Background: an optimization exercise with open tools, aiming at small area, a short achievable clock period and few clock cycles. Do not read the settings as production practice. Where RTL was checked, it was by simulation tests only, not by an equivalence proof against the original. Some runs may be left out. An edit can pass the tests and still lose a function that they never use. Function not checked in runs 2 to 9: the RTL went through the layout flow alone.

[flow/design.v]
module CORDIC_angles_ROM_comb #(
    parameter FIXED_WIDTH = 16,
    parameter ITERATIONS  = 9
)(
    input  wire [$clog2(ITERATIONS):0] which_angle,                   
    output wire signed [FIXED_WIDTH-1:0] angle_out
);
    wire [$clog2(ITERATIONS):0] idx = (which_angle > (ITERATIONS-1)) ? (ITERATIONS-1) : which_angle;
    function [FIXED_WIDTH-1:0] atan_lut;
        input [$clog2(ITERATIONS):0] i;
        begin
            case (i)
                'd0:        atan_lut = 16'b0011001001000100;  
                'd1:        atan_lut = 16'b0001110110101100;  
                'd2:        atan_lut = 16'b0000111110101110;  
                'd3:        atan_lut = 16'b0000011111110101;  
                'd4:        atan_lut = 16'b0000001111111111;  
                'd5:        atan_lut = 16'b0000001000000000;  
                'd6:        atan_lut = 16'b0000000100000000;  
                'd7:        atan_lut = 16'b0000000010000000;  
                'd8:        atan_lut = 16'b0000000001000000;  
                'd9:        atan_lut = 16'b0000000000100000;  
                'd10:       atan_lut = 16'b0000000000010000;  
                default:    atan_lut = 16'b0000000000001000;  
            endcase
        end
    endfunction
    assign angle_out = $signed(atan_lut(idx));
endmodule
module CORDIC_atanh_ROM_comb #(parameter FIXED_WIDTH = 16,
                               parameter ITERATIONS = 9)
                               (
                                    input wire [$clog2(ITERATIONS):0] which_angle,
                                    output wire signed [FIXED_WIDTH-1:0] angle_out
                               );
    wire [$clog2(ITERATIONS):0] idx = (which_angle > (ITERATIONS-1)) ? (ITERATIONS-1) : which_angle;
    function [FIXED_WIDTH-1:0] atanh_lut;
        input [$clog2(ITERATIONS):0] i;
        begin 
            case(i)
                'd1: atanh_lut     = 16'b0010001100101000;      
                'd2: atanh_lut     = 16'b0001000001011001;      
                'd3: atanh_lut     = 16'b0000100000001011;      
                'd4: atanh_lut     = 16'b0000010000000001;      
                'd5: atanh_lut     = 16'b0000001000000000;      
                'd6: atanh_lut     = 16'b0000000100000000;      
                'd7: atanh_lut     = 16'b0000000010000000;      
                'd8: atanh_lut     = 16'b0000000001000000;      
                'd9: atanh_lut     = 16'b0000000000100000;      
                'd10: atanh_lut    = 16'b0000000000010000;      
                'd11: atanh_lut    = 16'b0000000000001000;      
                default: atanh_lut = 16'b0000000000000100;      
            endcase 
        end 
    endfunction
    assign angle_out = $signed(atanh_lut(idx));
endmodule
module CORDIC_iteration #(parameter FIXED_WIDTH = 16,
                          parameter ITERATIONS = 9)
                        (input signed  [FIXED_WIDTH-1:0] x,
                         input signed  [FIXED_WIDTH-1:0] y,
                         input signed  [FIXED_WIDTH-1:0] z,
                         input [$clog2(ITERATIONS):0] shift,
                         input signed [FIXED_WIDTH-1:0] delta_z,
                         input is_sigma_positive,
                         input [1:0] mode, 
                         output reg signed [FIXED_WIDTH-1:0] next_x,
                         output reg signed [FIXED_WIDTH-1:0] next_y,
                         output reg signed [FIXED_WIDTH-1:0] next_z);
        wire [4:0] sh = shift;
        wire signed [FIXED_WIDTH-1:0] x_s = x >>> sh;
        wire signed [FIXED_WIDTH-1:0] y_s = y >>> sh;
        always @(*)
        begin
            next_x = {FIXED_WIDTH{1'b0}};
            next_y = {FIXED_WIDTH{1'b0}};
            next_z = {FIXED_WIDTH{1'b0}};
            case (mode)
                2'b00:
                begin
                    if (is_sigma_positive)
                    begin
                        next_x = x - y_s;
                        next_y = y + x_s; 
                        next_z = z - delta_z;
                    end
                    else 
                    begin 
                        next_x = x + y_s;
                        next_y = y - x_s; 
                        next_z = z + delta_z;
                    end
                end
                2'b01:
                begin
                    if (is_sigma_positive)
                    begin
                        next_x = x;
                        next_y = y + x_s;
                        next_z = z - delta_z;
                    end
                    else 
                    begin
                        next_x = x;
                        next_y = y - x_s;
                        next_z = z + delta_z;
                    end
                end
                2'b10:
                begin
                    if (is_sigma_positive)
                    begin
                        next_x = x + y_s;
                        next_y = y + x_s; 
                        next_z = z - delta_z;
                    end
                    else 
                    begin
                        next_x = x - y_s;
                        next_y = y - x_s;
                        next_z = z + delta_z;
                    end
                end
                default:
                begin
                end
            endcase 
        end
endmodule
module CORDIC #(
    parameter ITERATIONS  = 9,
    parameter FIXED_WIDTH = 16
)(
    input                                   clk,
    input                                   rst_n,
    input                                   start,
    input                                   is_rotating,             
    input [1:0]                             mode,                    
    input [$clog2(FIXED_WIDTH):0]         alpha_one_left_shift,
    input [FIXED_WIDTH-1:0]                 A,
    input [FIXED_WIDTH-1:0]                 B,
    output reg [FIXED_WIDTH-1:0]            out1,
    output reg [FIXED_WIDTH-1:0]            out2,
    output reg                              done
);
    function [FIXED_WIDTH-1:0] abs_tc;
        input signed [FIXED_WIDTH-1:0] v;
        begin
            abs_tc = v[FIXED_WIDTH-1] ? (~v + {{(FIXED_WIDTH-1){1'b0}},1'b1}) : v;
        end
    endfunction
    localparam integer IDX_W = (FIXED_WIDTH <= 1) ? 1 : $clog2(FIXED_WIDTH);
    function [IDX_W:0] msb_index;
        input [FIXED_WIDTH-1:0] v;
        integer i;
        reg hit;
        begin
            msb_index = {(IDX_W+1){1'b0}};
            hit = 1'b0;
            for (i = FIXED_WIDTH-1; i >= 0; i = i - 1) begin
                if (!hit && v[i]) begin
                    msb_index = i[IDX_W:0];  
                    hit = 1'b1;                
                end
            end
        end
    endfunction
    localparam integer ITER_W = $clog2(ITERATIONS);
    reg      [ITER_W:0] iteration;
    wire     last_iter = (iteration == (ITERATIONS-1));
    reg running;
    reg [1:0] mode_latched;
    reg       rot_latched;
    reg  signed [FIXED_WIDTH-1:0] x, y, z;
    wire signed  [FIXED_WIDTH-1:0] next_x, next_y, next_z;
    wire [ITER_W:0] sh_u = iteration;
    wire [ITER_W:0] sh   = (sh_u > (FIXED_WIDTH-1)) ? (FIXED_WIDTH-1) : sh_u;
    wire is_sigma_positive = rot_latched ? ~z[FIXED_WIDTH-1] : y[FIXED_WIDTH-1];
    wire       sh_le_alpha = (sh <= alpha_one_left_shift);
    wire [$clog2(FIXED_WIDTH):0] diff = alpha_one_left_shift - sh[$clog2(FIXED_WIDTH):0];
    wire signed [FIXED_WIDTH-1:0] alpha_linear = sh_le_alpha ? ({{(FIXED_WIDTH-1){1'b0}},1'b1} <<< diff) : '0;
    wire signed [FIXED_WIDTH-1:0] delta_theta_atan;
    CORDIC_angles_ROM_comb #(
        .FIXED_WIDTH(FIXED_WIDTH),
        .ITERATIONS (ITERATIONS)
    ) angles_rom (
        .which_angle(sh),
        .angle_out  (delta_theta_atan)
    );
    wire signed [FIXED_WIDTH-1:0] delta_theta_atanh;
    CORDIC_atanh_ROM_comb #(.FIXED_WIDTH(FIXED_WIDTH),
                            .ITERATIONS(ITERATIONS)) atanh_angles_rom(.which_angle(sh),
                                                                      .angle_out(delta_theta_atanh));
    reg signed [FIXED_WIDTH-1:0] delta_z;
    always @* begin
        case (mode_latched)
            2'b00:   delta_z = delta_theta_atan;
            2'b01:     delta_z = alpha_linear;
            2'b10: delta_z = delta_theta_atanh;
            default:          delta_z = {{(FIXED_WIDTH-1){1'b0}},1'b1};  
        endcase
    end
    CORDIC_iteration #(
        .FIXED_WIDTH(FIXED_WIDTH),
        .ITERATIONS (ITERATIONS)
    ) iter_stage (
        .x(x), .y(y), .z(z),
        .shift(sh),
        .delta_z(delta_z),
        .is_sigma_positive(is_sigma_positive),
        .mode(mode_latched),
        .next_x(next_x), .next_y(next_y), .next_z(next_z)
    );
    localparam signed [FIXED_WIDTH-1:0] K_INV_Q = 16'sd9949;
    localparam signed [FIXED_WIDTH-1:0] K_HYP = 16'b0100110101001000;  
    localparam integer K_W = $clog2(FIXED_WIDTH);
    reg  [K_W:0] k_lat;   
    wire [K_W:0] msb_z = msb_index(abs_tc($signed(B)));
    wire [K_W:0] msb_y = msb_index(abs_tc($signed(B)));
    wire [K_W:0] msb_x = msb_index(abs_tc($signed(A)));
    wire [K_W:0] k_mul = (msb_z >= (alpha_one_left_shift + 1)) ? (msb_z - alpha_one_left_shift) : {(K_W+1){1'b0}};
    wire [K_W:0] k_div = (msb_y > msb_x) ? (msb_y - msb_x) : {(K_W+1){1'b0}};
    wire [K_W:0] k_comb =(mode == 2'b01) ? (is_rotating ? k_mul : k_div) : {(K_W+1){1'b0}};
    wire repeat_signal = (mode == 2'b10 && ((iteration == 4) || (iteration == 13)));
    reg skipped_already;
    always @(*)
    begin
        out1 = 0;
        out2 = 0;
        case (mode)
            2'b00:
            begin
                if (rot_latched)
                begin
                    out1 = x;  
                    out2 = y;  
                end 
                else 
                begin
                    out1 = x;  
                    out2 = z;  
                end
            end
            2'b01:
            begin
               if (rot_latched) begin
                    out1 = $signed(y) <<< k_lat;
                    out2 = z;  
                end 
                else 
                begin
                    out1 = $signed(z) <<< k_lat;
                    out2 = y;  
                end                
            end
            2'b10:
            begin
                if (rot_latched)
                begin
                    out1 = x;
                    out2 = y;
                end 
                else 
                begin
                    out1 = x;
                    out2 = z;
                end
            end
            default:
            begin
                out1 = x;
                out2 = z;
            end 
        endcase
    end
    always @(posedge clk) begin
        if (!rst_n) begin
            running          <= 1'b0;
            iteration        <= 'd0;
            mode_latched     <= 2'b00;
            rot_latched      <= 1'b0;
            x                <= '0; 
            y                <= '0; 
            z                <= '0;
            done             <= 1'b0;
            k_lat            <= {(K_W+1){1'b0}};
            skipped_already  <= 0;
        end else begin
            done             <= 1'b0;
            if (start && !running) begin
                mode_latched    <= mode;
                rot_latched     <= is_rotating;
                k_lat           <= k_comb;        
                iteration       <= 'd0;
                running         <= 1'b1;
                skipped_already <= 0;
                case (mode)
                  2'b00: begin
                      if (is_rotating) begin
                          z <= $signed(A);
                          x <= K_INV_Q; 
                          y <= '0;
                      end else begin
                          x <= $signed(A); 
                          y <= $signed(B); 
                          z <= '0;
                      end
                  end
                  2'b01: begin
                      if (is_rotating) begin
                          x <= $signed(A);
                          y <= '0;
                          z <= $signed($signed(B) >>> k_comb);
                      end else begin
                          x <= $signed(A);
                          y <= $signed($signed(B) >>> k_comb);
                          z <= '0;
                      end
                  end
                  2'b10: begin
                    iteration <= 'd1;
                    if (is_rotating)
                    begin
                        z <= $signed(A);
                        x <= K_HYP;
                        y <= 0;                        
                    end
                    else 
                    begin
                        x <= $signed(A);
                        y <= $signed(B);
                        z <= '0;
                    end
                  end
                  default: begin
                      x <= '0; y <= '0; z <= '0;
                  end
                endcase
            end else if (running) begin
                x <= next_x; 
                y <= next_y;
                z <= next_z;
                if (last_iter) 
                begin
                    running <= 1'b0;
                    done <= 1'b1;
                    skipped_already <= 0;
                end 
                else
                begin
                    if (skipped_already)
                    begin
                        skipped_already <= 0;
                        iteration <= iteration + 1'b1;
                    end
                    else if (repeat_signal)
                    begin
                        iteration <= iteration;
                        skipped_already <= 1;
                    end
                    else
                        iteration <= iteration + 1'b1;
                end
            end
        end
    end
endmodule
`default_nettype none
module tqvp_CORDIC
    #(parameter ITERATIONS=12,
      parameter FIXED_WIDTH=16)
     (
    input         clk,           
    input         rst_n,         
    input  [7:0]  ui_in,         
    output [7:0]  uo_out,        
    input [5:0]   address,       
    input [31:0]  data_in,       
    input [1:0]   data_write_n,  
    input [1:0]   data_read_n,   
    output [31:0] data_out,      
    output        data_ready,
    output        user_interrupt   
);
    reg [1:0] mode_reg;
    reg is_rotating_reg, start_reg;
    reg [FIXED_WIDTH-1:0]           A, B;
    reg [$clog2(FIXED_WIDTH):0]   shift;
    wire [FIXED_WIDTH-1:0]          out1, out2;
    wire                            done;     
    reg                             done_reg;                        
    reg [1:0] status_reg;
    generate
    always @(posedge clk) begin
        if (!rst_n) 
        begin
            mode_reg <= 0;
            is_rotating_reg <= 0;
            start_reg <= 0;
            A <= 0;
            B <= 0;
            shift <= 11;
            done_reg <= 0;
            status_reg <= 0;
        end 
        else
         begin
            done_reg <= done_reg | done;
            start_reg <= 0;
            if (done)
            begin
                status_reg <= 2;
            end
            if (address == 6'h0) 
            begin
               if (data_write_n != 2'b11)
               begin
                    mode_reg <= data_in[2:1];
                    is_rotating_reg <= data_in[3];
                    start_reg <= data_in[0];
                    if (data_in[0] && !done)
                    begin
                        status_reg <= 1;
                    end
               end
            end
            else if (address == 6'h1)
            begin
                if (data_write_n != 2'b11)              A[7:0]   <= data_in[7:0];
                if (data_write_n[1] != data_write_n[0]) A[15:8]  <= data_in[15:8];
            end
            else if (address == 6'h2)
            begin
                if (data_write_n != 2'b11)              B[7:0]   <= data_in[7:0];
                if (data_write_n[1] != data_write_n[0]) B[15:8]  <= data_in[15:8];
            end
            else if (address == 6'h3)
            begin
                if (data_write_n != 2'b11) 
                    shift <= data_in[$clog2(FIXED_WIDTH):0];
            end
        end
    end
    endgenerate
    CORDIC #(
    .ITERATIONS(ITERATIONS),
    .FIXED_WIDTH(FIXED_WIDTH)
    )cordic_module (.clk(clk),
                    .rst_n(rst_n),
                    .start(start_reg),
                    .is_rotating(is_rotating_reg), 
                    .mode(mode_reg),                 
                    .alpha_one_left_shift(shift),    
                    .A(A),                           
                    .B(B),                           
                    .out1(out1),                     
                    .out2(out2),                     
                    .done(done)                      
);
    assign data_out = (address == 6'h0) ? 32'hbadcaffe :
                      (address == 6'h4) ?  { {(32-FIXED_WIDTH){1'b0}}, out1} :
                      (address == 6'h5) ?  { {(32-FIXED_WIDTH){1'b0}}, out2} :
                      (address == 6'h6) ? {30'b0, status_reg} :
                      32'h0;
    assign data_ready = 1;
    assign user_interrupt = done;
    wire _unused = &{data_read_n, 1'b0};
    wire _unused2 = &{ui_in, 1'b0};  
    wire _unused3 = &data_in[31:16];
    assign uo_out = {6'b0, status_reg};
endmodule
[flow/run.sh]
#!/bin/bash
# synth_recipe.tcl (not shown) runs the flow's synth.tcl, then flattens the netlist and writes it again
# the make line also repeats each setting of config.mk as NAME=value (left out here)
make -C /OpenROAD-flow-scripts/flow DESIGN_CONFIG=/design/flow/config.mk WORK_HOME=/design/flow/orfs CLKGATE_MAP_FILE= SYNTH_SCRIPT=/design/flow/synth_recipe.tcl finish
[flow/config.mk]
export PLATFORM = sky130hd
export DESIGN_NAME = tqvp_CORDIC
export DESIGN_NICKNAME = tqvp_CORDIC
export VERILOG_FILES = /design/flow/design.v
export SDC_FILE = /design/flow/constraint.sdc
export NUM_CORES = 4
export LEC_CHECK = 0
export CAP_MARGIN = 20
export CORE_MARGIN = 2
export CORE_UTILIZATION = 40
export SLEW_MARGIN = 20
[flow/constraint.sdc]
create_clock -name core_clock -period 12.0 [get_ports {clk}]
set_input_delay 2.4000 -clock core_clock [delete_from_list [all_inputs] [get_ports {clk}]]
set_output_delay 2.4000 -clock core_clock [all_outputs]
set_load 0.01 [all_outputs]
==> key figures, run 1 <==
CTS
  – Clk Latency, worst-skew pair: 0.38 ns
  – CTS Buffer Depth: 2
  – TritonCTS Buffers: 9
  – Post-cts sizing count: 0
  – Setup bufs post-CTS: 0
  – H-tree depth: 3
  – Clock Tree Root: clkbuf_16

Synthesis
  – Number of synthesized flops with an enable pin: 0
  – Gate Count Post-Synth: 1943
  – Syn avg cell area: 7.39 um2
  – Post-Synth Simple-Gate Area: 20.6%
  – Largest family of logic cells by synthesized area: compound AO/OA/AOI/OAI gates
  – Synth Area in XOR/XNOR: 5.37%
  – Post-synthesis compound-gate area fraction: 30.0%
  – Top cells by area, synth: dfxtp_1 15%, mux2i_1 8.7%, ha_1 8.1%, o21ai_0 5.2%, nor2_1 5.1%

Outcome
  – Status: no timing/DRC/antenna violations

GRT
  – Grt ovf: 0
  – Total Routing Usage GR: 28.1%
  – Largest net degree at the start of global routing: 70
  – Vias in the first global route: 14.0k

Cells and area
  – Nets@finish: 2029

Die
  – Die footprint: 0.0374 mm2
  – Area of the core: 0.0355 mm2

Job
  – Max Cap Violations: 0

Detailed routing
  – Routed length per placed instance: 23.4 um
  – Routed vias/inst: 6.49
  – Drt pass-1 iters: 6

Place
  – Post-DP HPWL: 41600 um
  – Gpl congestion: 0.994

Setup path
  – CP Launch Type: register
  – Critical-path maximum fanout: 35
  – Critical path buffers and inverters: 2
  – Reg2reg setup slack: 3.88 ns
  – CP Capture Type: register
  – FF-to-FF End: cordic_module.z[14]
  – Worst EP arrival: 8.35 ns

STA
  – Post-route setup slack: 3.88 ns
  – RSZ-0062 raised after global routing: no
  – Worst-Margin Slew: 1.11 ns
  – Post-Route Skew: 0.0188 ns

Min path
  – Hold path endpoint: status_reg[1]
  – Hold path depth: 2
Testbench counts for the RTL of run 1, summed over its fixed seeds: cycles 30,347.
-- run 1: cells in the mapped netlist (all sizes together), types with 12 or more instances --
cell type / count
xnor2: 55
nor2b: 23
mux4: 20
o21a: 15
o211ai: 13
o22ai: 14
a22oi: 23
mux2i: 125
and2: 16
nand2: 164
a21o: 21
a221oi: 29
a211oi: 40
buf: 61
ha: 93
dfxtp: 107
or3: 14
and3: 12
nor2: 196
inv: 75
nand4: 12
a32oi: 12
nand2b: 26
nand3: 46
o21ai: 152
clkbuf: 99
o31ai: 20
nor4: 15
o32ai: 12
nor3: 53
a31oi: 34
a21oi: 145
xor2: 33
o221ai: 17
-- run 1: cell usage in the layout (no fill, tap or decap), types with 13 or more instances in the layout --
cell type	instances
a211oi_1	37
a21o_1	21
and2_1	14
mux4_2	20
a22oi_1	23
o31ai_1	19
nor4_1	13
nand2_1	162
a21oi_1	142
a31oi_1	34
nor2b_1	23
clkdlybuf4s50_1	54
ha_1	93
o21ai_0	148
inv_1	69
o21a_1	15
xnor2_1	54
dfxtp_1	106
mux2i_1	124
nor2_1	194
a221oi_1	28
xor2_1	33
buf_4	17
conb_1	14
nor3_1	51
nand2b_1	25
nand3_1	46
o221ai_1	16
or3_1	14
-- run 1: metrics by stage --
stage / util [%] / cells / cell area [um2] / hold WS, ns
6_report: 43.0 / 2343 / 15200 / 0.532
5_1_grt: 43.0 / 2343 / 15200 / 0.547
4_1_cts: 42.9 / 2343 / 15200 / 0.536
3_5_place_dp: 42.0 / 2327 / 14900 / 0.507
3_3_place_gp: 42.0 / 2327 / 14900 / 0.476
2_1_floorplan: - / 1955 / 14400 / 0.457
-- run 1: cell type report --
cell class,count,area [um2],share of cell area (%)
flip-flops and latches,107,2140,14.1
inverters,77,292,1.91
multi-input cells,1611,11200,73.8
repair buffers,71,668,4.38
well taps,461,577,3.78
clock buffers,10,239,1.57
clock inverters,6,81.3,0.533
-- run 1: per-layer routing --
layer / routed length (um) / vias to the layer above / global-route usage [%]
met5: 0 / - / 0
met2: 23800 / 829 / 43.4
met4: 3080 / 0 / 14.9
met1: 23200 / 7139 / 37.7
met3: 4710 / 150 / 4.06
li1: - / 7078 / -
**Run 1: the metal 1 layer**

Bar = 50 um.
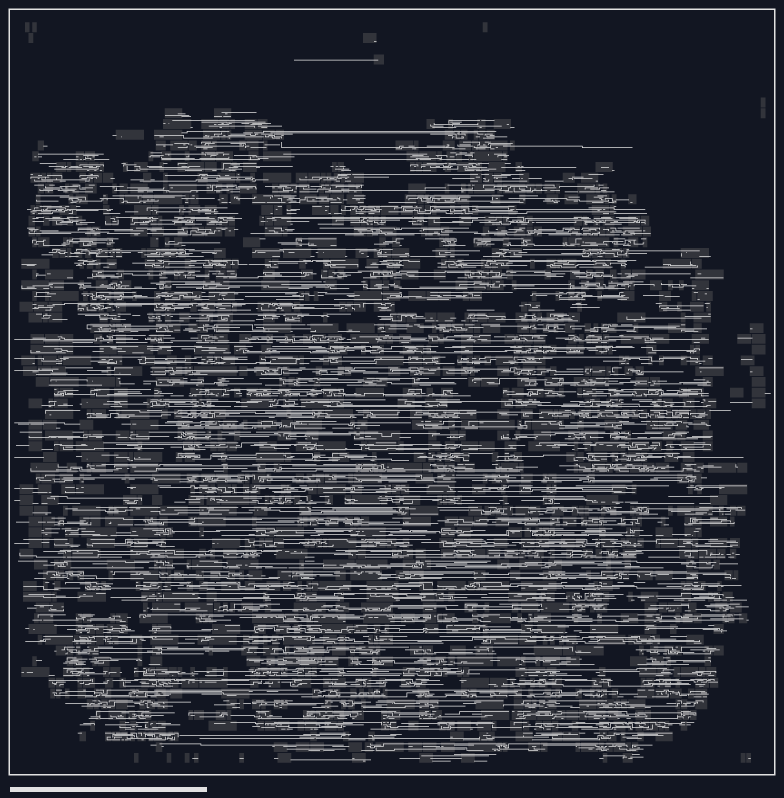
The wires run mostly horizontal. The longest straight run is 72.7 um. 1880 nets have wire on it.
Total Wirelength: 54700 um
met1 Track Usage GR: 37.7%
DR vias: 15.2k

**Run 1: signal wires on met2**

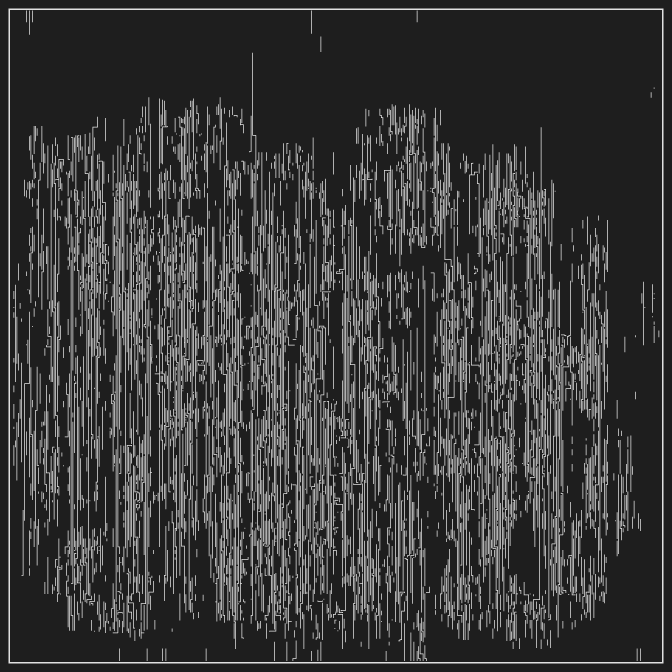
The wires run mostly vertical. 1621 nets have wire on it. The layer holds 43% of the routed length.

**Run 1: metal 3**

Bar = 50 um.
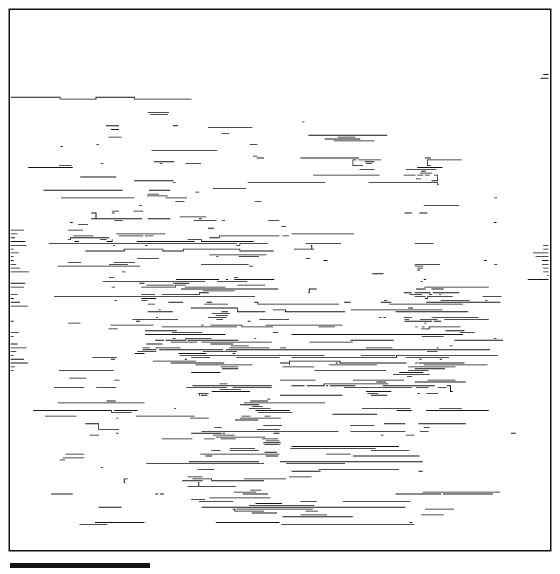
The wires run mostly horizontal. The layer holds 8.6% of the routed length. 283 nets have wire on it.

**Run 1: the metal 4 layer**

Bar = 50 um.
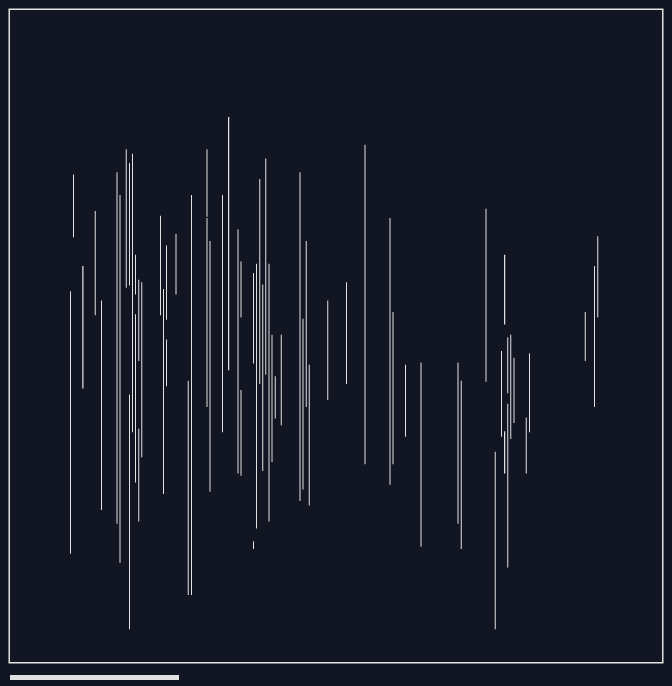
The layer carries 3080 um of wire. 62 nets have wire on it. The wires run mostly vertical.

--- run 2 (changed files replaced; the others as in run 1) ---
==> flow/design.v <==
module CORDIC_angles_ROM_comb (
    input  wire [3:0]  which_angle,
    output reg  [15:0] angle_out
);
    always @* begin
        case (which_angle)
            4'd0:    angle_out = 16'b0011001001000100;  
            4'd1:    angle_out = 16'b0001110110101100;  
            4'd2:    angle_out = 16'b0000111110101110;  
            4'd3:    angle_out = 16'b0000011111110101;  
            4'd4:    angle_out = 16'b0000001111111111;  
            4'd5:    angle_out = 16'b0000001000000000;  
            4'd6:    angle_out = 16'b0000000100000000;  
            4'd7:    angle_out = 16'b0000000010000000;  
            4'd8:    angle_out = 16'b0000000001000000;  
            4'd9:    angle_out = 16'b0000000000100000;  
            4'd10:   angle_out = 16'b0000000000010000;  
            default: angle_out = 16'b0000000000001000;  
        endcase
    end
endmodule
module CORDIC_atanh_ROM_comb (
    input  wire [3:0]  which_angle,
    output reg  [15:0] angle_out
);
    always @* begin
        case (which_angle)
            4'd1:    angle_out = 16'b0010001100101000;  
            4'd2:    angle_out = 16'b0001000001011001;  
            4'd3:    angle_out = 16'b0000100000001011;  
            4'd4:    angle_out = 16'b0000010000000001;  
            4'd5:    angle_out = 16'b0000001000000000;  
            4'd6:    angle_out = 16'b0000000100000000;  
            4'd7:    angle_out = 16'b0000000010000000;  
            4'd8:    angle_out = 16'b0000000001000000;  
            4'd9:    angle_out = 16'b0000000000100000;  
            4'd10:   angle_out = 16'b0000000000010000;  
            4'd11:   angle_out = 16'b0000000000001000;  
            default: angle_out = 16'b0000000000000100;  
        endcase
    end
endmodule
module CORDIC_iteration (
    input  [15:0] x, y, z,
    input  [15:0] x_s, y_s,
    input  [15:0] delta_z,
    input         sigma,      
    input         hold_x,     
    input         hyp,
    output [15:0] next_x, next_y, next_z
);
    wire        sub_x = sigma ^ hyp;
    wire [15:0] bx    = hold_x ? 16'd0 : (y_s ^ {16{sub_x}});
    assign next_x = x + bx + {15'd0, sub_x & ~hold_x};
    assign next_y = y + (x_s ^ {16{~sigma}}) + {15'd0, ~sigma};
    assign next_z = z + (delta_z ^ {16{sigma}}) + {15'd0, sigma};
endmodule
module CORDIC (
    input             clk,
    input             rst_n,
    input             start,
    input      [1:0]  mode_in,
    input             rot_in,
    input      [4:0]  s,
    input      [15:0] A,
    input      [15:0] B,
    output     [15:0] out1,
    output     [15:0] out2,
    output     [1:0]  status,
    output reg        done
);
    localparam signed [15:0] K_INV_Q = 16'sd9949;
    localparam signed [15:0] K_HYP   = 16'b0100110101001000;
    reg  [1:0] mode;
    reg        rot;
    reg        busy, fin;
    reg  [3:0] cnt;
    reg  [3:0] k;
    reg  signed [15:0] x, y, z;
    wire lin  = (mode == 2'b01);
    wire hyp  = (mode == 2'b10);
    wire circ = (mode == 2'b00);
    wire [3:0] sh = cnt + {3'b0, hyp & (cnt < 4'd4)};
    function [3:0] msb_abs;
        input [15:0] v;
        reg [15:0] a;
        integer i;
        begin
            a = v[15] ? (~v + 16'd1) : v;
            msb_abs = 4'd0;
            for (i = 0; i < 16; i = i + 1)
                if (a[i]) msb_abs = i[3:0];
        end
    endfunction
    wire [3:0] msb_b = msb_abs(B);
    wire [3:0] msb_a = msb_abs(A);
    wire [4:0] k_mul = ({1'b0, msb_b} > s) ? ({1'b0, msb_b} - s) : 5'd0;
    wire [3:0] k_div = (msb_b > msb_a) ? (msb_b - msb_a) : 4'd0;
    wire [3:0] k_new = rot_in ? k_mul[3:0] : k_div;
    wire signed [15:0] shx_in  = busy ? x : B;
    wire        [3:0]  shx_amt = busy ? sh : k_new;
    wire signed [15:0] x_s = shx_in >>> shx_amt;
    wire signed [15:0] y_s = y >>> sh;
    wire [15:0] atan_v, atanh_v;
    CORDIC_angles_ROM_comb angles_rom (.which_angle(sh), .angle_out(atan_v));
    CORDIC_atanh_ROM_comb  atanh_rom  (.which_angle(sh), .angle_out(atanh_v));
    wire [4:0]  diff  = s - {1'b0, sh};
    wire [15:0] alpha = ({1'b0, sh} <= s) ? (16'd1 << diff) : 16'd0;
    reg  [15:0] dz;
    always @* begin
        case (mode)
            2'b00:   dz = atan_v;
            2'b01:     dz = alpha;
            2'b10: dz = atanh_v;
            default:          dz = 16'd0;
        endcase
    end
    wire sigma = rot ? ~z[15] : y[15];
    wire [15:0] nx, ny, nz;
    CORDIC_iteration iter_stage (
        .x(x), .y(y), .z(z), .x_s(x_s), .y_s(y_s), .delta_z(dz),
        .sigma(sigma), .hold_x(lin | ~(circ | hyp)), .hyp(hyp),
        .next_x(nx), .next_y(ny), .next_z(nz)
    );
    wire last = (cnt == 4'd11);
    always @(posedge clk) begin
        if (!rst_n) begin
            busy <= 1'b0;
            fin  <= 1'b0;
            done <= 1'b0;
        end else begin
            done <= busy & last;
            if (start) begin
                busy <= 1'b1;
                fin  <= 1'b0;
            end else if (busy & last) begin
                busy <= 1'b0;
                fin  <= 1'b1;
            end
        end
    end
    always @(posedge clk) begin
        if (start) begin
            mode <= mode_in;
            rot  <= rot_in;
            k    <= k_new;
            cnt  <= 4'd0;
            case (mode_in)
                2'b00: begin
                    x <= rot_in ? K_INV_Q : A;
                    y <= rot_in ? 16'd0 : B;
                    z <= rot_in ? A : 16'd0;
                end
                2'b01: begin
                    x <= A;
                    y <= rot_in ? 16'd0 : x_s;
                    z <= rot_in ? x_s : 16'd0;
                end
                2'b10: begin
                    x <= rot_in ? K_HYP : A;
                    y <= rot_in ? 16'd0 : B;
                    z <= rot_in ? A : 16'd0;
                end
                default: begin
                    x <= 16'd0;
                    y <= 16'd0;
                    z <= 16'd0;
                end
            endcase
        end else if (busy) begin
            cnt <= cnt + 4'd1;
            x <= nx;
            y <= ny;
            z <= nz;
        end
    end
    wire [15:0] lin_v = rot ? y : z;
    assign out1   = lin ? (lin_v << k) : x;
    assign out2   = (rot ^ lin) ? y : z;
    assign status = {fin, busy};
endmodule
`default_nettype none
module tqvp_CORDIC (
    input         clk,
    input         rst_n,
    input  [7:0]  ui_in,
    output [7:0]  uo_out,
    input [5:0]   address,
    input [31:0]  data_in,
    input [1:0]   data_write_n,
    input [1:0]   data_read_n,
    output [31:0] data_out,
    output        data_ready,
    output        user_interrupt
);
    reg  [15:0] A, B;
    reg  [4:0]  shift;
    wire [15:0] out1, out2;
    wire [1:0]  status;
    wire        done;
    wire wr    = (data_write_n != 2'b11);
    wire wr_hi = (data_write_n[1] != data_write_n[0]);
    wire start = wr && (address == 6'h0) && data_in[0];
    always @(posedge clk) begin
        if (!rst_n) begin
            A     <= 16'd0;
            B     <= 16'd0;
            shift <= 5'd11;
        end else begin
            if (address == 6'h1 && wr)    A[7:0]  <= data_in[7:0];
            if (address == 6'h1 && wr_hi) A[15:8] <= data_in[15:8];
            if (address == 6'h2 && wr)    B[7:0]  <= data_in[7:0];
            if (address == 6'h2 && wr_hi) B[15:8] <= data_in[15:8];
            if (address == 6'h3 && wr)    shift   <= data_in[4:0];
        end
    end
    CORDIC cordic_module (
        .clk(clk), .rst_n(rst_n),
        .start(start), .mode_in(data_in[2:1]), .rot_in(data_in[3]),
        .s(shift), .A(A), .B(B),
        .out1(out1), .out2(out2), .status(status), .done(done)
    );
    assign data_out = (address == 6'h0) ? 32'hbadcaffe :
                      (address == 6'h4) ? {16'b0, out1} :
                      (address == 6'h5) ? {16'b0, out2} :
                      (address == 6'h6) ? {30'b0, status} :
                      32'h0;
    assign data_ready     = 1'b1;
    assign user_interrupt = done;
    assign uo_out         = {6'b0, status};
    wire _unused = &{data_read_n, ui_in, data_in[31:16], 1'b0};
endmodule
**Run 2: the metal 4 layer**

Bar = 50 um.
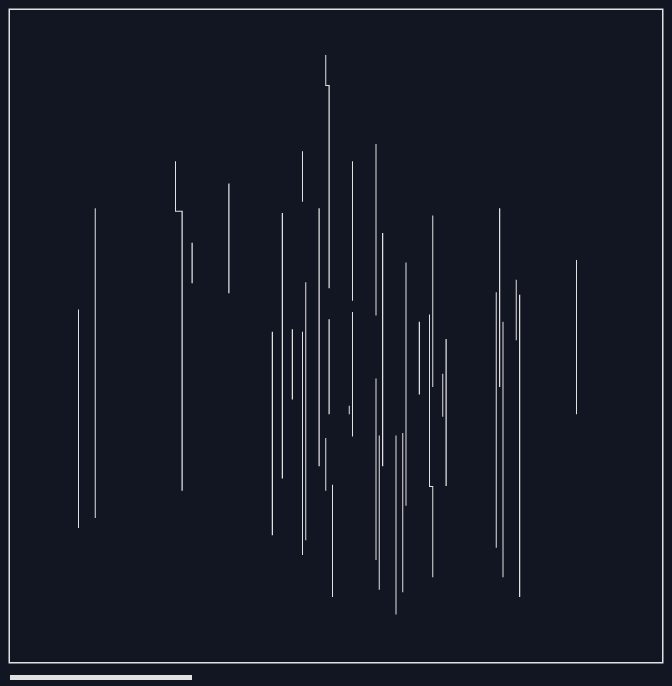
Total Wirelength: 43700 um
DR vias: 11.9k

**Run 2: the metal 1 layer**

Bar = 50 um.
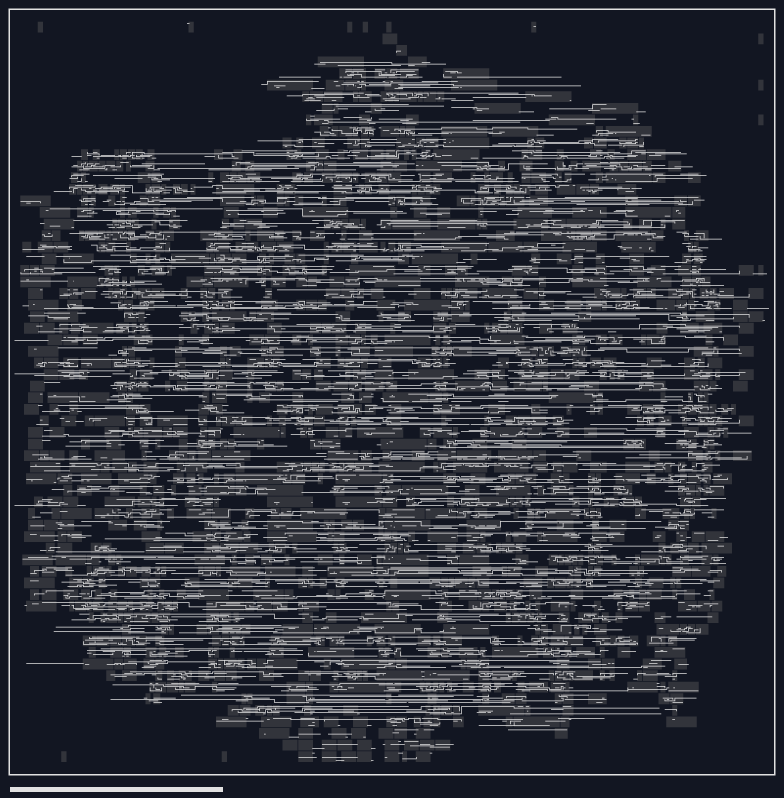
met1 Track Usage GR: 37.0%

==> run 2 against run 1 <==
  * Largest cell class unchanged
  * Clock skew increased by 0.0014 ns
  * Still clean on timing, DRC and antenna
  * Critical path depth increased by 13
  * Maximum frequency decreased by 15%
  * Die area decreased by 14%
  * Synthesized area decreased by 14%
  * Wire length decreased by 20%
  * Critical path type unchanged
  * First-iteration DRC count decreased by 34%
==> key figures, run 2 <==
Setup path
  – Worst EP arrival: 9.63 ns (was 8.35 ns)
  – Critical path buffers and inverters: 2 (unchanged)
  – Critical-path maximum fanout: 9 (was 35)
  – FF-to-FF End: cordic_module.y[14] (was cordic_module.z[14])
  – CP Capture Type: register (unchanged)
  – Reg2reg setup slack: 2.46 ns (was 3.88 ns)

Cells and area
  – Cell area after layout: 0.0133 mm2 (was 0.0152 mm2)
  – Final std cells w/o fill: 1904 (was 2343)
  – Most frequent cells in the layout: 130 x nand2_1, 126 x nor2_1, 107 x a21oi_1 (was 194 x nor2_1, 162 x nand2_1, 148 x o21ai_0)
  – Most common cell after layout, fill and taps aside: nand2_1 (was nor2_1)
  – Filler Cells Inserted: 3070 (was 3635)

Synthesis
  – Synth top cells by count: 131 x nand2_1, 126 x nor2_1, 107 x a21oi_1, 105 x mux2i_1, 87 x clkbuf_1 (was 194 x nor2_1, 162 x nand2_1, 148 x o21ai_0, 144 x a21oi_1, 125 x mux2i_1)
  – Top cells by area, synth: edfxtp_1 13%, mux2i_1 8.5%, dfxtp_1 7.2%, ha_1 7.0%, mux4_2 4.9% (was dfxtp_1 15%, mux2i_1 8.7%, ha_1 8.1%, o21ai_0 5.2%, nor2_1 5.1%)
  – Fraction of registers with async set or reset after synthesis: 0% (unchanged)
  – Syn avg cell area: 8.05 um2 (was 7.39 um2)
  – Most common cell in the netlist: nand2_1 (was nor2_1)
  – Post-synth top area share: 13.4% (was 14.9%)

CTS
  – Clock Tree Root: clkbuf_16 (unchanged)
  – Post-cts sizing count: 0 (unchanged)
  – Setup bufs post-CTS: 0 (unchanged)
  – TritonCTS Buffers: 9 (unchanged)
  – H-tree depth: 3 (unchanged)
  – Clk slew on worst S/H paths: 0.08 ns (was 0.09 ns)
  – CTS Buffer Depth: 2 (unchanged)

Detailed routing
  – Routed length per placed instance: 22.9 um (was 23.4 um)
  – Routed vias/inst: 6.26 (was 6.49)
  – Drt pass-1 iters: 7 (was 6)

STA
  – Slew Viols, Final: 0 (unchanged)
  – Worst-Margin Slew: 1.05 ns (was 1.11 ns)
  – WHS: 0.555 ns (was 0.532 ns)

Outcome
  – Status: no timing/DRC/antenna violations (unchanged)

GRT
  – Grt ovf: 0 (unchanged)
  – Largest net degree at the start of global routing: 57 (was 70)
  – Vias in the first global route: 11.2k (was 14.0k)
  – Total Routing Usage GR: 26.4% (was 28.1%)

Die
  – Die footprint: 0.0322 mm2 (was 0.0374 mm2)
  – Area of the core: 0.0304 mm2 (was 0.0355 mm2)
  – Chip height: 179 um (was 193 um)

Place
  – Placed cell area: 0.0130 mm2 (was 0.0149 mm2)

Job
  – Max Cap Violations: 0 (unchanged)

Min path
  – Worst hold-check path type: register to register (unchanged)
**Run 2: signal wires on met2**

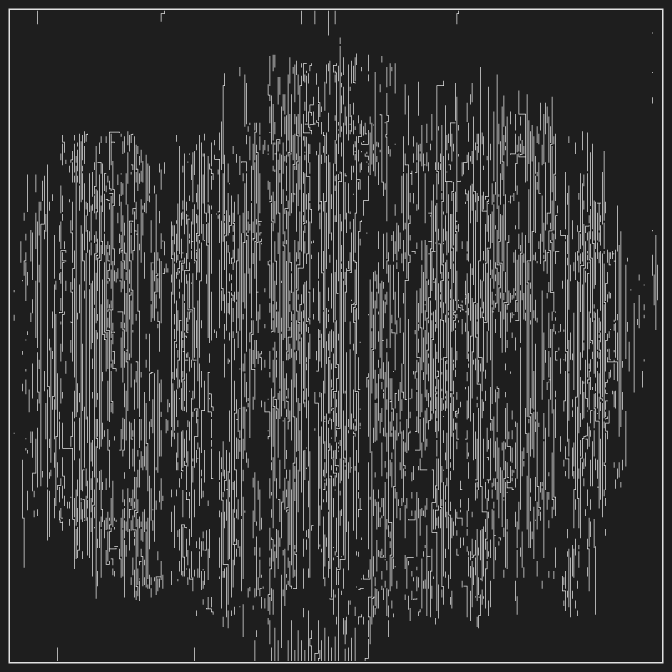
met2 usage: 41.9%

## run 2: area by class of cell
cell class | instances | area [um2] | area share, %
Inverter | 53 | 201 | 1.51
Clock buffer | 9 | 225 | 1.69
Clock inverter | 7 | 68.8 | 0.517
Sequential cell | 99 | 2530 | 19.0
Multi-Input combinational cell | 1264 | 9100 | 68.3
Tap cell | 396 | 495 | 3.72
Timing Repair Buffer | 76 | 698 | 5.24
## run 2: how the worst min path moves through the flow
stage / startpoint / endpoint / slack [ns] / depth (start not counted)
after floorplan: shift[0] / shift[0] / 0.50 / 2
after global placement: B[0] / B[0] / 0.54 / 2
after detailed placement: B[1] / B[1] / 0.55 / 2
after CTS: B[1] / B[1] / 0.56 / 2
after global routing: B[0] / B[0] / 0.59 / 2
final: B[1] / B[1] / 0.55 / 2
## run 2: routing by layer
layer | global-route usage, % | share of wire (%) | vias up
li1 | - | - | 5596
met1 | 37.0 | 44 | 5682
met2 | 41.9 | 45 | 558
met3 | 2.74 | 7.4 | 80
met4 | 10.5 | 4.0 | 0
met5 | 0 | 0 | -
## run 2: worst register-to-register path: cells and delay by family, from the launching register on
family / cells / cell delay (ns)
multiplexers: 3 / 0.63
buffers and inverters: 2 / 0.15
adder cells (fa/ha/maj): 4 / 1.32
flip-flops: 1 / 0.41
AO/OA/AOI/OAI: 18 / 4.07
XOR/XNOR: 3 / 0.65
AND/OR/NAND/NOR: 8 / 2.00
## run 2: per-stage QoR
| stage | util (%) | setup slack, ns |
|---|---|---|
| 2_1_floorplan | - | 3.74 |
| 3_3_place_gp | 42.8 | 2.84 |
| 3_5_place_dp | 42.8 | 2.70 |
| 4_1_cts | 43.8 | 2.63 |
| 5_1_grt | 43.8 | 1.76 |
| 6_report | 43.8 | 2.46 |
## run 2: kinds of logic after synthesis
family,count (synthesis),synth area share (%)
muxes,147,14.8
AOI/OAI and AO/OA,451,24.3
xor gates and xnor gates,99,7.04
buffers and inverters,179,6.29
DFF,99,20.6
other,2,0.0610
and+or+nand+nor,478,18.8
adders and majority gates,76,8.15
--- run 3 (diff from run 2) ---
--- a/flow/design.v
+++ b/flow/design.v
@@ -83,13 +83,19 @@
     wire [3:0] sh = cnt + {3'b0, hyp & (cnt < 4'd4)};
     function [3:0] msb_abs;
         input [15:0] v;
-        reg [15:0] a;
+        reg [15:0] u, c;
+        reg t;
         integer i;
         begin
-            a = v[15] ? (~v + 16'd1) : v;
+            u = v ^ {16{v[15]}};
+            t = v[15];
+            for (i = 0; i < 16; i = i + 1) begin
+                c[i] = u[i] | t;
+                t = t & u[i];
+            end
             msb_abs = 4'd0;
             for (i = 0; i < 16; i = i + 1)
-                if (a[i]) msb_abs = i[3:0];
+                if (c[i]) msb_abs = i[3:0];
         end
     endfunction
     wire [3:0] msb_b = msb_abs(B);
@@ -97,15 +103,15 @@
     wire [4:0] k_mul = ({1'b0, msb_b} > s) ? ({1'b0, msb_b} - s) : 5'd0;
     wire [3:0] k_div = (msb_b > msb_a) ? (msb_b - msb_a) : 4'd0;
     wire [3:0] k_new = rot_in ? k_mul[3:0] : k_div;
-    wire signed [15:0] shx_in  = busy ? x : B;
-    wire        [3:0]  shx_amt = busy ? sh : k_new;
-    wire signed [15:0] x_s = shx_in >>> shx_amt;
-    wire signed [15:0] y_s = y >>> sh;
+    wire pre = (cnt == 4'd15);
+    wire signed [15:0] x_s = x >>> sh;
+    wire signed [15:0] y_s = y >>> (pre ? k : sh);
     wire [15:0] atan_v, atanh_v;
     CORDIC_angles_ROM_comb angles_rom (.which_angle(sh), .angle_out(atan_v));
     CORDIC_atanh_ROM_comb  atanh_rom  (.which_angle(sh), .angle_out(atanh_v));
-    wire [4:0]  diff  = s - {1'b0, sh};
-    wire [15:0] alpha = ({1'b0, sh} <= s) ? (16'd1 << diff) : 16'd0;
+    wire [3:0] kk  = rot ? 4'd0 : k;
+    wire [5:0] e   = {1'b0, s} + {2'b0, kk} - {2'b0, sh};
+    wire [15:0] alpha = (({1'b0, sh} <= s) && (e < 6'd16)) ? (16'd1 << e[3:0]) : 16'd0;
     reg  [15:0] dz;
     always @* begin
         case (mode)
@@ -144,7 +150,7 @@
             mode <= mode_in;
             rot  <= rot_in;
             k    <= k_new;
-            cnt  <= 4'd0;
+            cnt  <= (mode_in == 2'b01) ? 4'd15 : 4'd0;
             case (mode_in)
                 2'b00: begin
                     x <= rot_in ? K_INV_Q : A;
@@ -153,8 +159,8 @@
                 end
                 2'b01: begin
                     x <= A;
-                    y <= rot_in ? 16'd0 : x_s;
-                    z <= rot_in ? x_s : 16'd0;
+                    y <= B;
+                    z <= 16'd0;
                 end
                 2'b10: begin
                     x <= rot_in ? K_HYP : A;
@@ -169,13 +175,17 @@
             endcase
         end else if (busy) begin
             cnt <= cnt + 4'd1;
-            x <= nx;
-            y <= ny;
-            z <= nz;
-        end
-    end
-    wire [15:0] lin_v = rot ? y : z;
-    assign out1   = lin ? (lin_v << k) : x;
+            if (pre) begin
+                y <= rot ? 16'd0 : y_s;
+                z <= rot ? y_s : 16'd0;
+            end else begin
+                x <= nx;
+                y <= ny;
+                z <= nz;
+            end
+        end
+    end
+    assign out1   = lin ? (rot ? (y << k) : z) : x;
     assign out2   = (rot ^ lin) ? y : z;
     assign status = {fin, busy};
 endmodule
--- a/flow/config.mk
+++ b/flow/config.mk
@@ -5,7 +5,10 @@
 export SDC_FILE = /design/flow/constraint.sdc
 export NUM_CORES = 4
 export LEC_CHECK = 0
+export ABC_CLOCK_PERIOD_IN_PS = 6000
 export CAP_MARGIN = 20
 export CORE_MARGIN = 2
 export CORE_UTILIZATION = 40
+export SETUP_SLACK_MARGIN = 5
 export SLEW_MARGIN = 20
+export TNS_END_PERCENT = 100
**Run 3: metal 3**

Bar = 50 um.
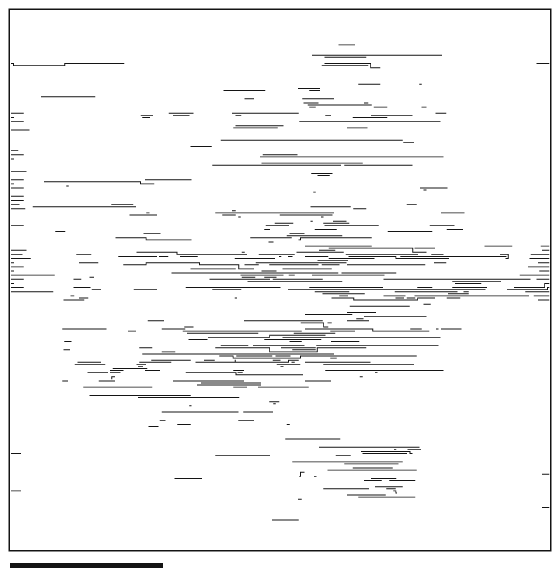
The wires run mostly horizontal. The layer holds 8.9% of the routed length.

**Run 3: the metal 1 layer**

Bar = 50 um.
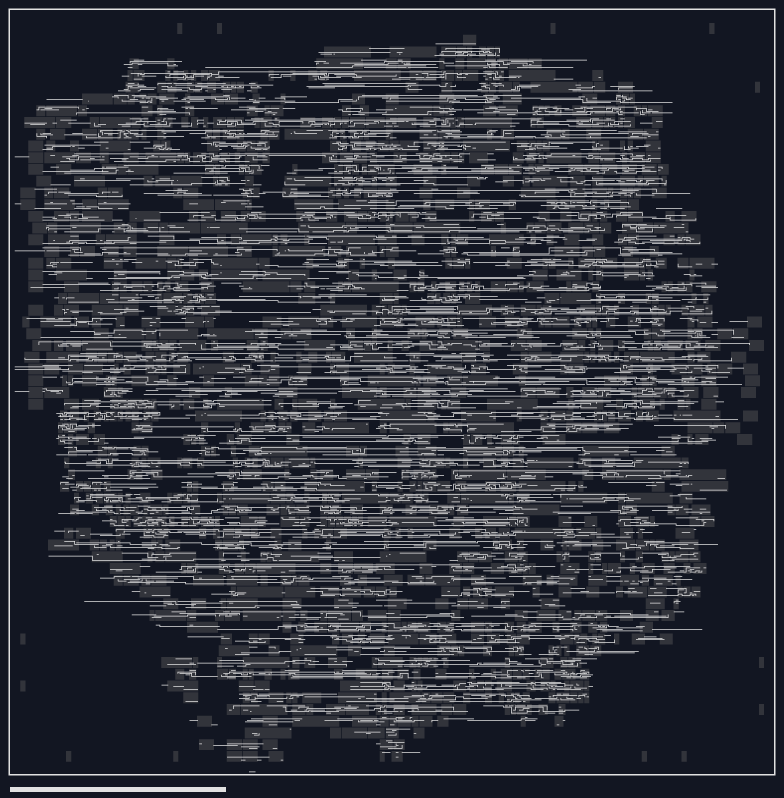
The longest straight run is 61.2 um. 1513 nets have wire on it. The layer carries 18500 um of wire.
DR vias: 11.8k
met1 Track Usage GR: 36.3%

==> run 3 against run 2 <==
  * Hold slack improved by 0.021 ns
  * Final cell count increased by 0.32%
  * Count of clock-buffer cells in the layout unchanged
  * Utilization increased by 1.8 points
  * First-iteration DRC count increased by 4.2%
  * Register-to-register slack improved by 2.9 ns
  * Synthesized cell count decreased by 1.1%
  * Setup slack improved by 2.6 ns
  * Highest routed layer unchanged
==> key figures, run 3 <==
Detailed routing
  – Drt pass-1 iters: 7 (unchanged)
  – Routed vias/inst: 6.20 (was 6.26)
  – Routed length per placed instance: 22.3 um (was 22.9 um)

Die
  – Chip height: 177 um (was 179 um)
  – Ports: 94 (unchanged)
  – Die footprint: 0.0313 mm2 (was 0.0322 mm2)
  – Area of the core: 0.0296 mm2 (was 0.0304 mm2)

Synthesis
  – Fraction of registers with async set or reset after synthesis: 0% (unchanged)
  – Top cells by area, synth: edfxtp_1 15%, mux2i_1 10%, ha_1 7.5%, dfxtp_1 6.7%, nand2_1 4.5% (was edfxtp_1 13%, mux2i_1 8.5%, dfxtp_1 7.2%, ha_1 7.0%, mux4_2 4.9%)
  – Syn avg cell area: 7.91 um2 (was 8.05 um2)
  – Post-synth cell types: 80 (was 86)
  – Netlist Area Pre-Place: 0.0120 mm2 (was 0.0123 mm2)
  – Number of synthesized flops with an enable pin: 59 (was 55)
  – Synth top cells by count: 144 x nand2_1, 133 x nor2_1, 122 x mux2i_1, 105 x a21oi_1, 96 x o21ai_0 (was 131 x nand2_1, 126 x nor2_1, 107 x a21oi_1, 105 x mux2i_1, 87 x clkbuf_1)
  – Gate Count Post-Synth: 1514 (was 1531)
  – Most common cell in the netlist: nand2_1 (unchanged)
  – Post-synth top area share: 14.8% (was 13.4%)

Min path
  – Worst hold-check path type: register to register (unchanged)

Cells and area
  – Final std cells w/o fill: 1910 (was 1904)
  – Final core utilization: 45.5% (was 43.8%)
  – Most frequent cells in the layout: 143 x nand2_1, 132 x nor2_1, 121 x mux2i_1 (was 130 x nand2_1, 126 x nor2_1, 107 x a21oi_1)
  – Synth-to-layout area growth: 12.4% (was 8.13%)
  – Most common cell after layout, fill and taps aside: nand2_1 (unchanged)
  – Nets@finish: 1646 (was 1631)

CTS
  – Clk slew on worst S/H paths: 0.08 ns (about the same)
  – H-tree depth: 3 (unchanged)
  – TritonCTS Buffers: 9 (unchanged)
  – Clk sinks: 99 (unchanged)
  – CTS Buffer Depth: 2 (unchanged)
  – Clk Latency, worst-skew pair: 0.37 ns (was 0.38 ns)
  – Clock Tree Root: clkbuf_16 (unchanged)

GRT
  – Largest net degree at the start of global routing: 41 (was 57)
  – Grt ovf: 0 (unchanged)
  – Total Routing Usage GR: 26.6% (was 26.4%)
  – Vias in the first global route: 10.7k (was 11.2k)

Setup path
  – Worst Setup Path Type: primary input to output pin (was register to register)
  – Worst EP arrival: 4.57 ns (was 9.63 ns)
  – CP Launch Type: primary input (was register)
  – Critical-path maximum fanout: 14 (was 9)
  – CP Capture Type: output pin (was register)

Place
  – # placed instances: 1871 (was 1887)
  – Gpl congestion: 0.982 (was 0.947)
  – Post-DP HPWL: 31500 um (was 33100 um)

STA
  – Slew Viols, Final: 0 (unchanged)
  – Final setup viols: 0 (unchanged)
  – Worst-Margin Slew: 1.04 ns (was 1.05 ns)
  – Tmin final: 6.97 ns (was 9.54 ns)
  – Post-Route Skew: 0.0102 ns (was 0.0202 ns)
  – Setup_tns: 0 ns (unchanged)
  – RSZ-0062 raised after global routing: yes (was no)

Outcome
  – Status: no timing/DRC/antenna violations (unchanged)

Job
  – Max Cap Violations: 0 (unchanged)
**Run 3: the metal 4 layer**

Bar = 50 um.
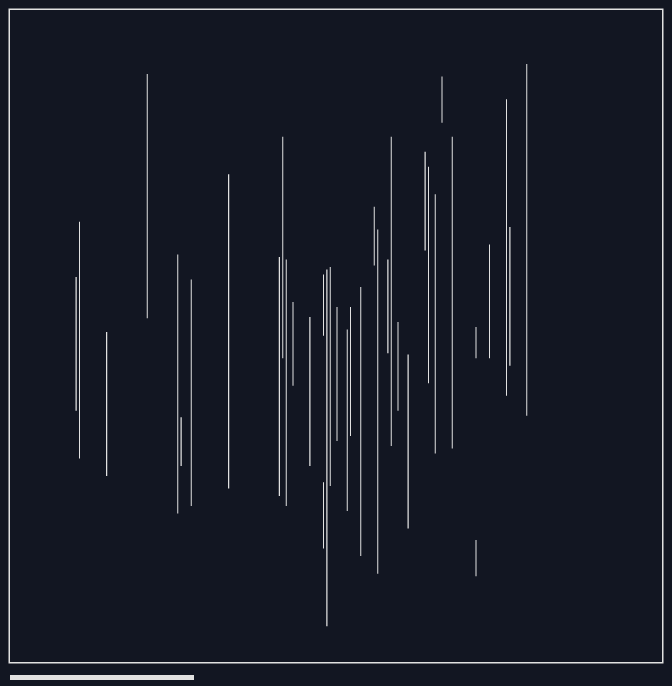
The layer holds 4.4% of the routed length. The wires run mostly vertical. The layer carries 1870 um of wire. The longest straight run is 96.6 um.
Total Wirelength: 42500 um

## run 3: layer usage
metal	vias to the layer above	global-route usage [%]	share of wire, %
met5	-	0	0
met1	5626	36.3	44
li1	5572	-	-
met4	0	11.0	4.4
met3	87	5.56	8.9
met2	556	40.8	43
## run 3: timing repair
| action | in CTS | in global routing |
|---|---|---|
| gates cloned | 1 | 0 |
| gates resized for setup | 29 | 23 |
| endpoints found under the setup margin | 40 | 27 |
| pin swaps | 2 | 6 |
| buffers inserted | 5 | 17 |
## run 3: path summary, 6_finish.rpt
path | from | end | slack [ns] | cells past startpoint
setup reg to reg | cordic_module.mode[0] | cordic_module.x[14] | 5.32 | 28
setup / recovery | address[3] | data_out[7] | 5.03 | 5
hold reg to reg | shift[2] | shift[2] | 0.58 | 2
hold / removal | shift[2] | shift[2] | 0.58 | 2
## run 3: cell families after synthesis
logic type               share of synthesized area [%]
buffers and inverters                             6.33
AO/OA/AOI/OAI                                     22.8
AND/OR/NAND/NOR                                   19.7
flip-flops                                        21.5
other                                           0.0627
adder cells (fa/ha/maj)                           8.69
multiplexers                                      13.1
XOR/XNOR                                          7.73
## run 3: area by class of cell
type                       instances  area (um2)
clock buffer                       9         225
clock inverter                     7        70.1
fill                            2962       16100
inverter                          45         181
multi-input combinational       1253        8920
sequential                        99        2570
tap                              390         488
timing repair buffer             107        1000
## run 3: metrics by stage
stage	worst slack (ns)	hold slack (ns)	instance area [um2]
2_1_floorplan	5.30	0.500	12000
3_5_place_dp	3.99	0.566	12700
3_3_place_gp	4.05	0.544	12700
6_report	5.03	0.575	13500
4_1_cts	4.97	0.572	13200
5_1_grt	4.95	0.597	13500
## run 3: critical path: stages
cell             delay, ns
clkdlybuf4s50_1       0.50
nor3_4                0.39
nand3_4               0.30
o221ai_1              0.35
clkdlybuf4s50_1       0.61
--- run 4 (diff from run 3) ---
==> flow/config.mk (replaced) <==
export PLATFORM = sky130hd
export DESIGN_NAME = tqvp_CORDIC
export DESIGN_NICKNAME = tqvp_CORDIC
export VERILOG_FILES = /design/flow/design.v
export SDC_FILE = /design/flow/constraint.sdc
export NUM_CORES = 4
export LEC_CHECK = 0
export CAP_MARGIN = 20
export CORE_MARGIN = 2
export CORE_UTILIZATION = 40
export SLEW_MARGIN = 20
**Run 4: metal 3**

Bar = 50 um.
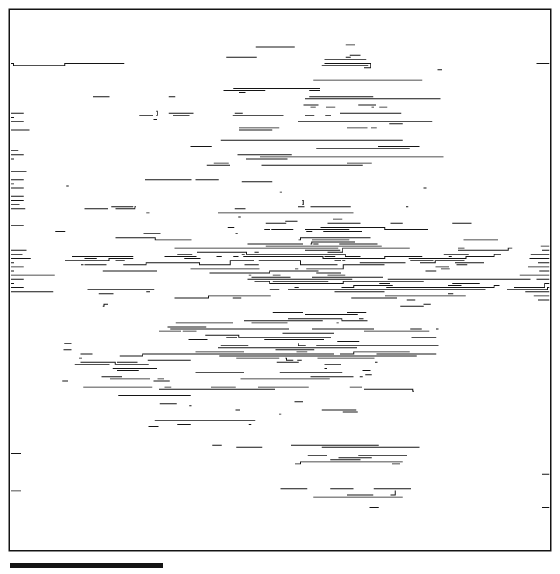
The longest straight run is 64.4 um. The layer holds 8.8% of the routed length. The wires run mostly horizontal. The layer carries 3640 um of wire.
Total Wirelength: 41600 um
DR vias: 11.7k
met3 global-route usage: 5.28%

**Run 4: placed standard cells**

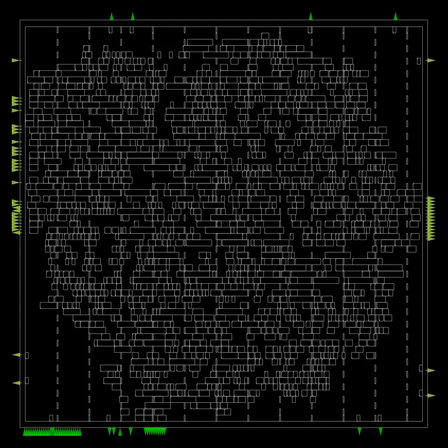
Well Taps: 390
seq_cells: 99
Filler Cells Inserted: 2980
Seq/total area: 19.8%

==> run 4 against run 3 <==
  * Still clean on timing, DRC and antenna
  * Count of clock-buffer cells in the layout stayed put
  * Sequential share of layout area is 0.67 points higher
  * Die area stayed put
  * Synthesized cell count stayed put
  * Utilization is 1.5 points lower
==> key figures, run 4 <==
Job
  – Max Cap Violations: 0 (unchanged)

Synthesis
  – Gate Count Post-Synth: 1514 (unchanged)
  – Syn avg cell area: 7.91 um2 (unchanged)
  – Top cells by area, synth: edfxtp_1 15%, mux2i_1 10%, ha_1 7.5%, dfxtp_1 6.7%, nand2_1 4.5% (unchanged)
  – Number of synthesized flops with an enable pin: 59 (unchanged)
  – Fraction of registers with async set or reset after synthesis: 0% (unchanged)
  – Post-synth cell types: 80 (unchanged)

Setup path
  – Delay of the slowest critical-path stage: 0.79 ns (was 0.61 ns)
  – Worst EP arrival: 8.22 ns (was 4.57 ns)
  – Crit path max-delay family: simple AND/OR/NAND/NOR gates (was buffers and inverters)
  – CP Capture Type: register (was output pin)
  – Crit-path most repeated cell: ha_1 (was clkdlybuf4s50_1)

Detailed routing
  – Drt pass-1 iters: 5 (was 7)
  – Routed vias/inst: 6.18 (was 6.20)
  – Routed length per placed instance: 22.1 um (was 22.3 um)

Cells and area
  – Most frequent cells in the layout: 144 x nand2_1, 133 x nor2_1, 122 x mux2i_1 (was 143 x nand2_1, 132 x nor2_1, 121 x mux2i_1)
  – Final std cells w/o fill: 1887 (was 1910)

STA
  – Post-Route Skew: 0.0137 ns (was 0.0102 ns)
  – Setup_tns: 0 ns (unchanged)
  – Final setup viols: 0 (unchanged)
  – Tmin final: 8.14 ns (was 6.97 ns)
  – RSZ-0062 raised after global routing: no (was yes)

Place
  – Post-DP HPWL: 31500 um (unchanged)

CTS
  – CTS Buffer Depth: 2 (unchanged)
  – Setup bufs post-CTS: 0 (was 5)
  – TritonCTS Buffers: 9 (unchanged)
  – Clock Tree Root: clkbuf_16 (unchanged)

Outcome
  – Status: no timing/DRC/antenna violations (unchanged)

Die
  – Ports: 94 (unchanged)
  – Die footprint: 0.0313 mm2 (unchanged)

GRT
  – Largest net degree at the start of global routing: 41 (unchanged)
**Run 4: the metal 4 layer**

Bar = 50 um.
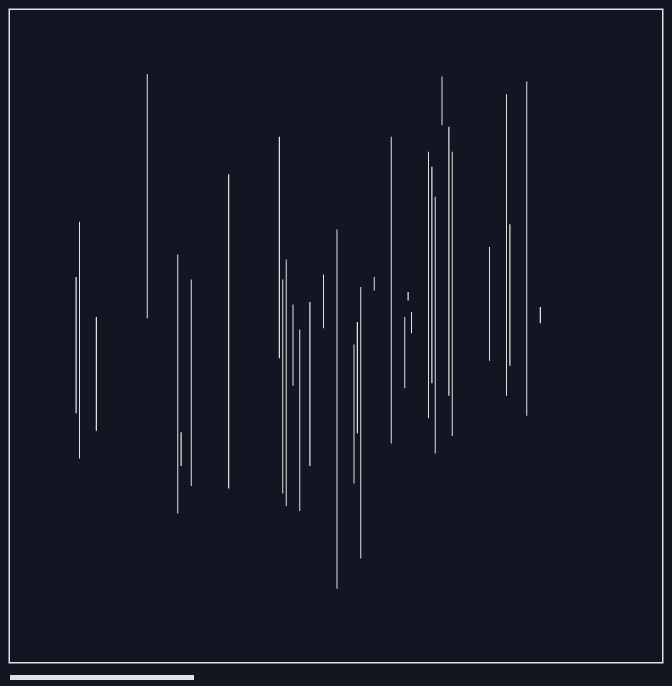
The wires run mostly vertical. The layer carries 1690 um of wire. 33 nets have wire on it.

run 4: metal layers:
layer  global-route usage (%)  up-vias  wire (um)
li1                         -     5507          -
met1                     36.4     5524      18300
met2                     39.8      562      18000
met3                     5.28       76       3640
met4                     10.8        0       1690
met5                        0        -          0
run 4: final cells by class:
cell class	instances	area, um2
fillers	2980	16600
multi-input cells	1253	8720
flip-flops and latches	99	2570
repair buffers	84	761
well taps	390	488
clock buffers	9	225
inverters	45	169
clock inverters	7	70.1
run 4: worst min-delay path, cell delays in order, from the launching register on:
cell	delay (ns)
dfxtp_1	0.34
mux2i_1	0.13
nor2b_1	0.06
run 4: metrics by stage:
stage	setup WS (ns)	hold WS (ns)	util, %	instance area, um2
final	3.86	0.571	44.0	13000
after floorplan	5.30	0.500	-	12000
after global placement	4.05	0.544	43.0	12700
after CTS	3.91	0.572	44.0	13000
after global routing	3.22	0.596	44.0	13000
after detailed placement	3.99	0.566	43.0	12700
run 4: cell families (layout without fill, tap and decap cells):
| logic type | after synthesis | in the layout | share of synthesized area [%] |
|---|---|---|---|
| multiplexers | 141 | 141 | 13.1 |
| buffers and inverters | 173 | 145 | 6.33 |
| flip-flops | 99 | 99 | 21.5 |
| other | 2 | 13 | 0.0627 |
| AND/OR/NAND/NOR | 497 | 497 | 19.7 |
| XOR/XNOR | 104 | 104 | 7.73 |
| adder cells (fa/ha/maj) | 79 | 79 | 8.69 |
| AO/OA/AOI/OAI | 419 | 419 | 22.8 |
run 4: worst paths after layout:
path	start	end	slack, ns	cells past startpoint
setup reg to reg	cordic_module.mode[1]	cordic_module.z[14]	3.86	30
setup / recovery	cordic_module.mode[1]	cordic_module.z[14]	3.86	30
hold reg to reg	shift[2]	shift[2]	0.57	2
hold / removal	shift[2]	shift[2]	0.57	2
--- run 5 (diff from run 4) ---
--- a/flow/design.v
+++ b/flow/design.v
@@ -104,8 +104,18 @@
     wire [3:0] k_div = (msb_b > msb_a) ? (msb_b - msb_a) : 4'd0;
     wire [3:0] k_new = rot_in ? k_mul[3:0] : k_div;
     wire pre = (cnt == 4'd15);
+    function [15:0] rev16;
+        input [15:0] v;
+        integer i;
+        begin
+            for (i = 0; i < 16; i = i + 1) rev16[i] = v[15 - i];
+        end
+    endfunction
     wire signed [15:0] x_s = x >>> sh;
-    wire signed [15:0] y_s = y >>> (pre ? k : sh);
+    wire        [15:0] ysh_in = busy ? y : rev16(y);
+    wire        [3:0]  ysh_amt = (pre | ~busy) ? k : sh;
+    wire        [31:0] ysh_ext = {{16{busy & y[15]}}, ysh_in} >> ysh_amt;
+    wire        [15:0] y_s = ysh_ext[15:0];
     wire [15:0] atan_v, atanh_v;
     CORDIC_angles_ROM_comb angles_rom (.which_angle(sh), .angle_out(atan_v));
     CORDIC_atanh_ROM_comb  atanh_rom  (.which_angle(sh), .angle_out(atanh_v));
@@ -185,7 +195,7 @@
             end
         end
     end
-    assign out1   = lin ? (rot ? (y << k) : z) : x;
+    assign out1   = lin ? (rot ? rev16(y_s) : z) : x;
     assign out2   = (rot ^ lin) ? y : z;
     assign status = {fin, busy};
 endmodule
--- a/flow/config.mk
+++ b/flow/config.mk
@@ -5,7 +5,10 @@
 export SDC_FILE = /design/flow/constraint.sdc
 export NUM_CORES = 4
 export LEC_CHECK = 0
+export ABC_CLOCK_PERIOD_IN_PS = 6000
 export CAP_MARGIN = 20
 export CORE_MARGIN = 2
 export CORE_UTILIZATION = 40
+export SETUP_SLACK_MARGIN = 5
 export SLEW_MARGIN = 20
+export TNS_END_PERCENT = 100
**Run 5: signal wires on met2**

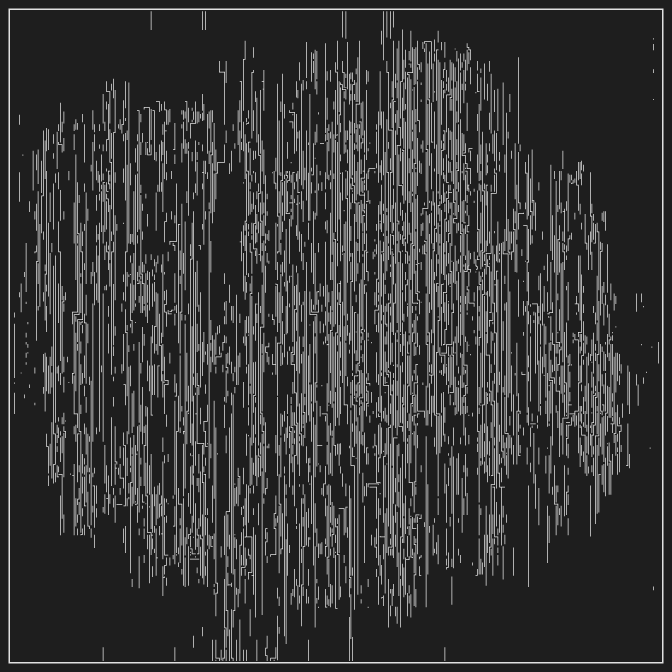
met2 usage: 41.3%
Total Wirelength: 43100 um
DR vias: 11.5k

**Run 5: metal 3**

Bar = 50 um.
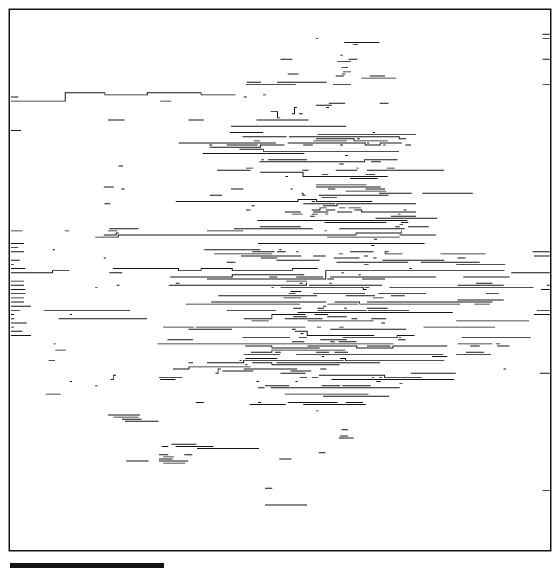
met3 global-route usage: 4.26%

==> run 5 against run 4 <==
  * Still clean on timing, DRC and antenna
  * Critical endpoint unchanged
  * Clock skew down 0.0023 ns
  * Synthesized cell count fell by 5.4%
  * Critical path depth shrank 1
  * Count of clock-buffer cells in the layout grew 1
  * Synthesized area decreased by 1.8%
  * Final cell count decreased by 3.3%
  * Cell area up 3.6%
  * Die area down 1.7%
==> key figures, run 5 <==
Min path
  – Worst hold-check path type: register to register (unchanged)
  – Hold path depth: 2 (unchanged)

Synthesis
  – Number of synthesized flops with an enable pin: 59 (unchanged)
  – Syn avg cell area: 8.21 um2 (was 7.91 um2)
  – Post-synth cell types: 82 (was 80)
  – Gate Count Post-Synth: 1432 (was 1514)
  – Synth top cells by count: 120 x nor2_1, 107 x nand2_1, 103 x o21ai_0, 95 x a21oi_1, 90 x mux2i_1 (was 144 x nand2_1, 133 x nor2_1, 122 x mux2i_1, 105 x a21oi_1, 96 x o21ai_0)

GRT
  – Largest net degree at the start of global routing: 46 (was 41)
  – Total Routing Usage GR: 27.5% (was 26.3%)
  – Vias in the first global route: 10.5k (was 10.6k)
  – Grt ovf: 0 (unchanged)

CTS
  – Clk slew on worst S/H paths: 0.08 ns (about the same)
  – TritonCTS Buffers: 9 (unchanged)
  – CTS Buffer Depth: 2 (unchanged)
  – Clock Tree Root: clkbuf_16 (unchanged)

Job
  – Max Cap Violations: 0 (unchanged)

Setup path
  – Delay of the slowest critical-path stage: 0.43 ns (was 0.79 ns)
  – Worst Setup Path Type: register to register (unchanged)
  – CP Launch Type: register (unchanged)
  – Critical-path maximum fanout: 29 (was 26)
  – CP max-delay cell: edfxtp_1 (unchanged)
  – Crit path max-delay family: compound AO/OA/AOI/OAI gates (was simple AND/OR/NAND/NOR gates)

Place
  – Gpl congestion: 1.07 (was 0.982)
  – Post-DP HPWL: 31500 um (about the same)
  – Placed cell area: 0.0125 mm2 (was 0.0127 mm2)

Cells and area
  – Most common cell after layout, fill and taps aside: nor2_1 (was nand2_1)
  – Final core utilization: 46.7% (was 44.0%)
  – Most frequent cells in the layout: 120 x nor2_1, 105 x nand2_1, 93 x o21ai_0 (was 144 x nand2_1, 133 x nor2_1, 122 x mux2i_1)
  – Cell area after layout: 0.0135 mm2 (was 0.0130 mm2)
  – Nets@finish: 1567 (was 1623)
  – Area taken by multi-input logic gates: 0.00886 mm2 (was 0.00872 mm2)

STA
  – RSZ-0062 raised after global routing: yes (was no)
  – Final setup viols: 0 (unchanged)

Outcome
  – Status: no timing/DRC/antenna violations (unchanged)

Die
  – Ports: 94 (unchanged)

Detailed routing
  – Drt pass-1 iters: 8 (was 5)
**Run 5: the metal 1 layer**

Bar = 50 um.
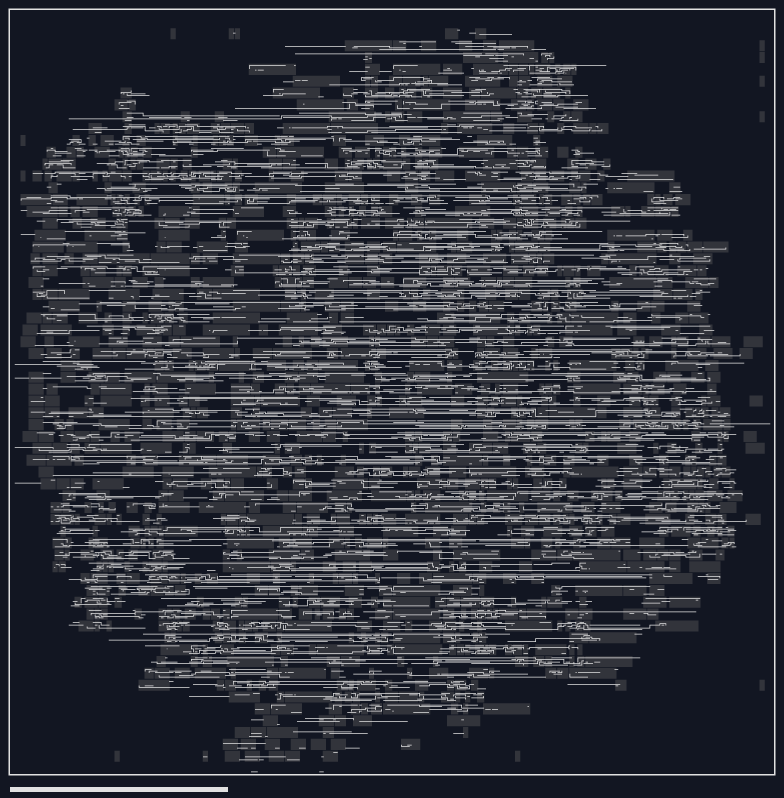
1437 nets have wire on it. The wires run mostly horizontal. The layer carries 18100 um of wire. The layer holds 42% of the routed length.

==> run 5: per-layer routing <==
layer	track usage [%]	vias to the layer above	routed length, um
li1	-	5284	-
met1	37.9	5506	18100
met2	41.3	602	18500
met5	0	-	0
met3	4.26	152	3970
met4	15.0	0	2570
==> run 5: logic make-up after synthesis <==
logic type	count (synthesis)	share of synthesized area, %
buffers and inverters	172	6.55
other	2	0.0639
flip-flops	99	21.9
AND/OR/NAND/NOR	427	17.8
XOR/XNOR	102	7.82
adder cells (fa/ha/maj)	79	8.85
AO/OA/AOI/OAI	429	23.9
multiplexers	122	13.1
==> run 5: path summary, 6_finish.rpt <==
| path | slack (ns) | to | start |
|---|---|---|---|
| setup / recovery | 5.02 | cordic_module.z[14] | cordic_module.mode[0] |
| hold / removal | 0.58 | shift[3] | shift[3] |
| setup reg to reg | 5.02 | cordic_module.z[14] | cordic_module.mode[0] |
| hold reg to reg | 0.58 | shift[3] | shift[3] |
==> run 5: what timing repair did <==
action	4_1_cts	5_1_grt
buffers inserted	16	7
endpoints found under the setup margin	38	27
pin swaps	6	10
resized for setup	58	43
cloned	2	1
hold buffers	0	0
==> run 5: metrics by stage <==
step	std cells	setup WS (ns)	hold WS, ns
final	1825	5.02	0.580
after global routing	1825	4.80	0.626
after CTS	1817	4.91	0.572
after detailed placement	1783	3.84	0.562
after global placement	1783	3.90	0.561
after floorplan	1443	5.02	0.501
==> run 5: area by class of cell <==
type	count	share of cell area, %
Clock buffer	10	1.86
Clock inverter	6	0.390
Inverter	39	1.23
Multi-Input combinational cell	1173	65.8
Sequential cell	99	19.1
Tap cell	384	3.57
Timing Repair Buffer	113	8.01
Timing Repair inverter	1	0.0557
==> run 5: worst min-delay path: stages, from the launching register on <==
cell	delay [ns]
dfxtp_1	0.31
inv_1	0.11
o211ai_1	0.10
--- run 6 (diff from run 5) ---
--- a/flow/config.mk
+++ b/flow/config.mk
@@ -5,7 +5,7 @@
 export SDC_FILE = /design/flow/constraint.sdc
 export NUM_CORES = 4
 export LEC_CHECK = 0
-export ABC_CLOCK_PERIOD_IN_PS = 6000
+export ABC_AREA = 1
 export CAP_MARGIN = 20
 export CORE_MARGIN = 2
 export CORE_UTILIZATION = 40
**Run 6: the metal 1 layer**

Bar = 50 um.
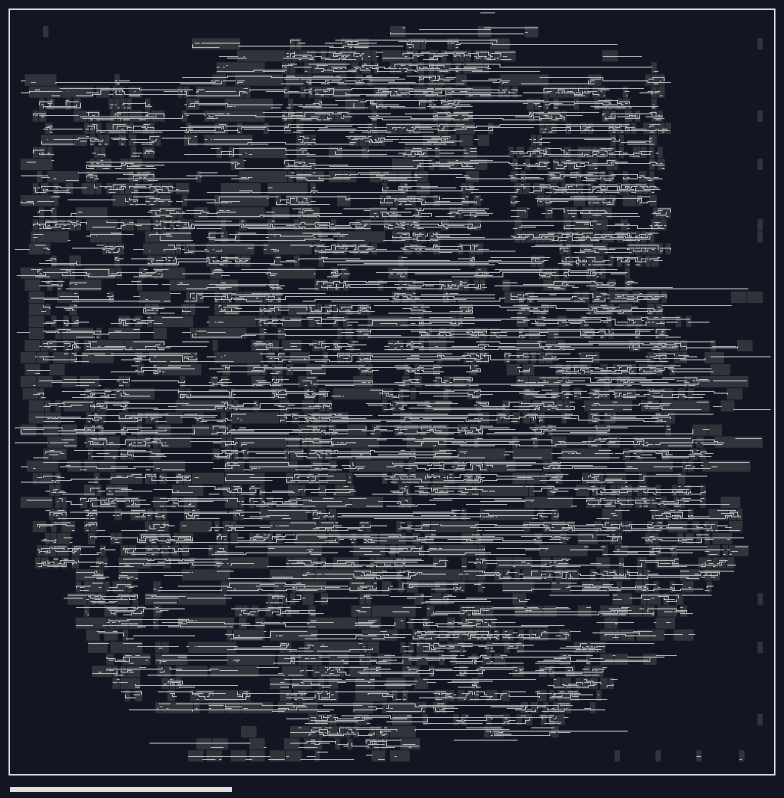
met1 Track Usage GR: 38.8%
DR vias: 12.0k

**Run 6: signal wires on met2**

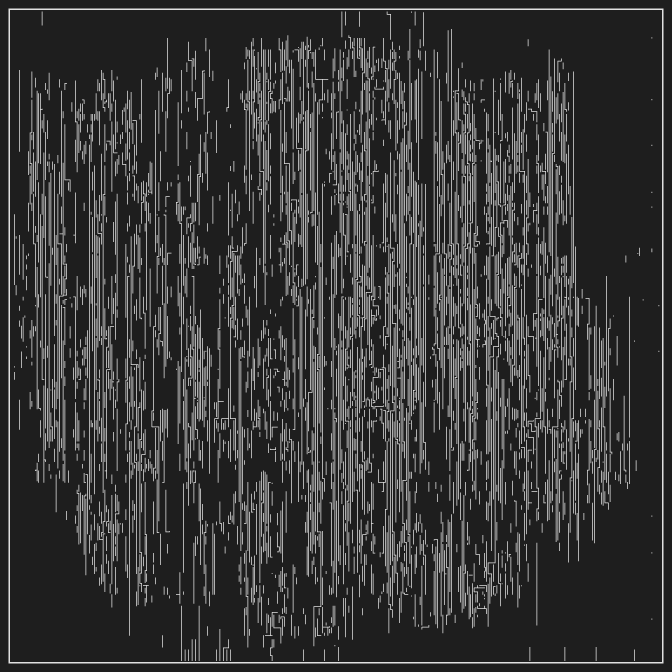
The layer holds 44% of the routed length. The wires run mostly vertical.
met2 usage: 45.6%
Total Wirelength: 42100 um

==> run 6 against run 5 <==
  * Critical path type is now primary input to output pin
  * Setup slack gained 0.020 ns
  * Sequential cell count unchanged
  * Synthesized area down 3.8%
  * Count of clock-buffer cells in the layout shrank 1
  * Final cell count grew 19%
  * Register-to-register slack improved by 0.62 ns
  * Highest routed layer unchanged
  * Still clean on timing, DRC and antenna
==> key figures, run 6 <==
Synthesis
  – Synth top cells by count: 434 x nand2_1, 221 x o21ai_0, 188 x inv_1, 169 x nor2_1, 105 x a21oi_1 (was 120 x nor2_1, 107 x nand2_1, 103 x o21ai_0, 95 x a21oi_1, 90 x mux2i_1)
  – Netlist Area Pre-Place: 0.0113 mm2 (was 0.0118 mm2)
  – Top cells by area, synth: edfxtp_1 16%, nand2_1 14%, o21ai_0 9.8%, ha_1 8.0%, dfxtp_1 7.1% (was edfxtp_1 15%, ha_1 7.7%, mux2i_1 7.7%, dfxtp_1 6.8%, xnor2_1 4.9%)
  – Post-synth cell types: 61 (was 82)
  – Number of synthesized flops with an enable pin: 59 (unchanged)

CTS
  – Clk Latency, worst-skew pair: 0.36 ns (was 0.37 ns)
  – Clk slew on worst S/H paths: 0.07 ns (was 0.08 ns)
  – Clock Tree Root: clkbuf_16 (unchanged)
  – H-tree depth: 3 (unchanged)

GRT
  – Vias in the first global route: 10.9k (was 10.5k)
  – Total Routing Usage GR: 28.6% (was 27.5%)
  – Grt ovf: 0 (unchanged)
  – Largest net degree at the start of global routing: 37 (was 46)
  – Met3 global-route usage: 5.40% (was 4.26%)
  – Busiest grt layer: met2 (unchanged)

Job
  – Max Cap Violations: 0 (unchanged)

STA
  – Worst-Margin Slew: 0.884 ns (was 1.03 ns)
  – Tmin final: 6.96 ns (was 6.98 ns)
  – Post-Route Skew: 0.0117 ns (was 0.0115 ns)
  – RSZ-0062 raised after global routing: yes (unchanged)
  – Setup_tns: 0 ns (unchanged)
  – Final setup viols: 0 (unchanged)
  – Slew Viols, Final: 0 (unchanged)

Setup path
  – Worst flop-to-flop path startpoint: cordic_module.mode[0] (unchanged)
  – Critical-path maximum fanout: 9 (was 29)
  – Crit path from: address[5] (was cordic_module.mode[0])
  – CP max-delay cell: clkdlybuf4s50_1 (was edfxtp_1)
  – Crit-path cells: clkdlybuf4s50_1, nor2_1, inv_1, nor3_4, inv_1, nor2_1, buf_6, clkinv_4, o21ai_0, inv_1, nand2_1, clkdlybuf4s50_1

Cells and area
  – Nets@finish: 1923 (was 1567)
  – Most frequent cells in the layout: 431 x nand2_1, 220 x o21ai_0, 185 x inv_1 (was 120 x nor2_1, 105 x nand2_1, 93 x o21ai_0)
  – Synth-to-layout area growth: 12.3% (was 14.6%)
  – Final std cells w/o fill: 2175 (was 1825)

Min path
  – Min-delay src: B[0] (was shift[3])
  – Worst hold-check path type: register to register (unchanged)

Outcome
  – Status: no timing/DRC/antenna violations (unchanged)

Detailed routing
  – Drt pass-1 iters: 8 (unchanged)

Place
  – Gpl congestion: 0.990 (was 1.07)
**Run 6: the metal 4 layer**

Bar = 50 um.
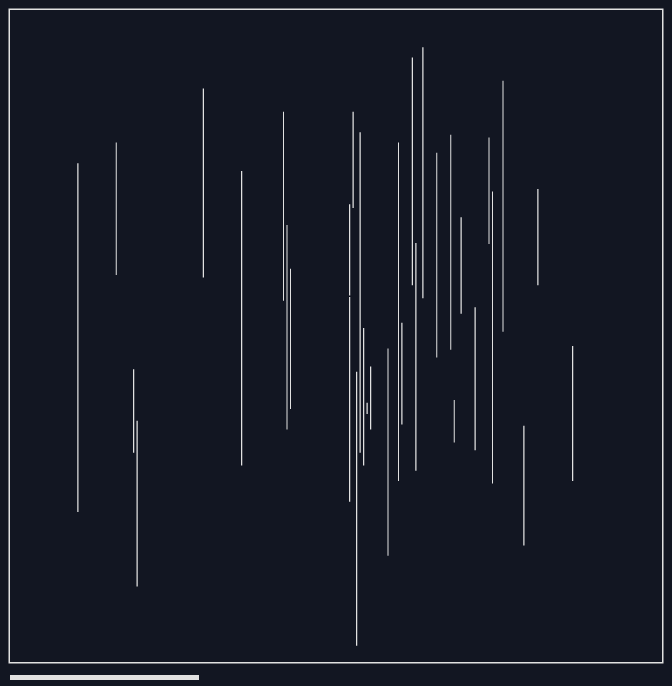

-- run 6: cell types whose count changed after synthesis, sizes merged, moves of 31 or more --
cell | before | now
xnor2 | 67 | 36
nand3 | 32 | 84
inv | 37 | 198
o21ai | 108 | 261
nor2 | 120 | 174
mux2i | 92 | 2
nand2 | 108 | 441
clkbuf | 88 | 32
nor2b | 49 | 0
-- run 6: cell families (layout without fill, tap and decap cells) --
group	Yosys count	after routing	synth area share [%]
multiplexers	2	2	0.177
other	2	13	0.0664
buffers and inverters	286	307	10.8
flip-flops	99	99	22.7
AO/OA/AOI/OAI	472	473	23.7
AND/OR/NAND/NOR	739	741	26.9
XOR/XNOR	82	83	6.41
adder cells (fa/ha/maj)	79	79	9.20
-- run 6: worst max-delay path: cells and delay by family --
family	cells	cell delay, ns
simple gates	4	0.52
buf+inv	7	1.45
compound gates	1	0.17
-- run 6: metal layers --
layer | vias to the layer above | wire [um]
li1 | 5928 | -
met1 | 5541 | 18300
met2 | 486 | 18700
met3 | 72 | 3550
met4 | 0 | 1570
met5 | - | 0
-- run 6: cell type report --
cell class              count  area [um2]  share of cell area [%]
multi-input cells        1391        7750                    61.0
repair buffers             90         837                    6.59
clock inverters             7        68.8                   0.541
inverters                 201         778                    6.12
well taps                 378         473                    3.72
flip-flops and latches     99        2570                    20.2
clock buffers               9         225                    1.77
-- run 6: timing repair --
item	CTS	global route
buffers inserted	13	12
resized for setup	31	22
pin swaps	7	3
hold buffers	0	0
cloned	3	1
setup endpoints to repair	36	18
-- run 6: worst paths after layout --
kind                               to  slack [ns]  cells after the start
setup / recovery          data_out[2]        5.04                     12
hold / removal                   B[0]        0.54                      2
setup reg to reg  cordic_module.z[15]        5.64                     31
hold reg to reg                  B[0]        0.54                      2
-- run 6: stage by stage --
step	setup WS [ns]	util, %	hold WS (ns)	cell area [um2]
final	5.04	45.7	0.539	12700
after detailed placement	4.01	43.2	0.525	12000
after CTS	4.95	45.1	0.536	12500
after global placement	4.15	43.2	0.525	12000
after floorplan	5.70	-	0.470	11400
after global routing	4.91	45.7	0.572	12700
--- run 7 (diff from run 6) ---
==> flow/flow/run.sh (new file) <==
#!/bin/bash
set -euo pipefail
bash standard.sh SETUP_SLACK_MARGIN=6 finish > flow_make.log 2>&1
==> flow/standard.sh (new file) <==
#!/bin/bash
# synth_recipe.tcl (not shown) runs the flow's synth.tcl, then flattens the netlist and writes it again
# the make line also repeats each setting of config.mk as NAME=value (left out here)
make -C /OpenROAD-flow-scripts/flow DESIGN_CONFIG=/design/flow/config.mk WORK_HOME=/design/flow/orfs CLKGATE_MAP_FILE= SYNTH_SCRIPT=/design/flow/synth_recipe.tcl "${@:-finish}"
removed: flow/run.sh
**Run 7: placed standard cells**

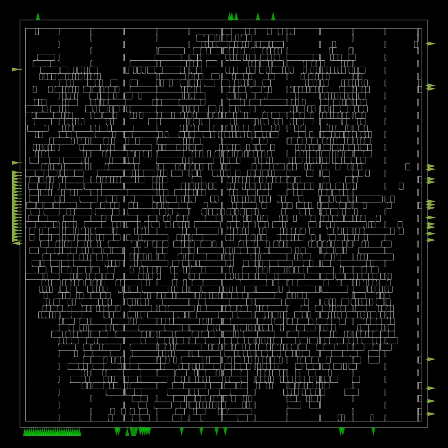
Site Rows: 61
final core utilization: 47.2%

**Run 7: the metal 1 layer**

Bar = 50 um.
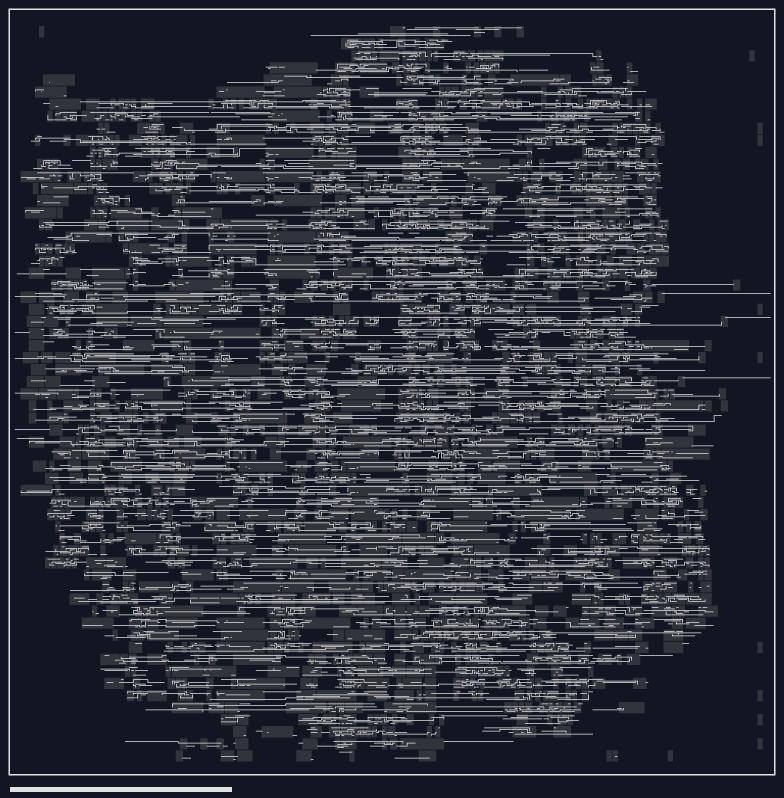
met1 Track Usage GR: 37.7%
DR vias: 12.3k
Total Wirelength: 42800 um

==> run 7 against run 6 <==
  * Hold slack better by 0.00092 ns
  * Clock skew grew 0.0041 ns
  * First-iteration DRC count increased by 10%
  * Highest routed layer is now met5
  * Sequential share of layout area is 0.64 points lower
  * Register-to-register slack better by 0.64 ns
  * Setup slack better by 0.70 ns
==> key figures, run 7 <==
Cells and area
  – Most common cell after layout, fill and taps aside: nand2_1 (unchanged)
  – Filler Cells Inserted: 2920 (was 2956)
  – Nets@finish: 1957 (was 1923)

Setup path
  – Cell depth of the worst flop-to-flop path: 33 (was 31)
  – CP Launch Type: primary input (unchanged)
  – Worst EP arrival: 3.86 ns (was 4.56 ns)
  – CP max-delay cell: clkdlybuf4s15_2 (was clkdlybuf4s50_1)
  – Delay of the slowest critical-path stage: 0.23 ns (was 0.55 ns)
  – Reg2reg setup slack: 6.28 ns (was 5.64 ns)
  – Worst flop-to-flop path startpoint: cordic_module.mode[0] (unchanged)
  – CP Capture Type: output pin (unchanged)

CTS
  – Clock Tree Root: clkbuf_16 (unchanged)
  – Clk sinks: 99 (unchanged)
  – H-tree depth: 3 (unchanged)

Detailed routing
  – Routed vias/inst: 5.58 (was 5.53)
  – Met2 wire len: 18400 um (was 18700 um)
  – Uppermost routed layer: met5 (was met4)
  – M1 WL: 18000 um (was 18300 um)

Outcome
  – Status: no timing/DRC/antenna violations (unchanged)

Synthesis
  – Most common cell in the netlist: nand2_1 (unchanged)
  – Number of synthesized flops with an enable pin: 59 (unchanged)
  – Synth top cells by count: 434 x nand2_1, 221 x o21ai_0, 188 x inv_1, 169 x nor2_1, 105 x a21oi_1 (unchanged)
  – Fraction of registers with async set or reset after synthesis: 0% (unchanged)
  – Netlist Area Pre-Place: 0.0113 mm2 (unchanged)
  – Post-synth top area share: 15.7% (unchanged)
  – Post-synth cell types: 61 (unchanged)

STA
  – Setup_tns: 0 ns (unchanged)
  – Tmin final: 6.26 ns (was 6.96 ns)
  – RSZ-0062 raised after global routing: yes (unchanged)

GRT
  – Largest net degree at the start of global routing: 37 (unchanged)
  – Vias in the first global route: 11.1k (was 10.9k)
  – Grt ovf: 0 (unchanged)
  – Total Routing Usage GR: 28.3% (was 28.6%)

Die
  – Chip height: 172 um (unchanged)

Place
  – Gpl congestion: 0.997 (was 0.990)
  – Post-DP HPWL: 31200 um (was 32600 um)

Job
  – Max Cap Violations: 0 (unchanged)
**Run 7: signal wires on met2**

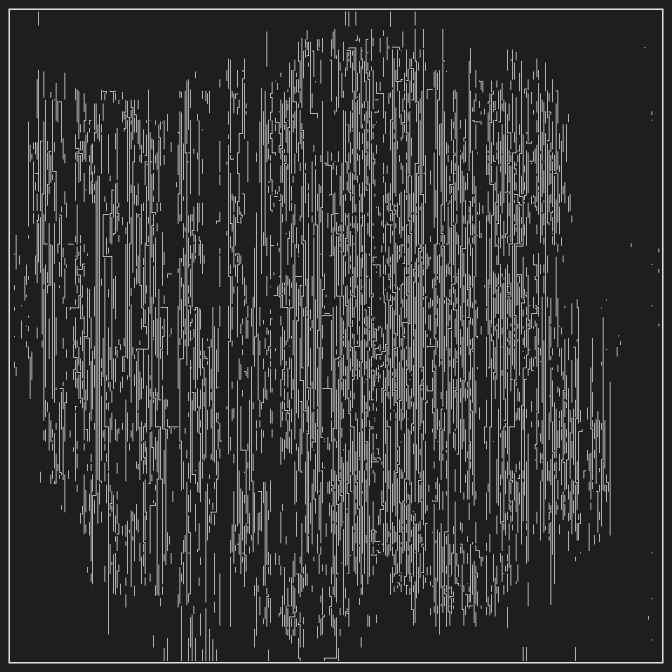
The layer holds 43% of the routed length. The layer carries 18400 um of wire.

-- run 7: kinds of logic after synthesis --
| kind of cell | after synthesis | synth area share, % |
|---|---|---|
| DFF | 99 | 22.7 |
| adders and majority gates | 79 | 9.20 |
| muxes | 2 | 0.177 |
| AOI/OAI and AO/OA | 472 | 23.7 |
| other | 2 | 0.0664 |
| and+or+nand+nor | 739 | 26.9 |
| xor gates and xnor gates | 82 | 6.41 |
| buffers and inverters | 286 | 10.8 |
-- run 7: worst max-delay path: cells and delay by family --
kind	cells	cell delay [ns]
simple gates	4	0.55
compound gates	1	0.09
buf+inv	7	0.82
-- run 7: worst max-delay path by stage --
stage	depth (start not counted)	end
after detailed placement	10	data_out[9]
after floorplan	8	data_out[10]
after global placement	10	data_out[9]
after CTS	11	data_out[12]
final	12	data_out[2]
after global routing	11	data_out[12]
-- run 7: stage by stage --
stage               hold slack, ns  area (um2)  worst slack (ns)  cells  utilization, %
floorplan                    0.470       11400              6.02   1772               -
global placement             0.519       12000              3.93   2128            43.2
detailed placement           0.518       12000              3.94   2128            43.2
CTS                          0.530       12700              5.69   2178            45.8
global route                 0.561       13100              5.68   2209            47.2
finish                       0.540       13100              5.74   2209            47.2
-- run 7: layer usage --
| layer | global-route usage (%) | up-vias |
|---|---|---|
| met5 | 0 | - |
| met4 | 12.5 | 2 |
| met3 | 5.22 | 137 |
| met2 | 44.8 | 587 |
| met1 | 37.7 | 5609 |
| li1 | - | 6000 |
-- run 7: area by class of cell --
type                            count  area [um2]  area share, %
Clock buffer                       10         229           1.74
Multi-Input combinational cell   1393        8000           60.9
Inverter                          201         790           6.02
Timing Repair Buffer              120         973           7.42
Clock inverter                      6        78.8          0.601
Sequential cell                    99        2570           19.6
Tap cell                          378         473           3.60
Timing Repair inverter              2        13.8          0.105
-- run 7: what timing repair did --
item | 4_1_cts | 5_1_grt
pin swaps | 31 | 32
hold buffers | 0 | 0
hold endpoints to repair | 0 | 0
gates cloned | 5 | 3
setup buffers | 29 | 28
setup endpoints to repair | 50 | 38
resized for setup | 142 | 60
--- run 8 (diff from run 7) ---
--- a/flow/design.v
+++ b/flow/design.v
@@ -80,7 +80,8 @@
     wire lin  = (mode == 2'b01);
     wire hyp  = (mode == 2'b10);
     wire circ = (mode == 2'b00);
-    wire [3:0] sh = cnt + {3'b0, hyp & (cnt < 4'd4)};
+    reg        rep;
+    wire [3:0] sh = cnt;
     function [3:0] msb_abs;
         input [15:0] v;
         reg [15:0] u, c;
@@ -160,7 +161,9 @@
             mode <= mode_in;
             rot  <= rot_in;
             k    <= k_new;
-            cnt  <= (mode_in == 2'b01) ? 4'd15 : 4'd0;
+            cnt  <= (mode_in == 2'b01) ? 4'd15 :
+                    (mode_in == 2'b10) ? 4'd1 : 4'd0;
+            rep  <= 1'b0;
             case (mode_in)
                 2'b00: begin
                     x <= rot_in ? K_INV_Q : A;
@@ -184,7 +187,10 @@
                 end
             endcase
         end else if (busy) begin
-            cnt <= cnt + 4'd1;
+            if (hyp && cnt == 4'd4 && !rep)
+                rep <= 1'b1;
+            else
+                cnt <= cnt + 4'd1;
             if (pre) begin
                 y <= rot ? 16'd0 : y_s;
                 z <= rot ? y_s : 16'd0;
==> flow/run.sh (new file) <==
#!/bin/bash
# synth_recipe.tcl (not shown) runs the flow's synth.tcl, then flattens the netlist and writes it again
# the make line also repeats each setting of config.mk as NAME=value (left out here)
make -C /OpenROAD-flow-scripts/flow DESIGN_CONFIG=/design/flow/config.mk WORK_HOME=/design/flow/orfs CLKGATE_MAP_FILE= SYNTH_SCRIPT=/design/flow/synth_recipe.tcl finish
removed: flow/flow/run.sh
removed: flow/standard.sh
**Run 8: the metal 4 layer**

Bar = 50 um.
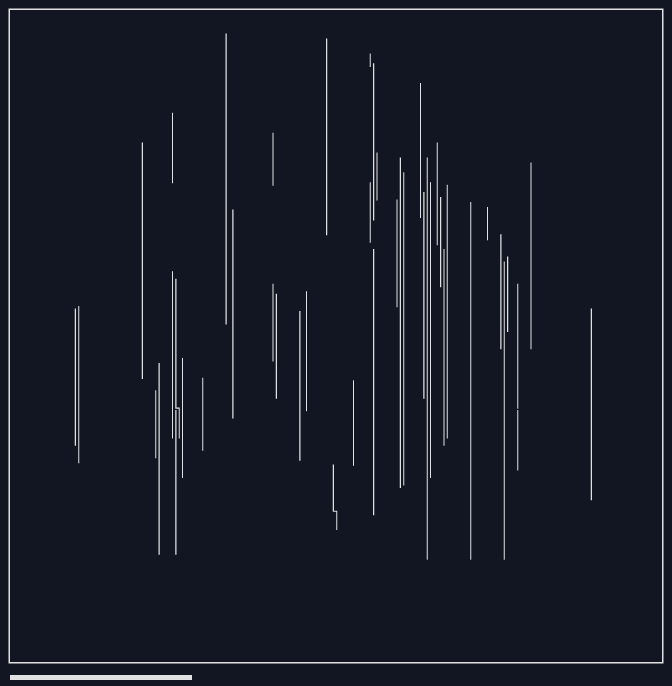
The layer holds 4.4% of the routed length. The longest straight run is 110 um. The wires run mostly vertical. The layer carries 1990 um of wire. 40 nets have wire on it.
DR vias: 12.6k
Total Wirelength: 45500 um

**Run 8: metal 3**

Bar = 50 um.
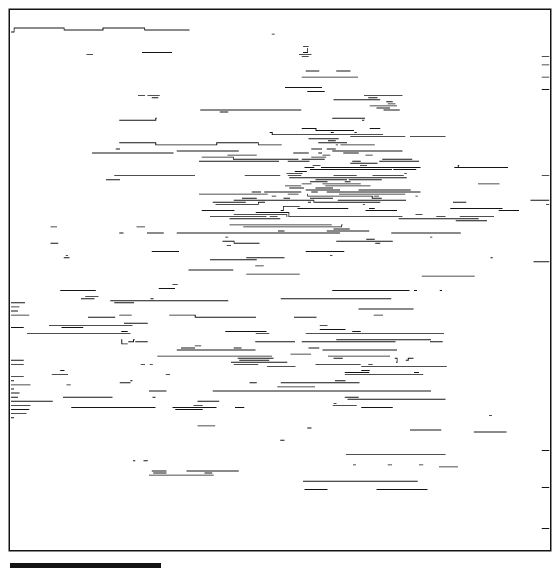
met3 global-route usage: 3.35%

==> run 8 against run 7 <==
  * Utilization fell by 2.3 points
  * Critical path type unchanged
  * Synthesized cell count grew 5.1%
  * Sequential share of layout area up 3.4 points
  * Maximum frequency fell by 9.6%
  * Critical endpoint is now data_out[14]
  * Still clean on timing, DRC and antenna
==> key figures, run 8 <==
Outcome
  – Status: no timing/DRC/antenna violations (unchanged)

Die
  – Chip height: 179 um (was 172 um)
  – Ports: 94 (unchanged)
  – Die footprint: 0.0320 mm2 (was 0.0296 mm2)

Cells and area
  – Most frequent cells in the layout: 453 x nand2_1, 199 x o21ai_0, 190 x inv_1 (was 422 x nand2_1, 213 x o21ai_0, 180 x inv_1)
  – Filler Cells Inserted: 3150 (was 2920)

Setup path
  – Critical path buffers and inverters: 4 (was 7)
  – Crit-path most repeated cell: clkdlybuf4s50_1
  – CP max-delay cell: clkdlybuf4s50_1 (was clkdlybuf4s15_2)

GRT
  – Grt ovf: 0 (unchanged)

Synthesis
  – Post-synth top area share: 14.5% (was 15.7%)
  – Number of synthesized flops with an enable pin: 59 (unchanged)

Job
  – Max Cap Violations: 0 (unchanged)

CTS
  – CTS Buffer Depth: 2 (unchanged)
  – Clk Latency, worst-skew pair: 0.44 ns (was 0.38 ns)
  – Clk slew on worst S/H paths: 0.06 ns (was 0.08 ns)

Place
  – Gpl congestion: 1.02 (was 0.997)
  – Pre-CTS WS: 4.55 ns (was 3.94 ns)

STA
  – Post-Route Skew: 0.0163 ns (was 0.0158 ns)
  – Worst-Margin Slew: 1.05 ns (was 0.939 ns)
  – Final setup viols: 0 (unchanged)
  – Post-route setup slack: 5.07 ns (was 5.74 ns)
**Run 8: signal wires on met2**

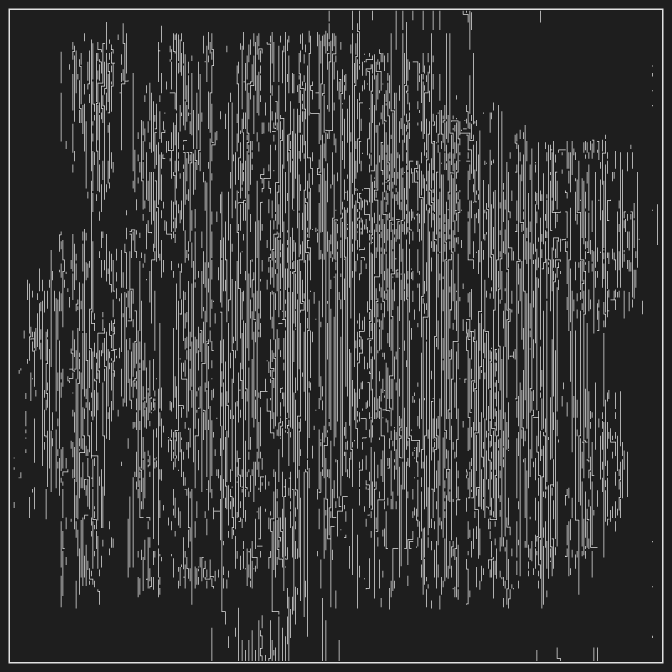
1522 nets have wire on it. The wires run mostly vertical. The longest straight run is 81.3 um. The layer carries 20.6 mm of wire. The layer holds 45% of the routed length.
met2 usage: 45.5%

-- run 8: changes by cell type in the layout (fill, tap and decap cells not counted), moves of 20 or more --
| cell | delta |
|---|---|
| buf_4 | -47 |
| clkdlybuf4s50_1 | +29 |
| dfxtp_1 | +28 |
| nor2_1 | +24 |
| nand2_1 | +31 |
| nand3_1 | +20 |
-- run 8: stage by stage --
step                util [%]  instances  cell area (um2)  hold slack [ns]
finish                  44.9       2270            13600            0.520
global route            44.9       2270            13600            0.541
CTS                     44.8       2269            13600            0.508
detailed placement      42.7       2236            12900            0.494
global placement        42.6       2236            12900            0.465
floorplan                  -       1861            12300            0.456
-- run 8: cell families (layout without fill, tap and decap cells) --
group | count (synthesis) | count (layout) | synth area share, %
AO/OA/AOI/OAI | 452 | 452 | 20.9
XOR/XNOR | 83 | 83 | 6.00
adder cells (fa/ha/maj) | 90 | 90 | 9.80
buffers and inverters | 295 | 307 | 10.3
flip-flops | 127 | 127 | 25.6
multiplexers | 4 | 4 | 0.327
other | 2 | 13 | 0.0613
AND/OR/NAND/NOR | 797 | 798 | 27.1
-- run 8: final timing paths --
path	start	endpoint	slack, ns	cells past startpoint
setup / recovery	address[0]	data_out[14]	5.07	8
hold / removal	cordic_module.rep	cordic_module.rep	0.52	2
setup reg to reg	cordic_module.rot	cordic_module.z[15]	6.14	26
hold reg to reg	cordic_module.rep	cordic_module.rep	0.52	2
-- run 8: what timing repair did --
item	in CTS	in global routing
hold endpoints to repair	0	0
resized for setup	11	5
buffers inserted	1	0
cloned	0	1
setup endpoints to repair	16	5
pin swaps	2	1
-- run 8: final cells by class --
class	count	area, um2	area share [%]
Multi-Input combinational cell	1440	7960	58.4
Sequential cell	127	3130	23.0
Inverter	208	786	5.76
Timing Repair Buffer	67	642	4.71
Tap cell	396	495	3.63
Clock buffer	20	489	3.59
Clock inverter	12	134	0.982
-- run 8: routing by layer --
metal | vias to the layer above | wire length [um] | track usage [%]
met1 | 5817 | 19900 | 38.6
li1 | 6162 | - | -
met2 | 511 | 20600 | 45.5
met5 | - | 0 | 0
met4 | 0 | 1990 | 11.7
met3 | 102 | 3010 | 3.35
-- run 8: worst register-to-register path, delay by kind of cell, from the launching register on --
family          cells  cell delay (ns)
fa+ha+maj           3             1.19
compound gates      5             1.39
xor+xnor            1             0.25
simple gates       12             1.34
flops               1             0.36
buf+inv             5             1.06
--- run 9 (diff from run 8) ---
--- a/flow/design.v
+++ b/flow/design.v
@@ -1,44 +1,17 @@
 module CORDIC_angles_ROM_comb (
     input  wire [3:0]  which_angle,
-    output reg  [15:0] angle_out
-);
-    always @* begin
-        case (which_angle)
-            4'd0:    angle_out = 16'b0011001001000100;  
-            4'd1:    angle_out = 16'b0001110110101100;  
-            4'd2:    angle_out = 16'b0000111110101110;  
-            4'd3:    angle_out = 16'b0000011111110101;  
-            4'd4:    angle_out = 16'b0000001111111111;  
-            4'd5:    angle_out = 16'b0000001000000000;  
-            4'd6:    angle_out = 16'b0000000100000000;  
-            4'd7:    angle_out = 16'b0000000010000000;  
-            4'd8:    angle_out = 16'b0000000001000000;  
-            4'd9:    angle_out = 16'b0000000000100000;  
-            4'd10:   angle_out = 16'b0000000000010000;  
-            default: angle_out = 16'b0000000000001000;  
-        endcase
-    end
-endmodule
-module CORDIC_atanh_ROM_comb (
-    input  wire [3:0]  which_angle,
-    output reg  [15:0] angle_out
-);
-    always @* begin
-        case (which_angle)
-            4'd1:    angle_out = 16'b0010001100101000;  
-            4'd2:    angle_out = 16'b0001000001011001;  
-            4'd3:    angle_out = 16'b0000100000001011;  
-            4'd4:    angle_out = 16'b0000010000000001;  
-            4'd5:    angle_out = 16'b0000001000000000;  
-            4'd6:    angle_out = 16'b0000000100000000;  
-            4'd7:    angle_out = 16'b0000000010000000;  
-            4'd8:    angle_out = 16'b0000000001000000;  
-            4'd9:    angle_out = 16'b0000000000100000;  
-            4'd10:   angle_out = 16'b0000000000010000;  
-            4'd11:   angle_out = 16'b0000000000001000;  
-            default: angle_out = 16'b0000000000000100;  
-        endcase
-    end
+    input  wire        hyp,
+    output wire [15:0] angle_out
+);
+    wire [3:0]  i = which_angle;
+    wire [15:0] tbl =
+        (i == 4'd0) ? 16'b0011001001000100 :                                    
+        (i == 4'd1) ? (hyp ? 16'b0010001100101000 : 16'b0001110110101100) :     
+        (i == 4'd2) ? (hyp ? 16'b0001000001011001 : 16'b0000111110101110) :     
+        (i == 4'd3) ? (hyp ? 16'b0000100000001011 : 16'b0000011111110101) :     
+                      (hyp ? 16'b0000010000000001 : 16'b0000001111111111);      
+    wire [3:0]  p = 4'd14 - i;
+    assign angle_out = (i < 4'd5) ? tbl : (16'd1 << p);
 endmodule
 module CORDIC_iteration (
     input  [15:0] x, y, z,
@@ -99,11 +72,11 @@
                 if (c[i]) msb_abs = i[3:0];
         end
     endfunction
-    wire [3:0] msb_b = msb_abs(B);
-    wire [3:0] msb_a = msb_abs(A);
-    wire [4:0] k_mul = ({1'b0, msb_b} > s) ? ({1'b0, msb_b} - s) : 5'd0;
-    wire [3:0] k_div = (msb_b > msb_a) ? (msb_b - msb_a) : 4'd0;
-    wire [3:0] k_new = rot_in ? k_mul[3:0] : k_div;
+    wire [3:0] msb_v = msb_abs(busy ? A : B);
+    wire [4:0] k_mul = ({1'b0, msb_v} > s) ? ({1'b0, msb_v} - s) : 5'd0;
+    wire [3:0] k_new = rot_in ? k_mul[3:0] : msb_v;
+    wire [3:0] k_div = (k > msb_v) ? (k - msb_v) : 4'd0;
+    wire [3:0] k_pre = rot ? k : k_div;
     wire pre = (cnt == 4'd15);
     function [15:0] rev16;
         input [15:0] v;
@@ -114,24 +87,15 @@
     endfunction
     wire signed [15:0] x_s = x >>> sh;
     wire        [15:0] ysh_in = busy ? y : rev16(y);
-    wire        [3:0]  ysh_amt = (pre | ~busy) ? k : sh;
+    wire        [3:0]  ysh_amt = ~busy ? k : pre ? k_pre : sh;
     wire        [31:0] ysh_ext = {{16{busy & y[15]}}, ysh_in} >> ysh_amt;
     wire        [15:0] y_s = ysh_ext[15:0];
-    wire [15:0] atan_v, atanh_v;
-    CORDIC_angles_ROM_comb angles_rom (.which_angle(sh), .angle_out(atan_v));
-    CORDIC_atanh_ROM_comb  atanh_rom  (.which_angle(sh), .angle_out(atanh_v));
+    wire [15:0] ang;
+    CORDIC_angles_ROM_comb angles_rom (.which_angle(sh), .hyp(hyp), .angle_out(ang));
     wire [3:0] kk  = rot ? 4'd0 : k;
     wire [5:0] e   = {1'b0, s} + {2'b0, kk} - {2'b0, sh};
     wire [15:0] alpha = (({1'b0, sh} <= s) && (e < 6'd16)) ? (16'd1 << e[3:0]) : 16'd0;
-    reg  [15:0] dz;
-    always @* begin
-        case (mode)
-            2'b00:   dz = atan_v;
-            2'b01:     dz = alpha;
-            2'b10: dz = atanh_v;
-            default:          dz = 16'd0;
-        endcase
-    end
+    wire [15:0] dz = lin ? alpha : (circ | hyp) ? ang : 16'd0;
     wire sigma = rot ? ~z[15] : y[15];
     wire [15:0] nx, ny, nz;
     CORDIC_iteration iter_stage (
@@ -192,6 +156,7 @@
             else
                 cnt <= cnt + 4'd1;
             if (pre) begin
+                k <= k_pre;
                 y <= rot ? 16'd0 : y_s;
                 z <= rot ? y_s : 16'd0;
             end else begin
**Run 9: signal wires on met2**

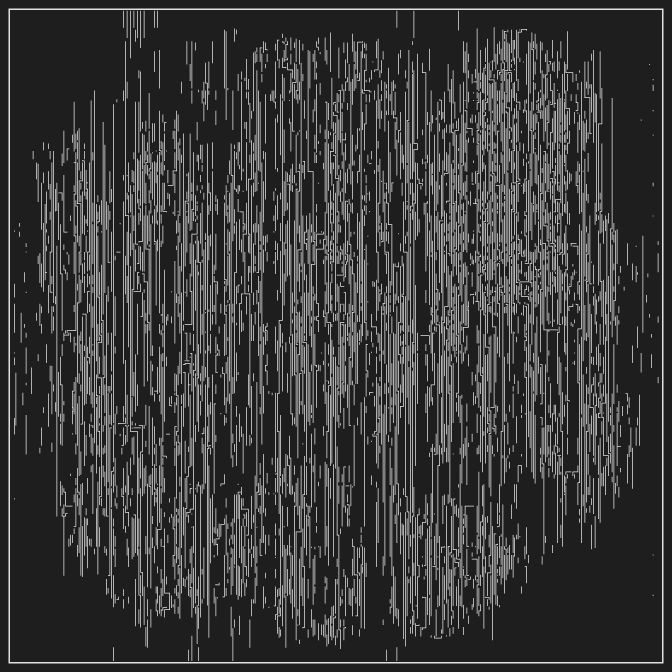
The longest straight run is 94.9 um. The layer carries 21.7 mm of wire. The wires run mostly vertical. The layer holds 44% of the routed length. 1681 nets have wire on it.

**Run 9: the metal 1 layer**

Bar = 50 um.
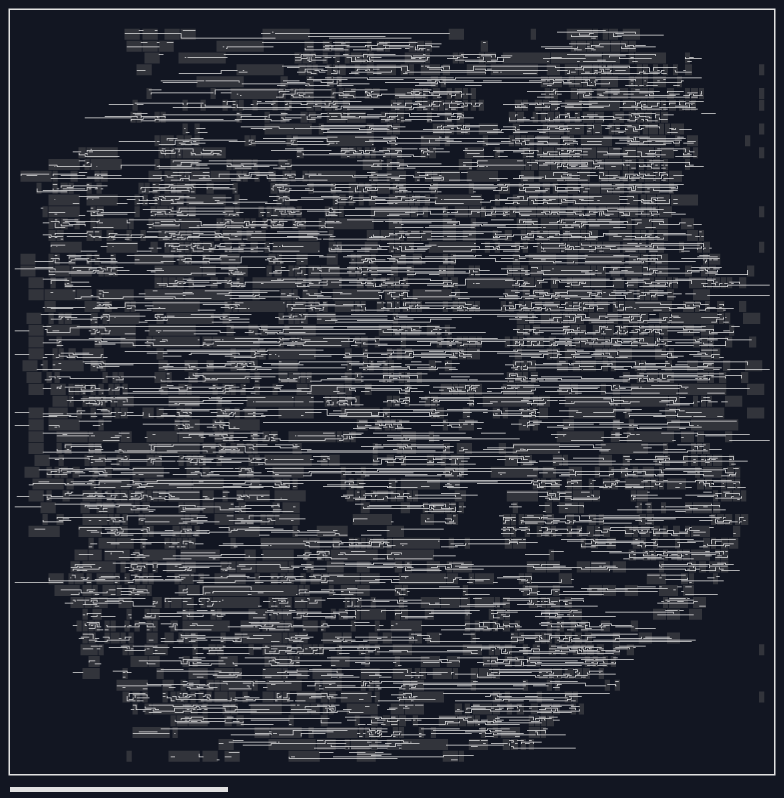
1946 nets have wire on it. The layer carries 20.2 mm of wire. The longest straight run is 86.5 um. The wires run mostly horizontal. The layer holds 41% of the routed length.
met1 Track Usage GR: 40.9%
Total Wirelength: 49100 um
DR vias: 13.5k

==> run 9 against run 8 <==
  * Still clean
  * Maximum frequency shrank 9.5%
  * Die area decreased by 3.8%
==> key figures, run 9 <==
Setup path
  – Worst Setup Path Type: register to output pin (was primary input to output pin)
  – Reg2reg setup slack: 4.68 ns (was 6.14 ns)
  – Worst EP arrival: 5.26 ns (was 4.53 ns)
  – Worst setup path end: data_out[1] (was data_out[14])
  – Cell depth of the worst flop-to-flop path: 49 (was 26)
  – Crit path from: cordic_module.busy (was address[0])
  – CP Launch Type: register (was primary input)
  – CP max-delay cell: dfxtp_4 (was clkdlybuf4s50_1)

CTS
  – Clk Latency, worst-skew pair: 0.37 ns (was 0.44 ns)
  – Clk slew on worst S/H paths: 0.07 ns (was 0.06 ns)
  – TritonCTS Buffers: 9 (was 17)
  – Clk sinks: 100 (was 127)
  – Setup bufs post-CTS: 54 (was 1)

STA
  – RSZ-0062 raised after global routing: yes (was no)
  – Tmin final: 7.66 ns (was 6.93 ns)
  – Final setup viols: 0 (unchanged)
  – Post-route setup slack: 4.34 ns (was 5.07 ns)

Cells and area
  – Register Area: 0.00260 mm2 (was 0.00313 mm2)
  – Non-CTS inverters: 237 (was 208)
  – Multi-input gates: 1451 (was 1440)
  – Nets@finish: 2101 (was 2003)
  – Signal buf overhead: 10.6% (was 4.71%)
  – Multi-input logic portion of the cell area: 59.4% (was 58.4%)
  – Most frequent cells in the layout: 446 x nand2_1, 213 x inv_1, 195 x o21ai_0 (was 453 x nand2_1, 199 x o21ai_0, 190 x inv_1)

Place
  – Pre-CTS WS: 3.04 ns (was 4.55 ns)

Detailed routing
  – Routed length per placed instance: 20.9 um (was 20.0 um)
  – Routed vias/inst: 5.74 (was 5.55)
  – Routed wl met3: 4790 um (was 3010 um)
  – Met2 wire len: 21700 um (was 20600 um)
  – Uppermost routed layer: met4 (unchanged)

Synthesis
  – Syn avg cell area: 6.33 um2 (was 6.62 um2)
  – Largest family of logic cells by synthesized area: simple AND/OR/NAND/NOR gates (unchanged)
  – Post-synthesis mux area share: 0.680% (was 0.327%)

GRT
  – Total Routing Usage GR: 30.6% (was 28.4%)
  – Grt ovf: 0 (unchanged)
  – Vias in the first global route: 12.2k (was 11.3k)

Die
  – Die footprint: 0.0308 mm2 (was 0.0320 mm2)
  – Ports: 94 (unchanged)

Outcome
  – Status: no timing/DRC/antenna violations (unchanged)
**Run 9: placed standard cells**

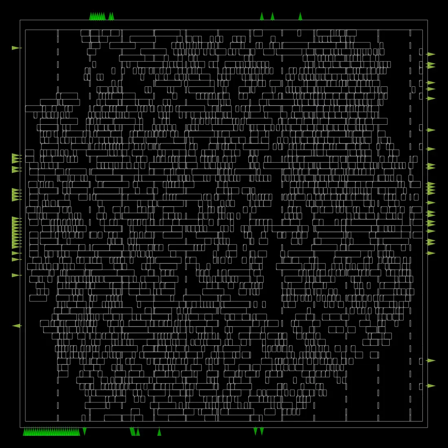
Filler Cells Inserted: 2943
Well Taps: 384
final core utilization: 49.5%
area of the core: 0.0289 mm2
Seq/total area: 18.2%

==> run 9: cell count changes after synthesis, moves of 7 or more <==
cell	previous run	this run
nand2_1	455	483
xnor2_1	34	7
o21ai_0	199	209
nor3_1	16	9
nor2_1	186	141
o21ai_1	27	35
a21oi_1	117	136
o21a_1	11	4
dfxtp_1	68	41
inv_1	191	219
nand3_1	97	115
==> run 9: how the worst min path moves through the flow <==
stage / endpoint / cells after the start / from
4_1_cts: cordic_module.rep / 2 / cordic_module.rep
2_1_floorplan: cordic_module.rep / 2 / cordic_module.rep
6_report: cordic_module.rep / 2 / cordic_module.rep
3_3_place_gp: cordic_module.rep / 2 / cordic_module.rep
5_1_grt: cordic_module.rep / 2 / cordic_module.rep
3_5_place_dp: cordic_module.rep / 2 / cordic_module.rep
==> run 9: per-stage QoR <==
stage | util, % | hold slack, ns | instances
floorplan | - | 0.437 | 1873
global placement | 43.2 | 0.452 | 2239
detailed placement | 43.2 | 0.456 | 2239
CTS | 47.2 | 0.478 | 2314
global route | 49.5 | 0.553 | 2347
finish | 49.5 | 0.470 | 2348
==> run 9: critical path: cells and delay by family (launching register included) <==
| family | cells | cell delay, ns |
|---|---|---|
| AOI/OAI and AO/OA | 2 | 0.21 |
| xor gates and xnor gates | 1 | 0.35 |
| adders and majority gates | 2 | 0.54 |
| buffers and inverters | 6 | 0.62 |
| DFF | 1 | 0.43 |
| muxes | 1 | 0.39 |
| and+or+nand+nor | 22 | 2.32 |
==> run 9: cell families (layout without fill, tap and decap cells) <==
| logic type | after synthesis | in the layout |
|---|---|---|
| and+or+nand+nor | 801 | 803 |
| muxes | 8 | 8 |
| xor gates and xnor gates | 56 | 56 |
| buffers and inverters | 324 | 412 |
| AOI/OAI and AO/OA | 480 | 480 |
| adders and majority gates | 91 | 91 |
| DFF | 100 | 100 |
| other | 2 | 14 |

==> layout pictures side by side <==
Placed standard cells.
image #1
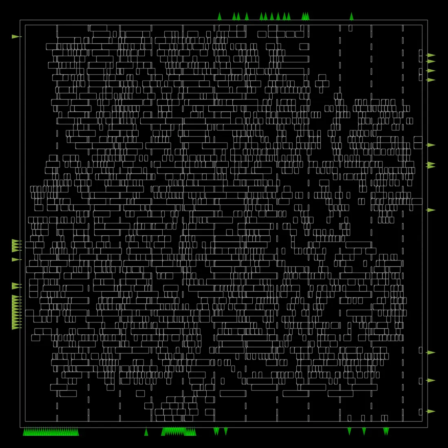
image #2
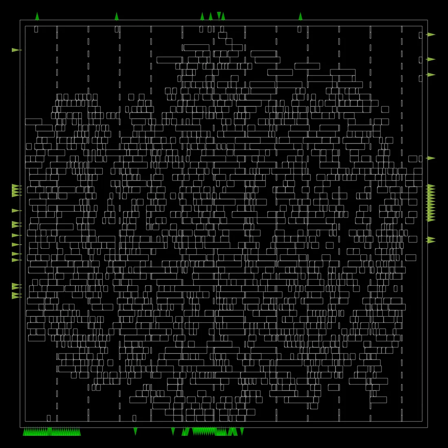
image #3
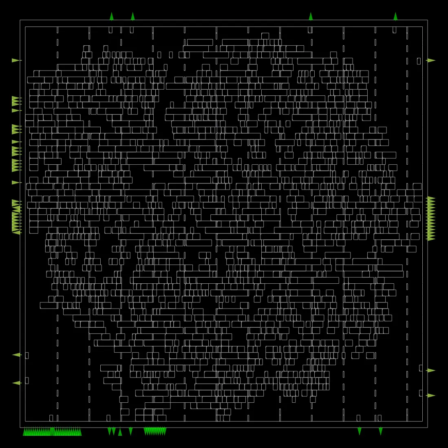
image #4
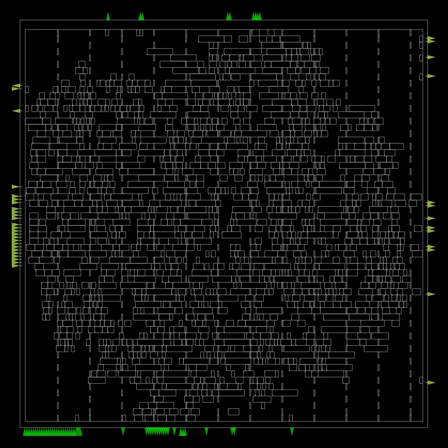
image #5
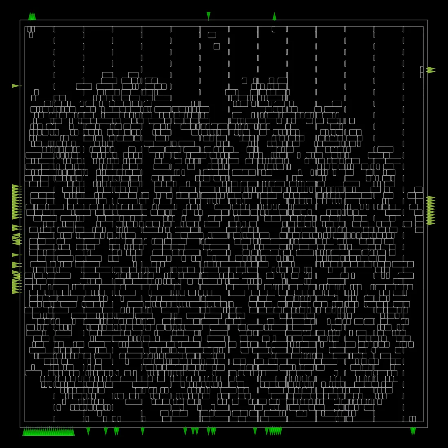
Image #2 is run 2.
Image #3 is run 3.
Image #1 is run 8.
Image #4 is run 5.
Image #5 is run 1.
The one with the most sequential cells is image #1.

port drivers added, routing unchanged:
How much do the figures lean on ideal ports? The routed layouts below were timed once more, with nothing changed but the port constraints.
Step 1 assumes that a clkbuf_16 drives the clock port and a buf_2 every other input.
Step 2 adds t to the input delays and takes it off the output delays; t is the mean of the earliest and latest rising clock arrival at the registers after step 1. Input paths then give back, and output paths get back, about the clock's delay inside the block.
a / b / c = ideal / step 1 / step 2; a / b = the first two.
run	shift t [ns]	slack for setup (ns)	slew at the worst register clock pin (ns)
run 1	0.424	3.882 / 3.882 / 3.882	0.09 / 0.09
run 2	0.421	2.460 / 2.460 / 2.460	0.09 / 0.09
run 3	0.413	5.033 / 5.012 / 5.012	0.08 / 0.08
run 4	0.411	3.859 / 3.859 / 3.859	0.08 / 0.08
run 5	0.409	5.016 / 5.016 / 5.016	0.08 / 0.08
run 6	0.403	5.036 / 5.014 / 5.014	0.08 / 0.08
run 7	0.419	5.738 / 5.706 / 5.706	0.09 / 0.09
run 8	0.482	5.073 / 5.050 / 4.905	0.07 / 0.07
run 9	0.414	4.343 / 4.293 / 4.676	0.09 / 0.09
After both steps setup and hold are still met in every run listed. The setup slack of run 8, which loses most, moves by -0.023 ns with the drivers and by -0.168 ns with both steps.
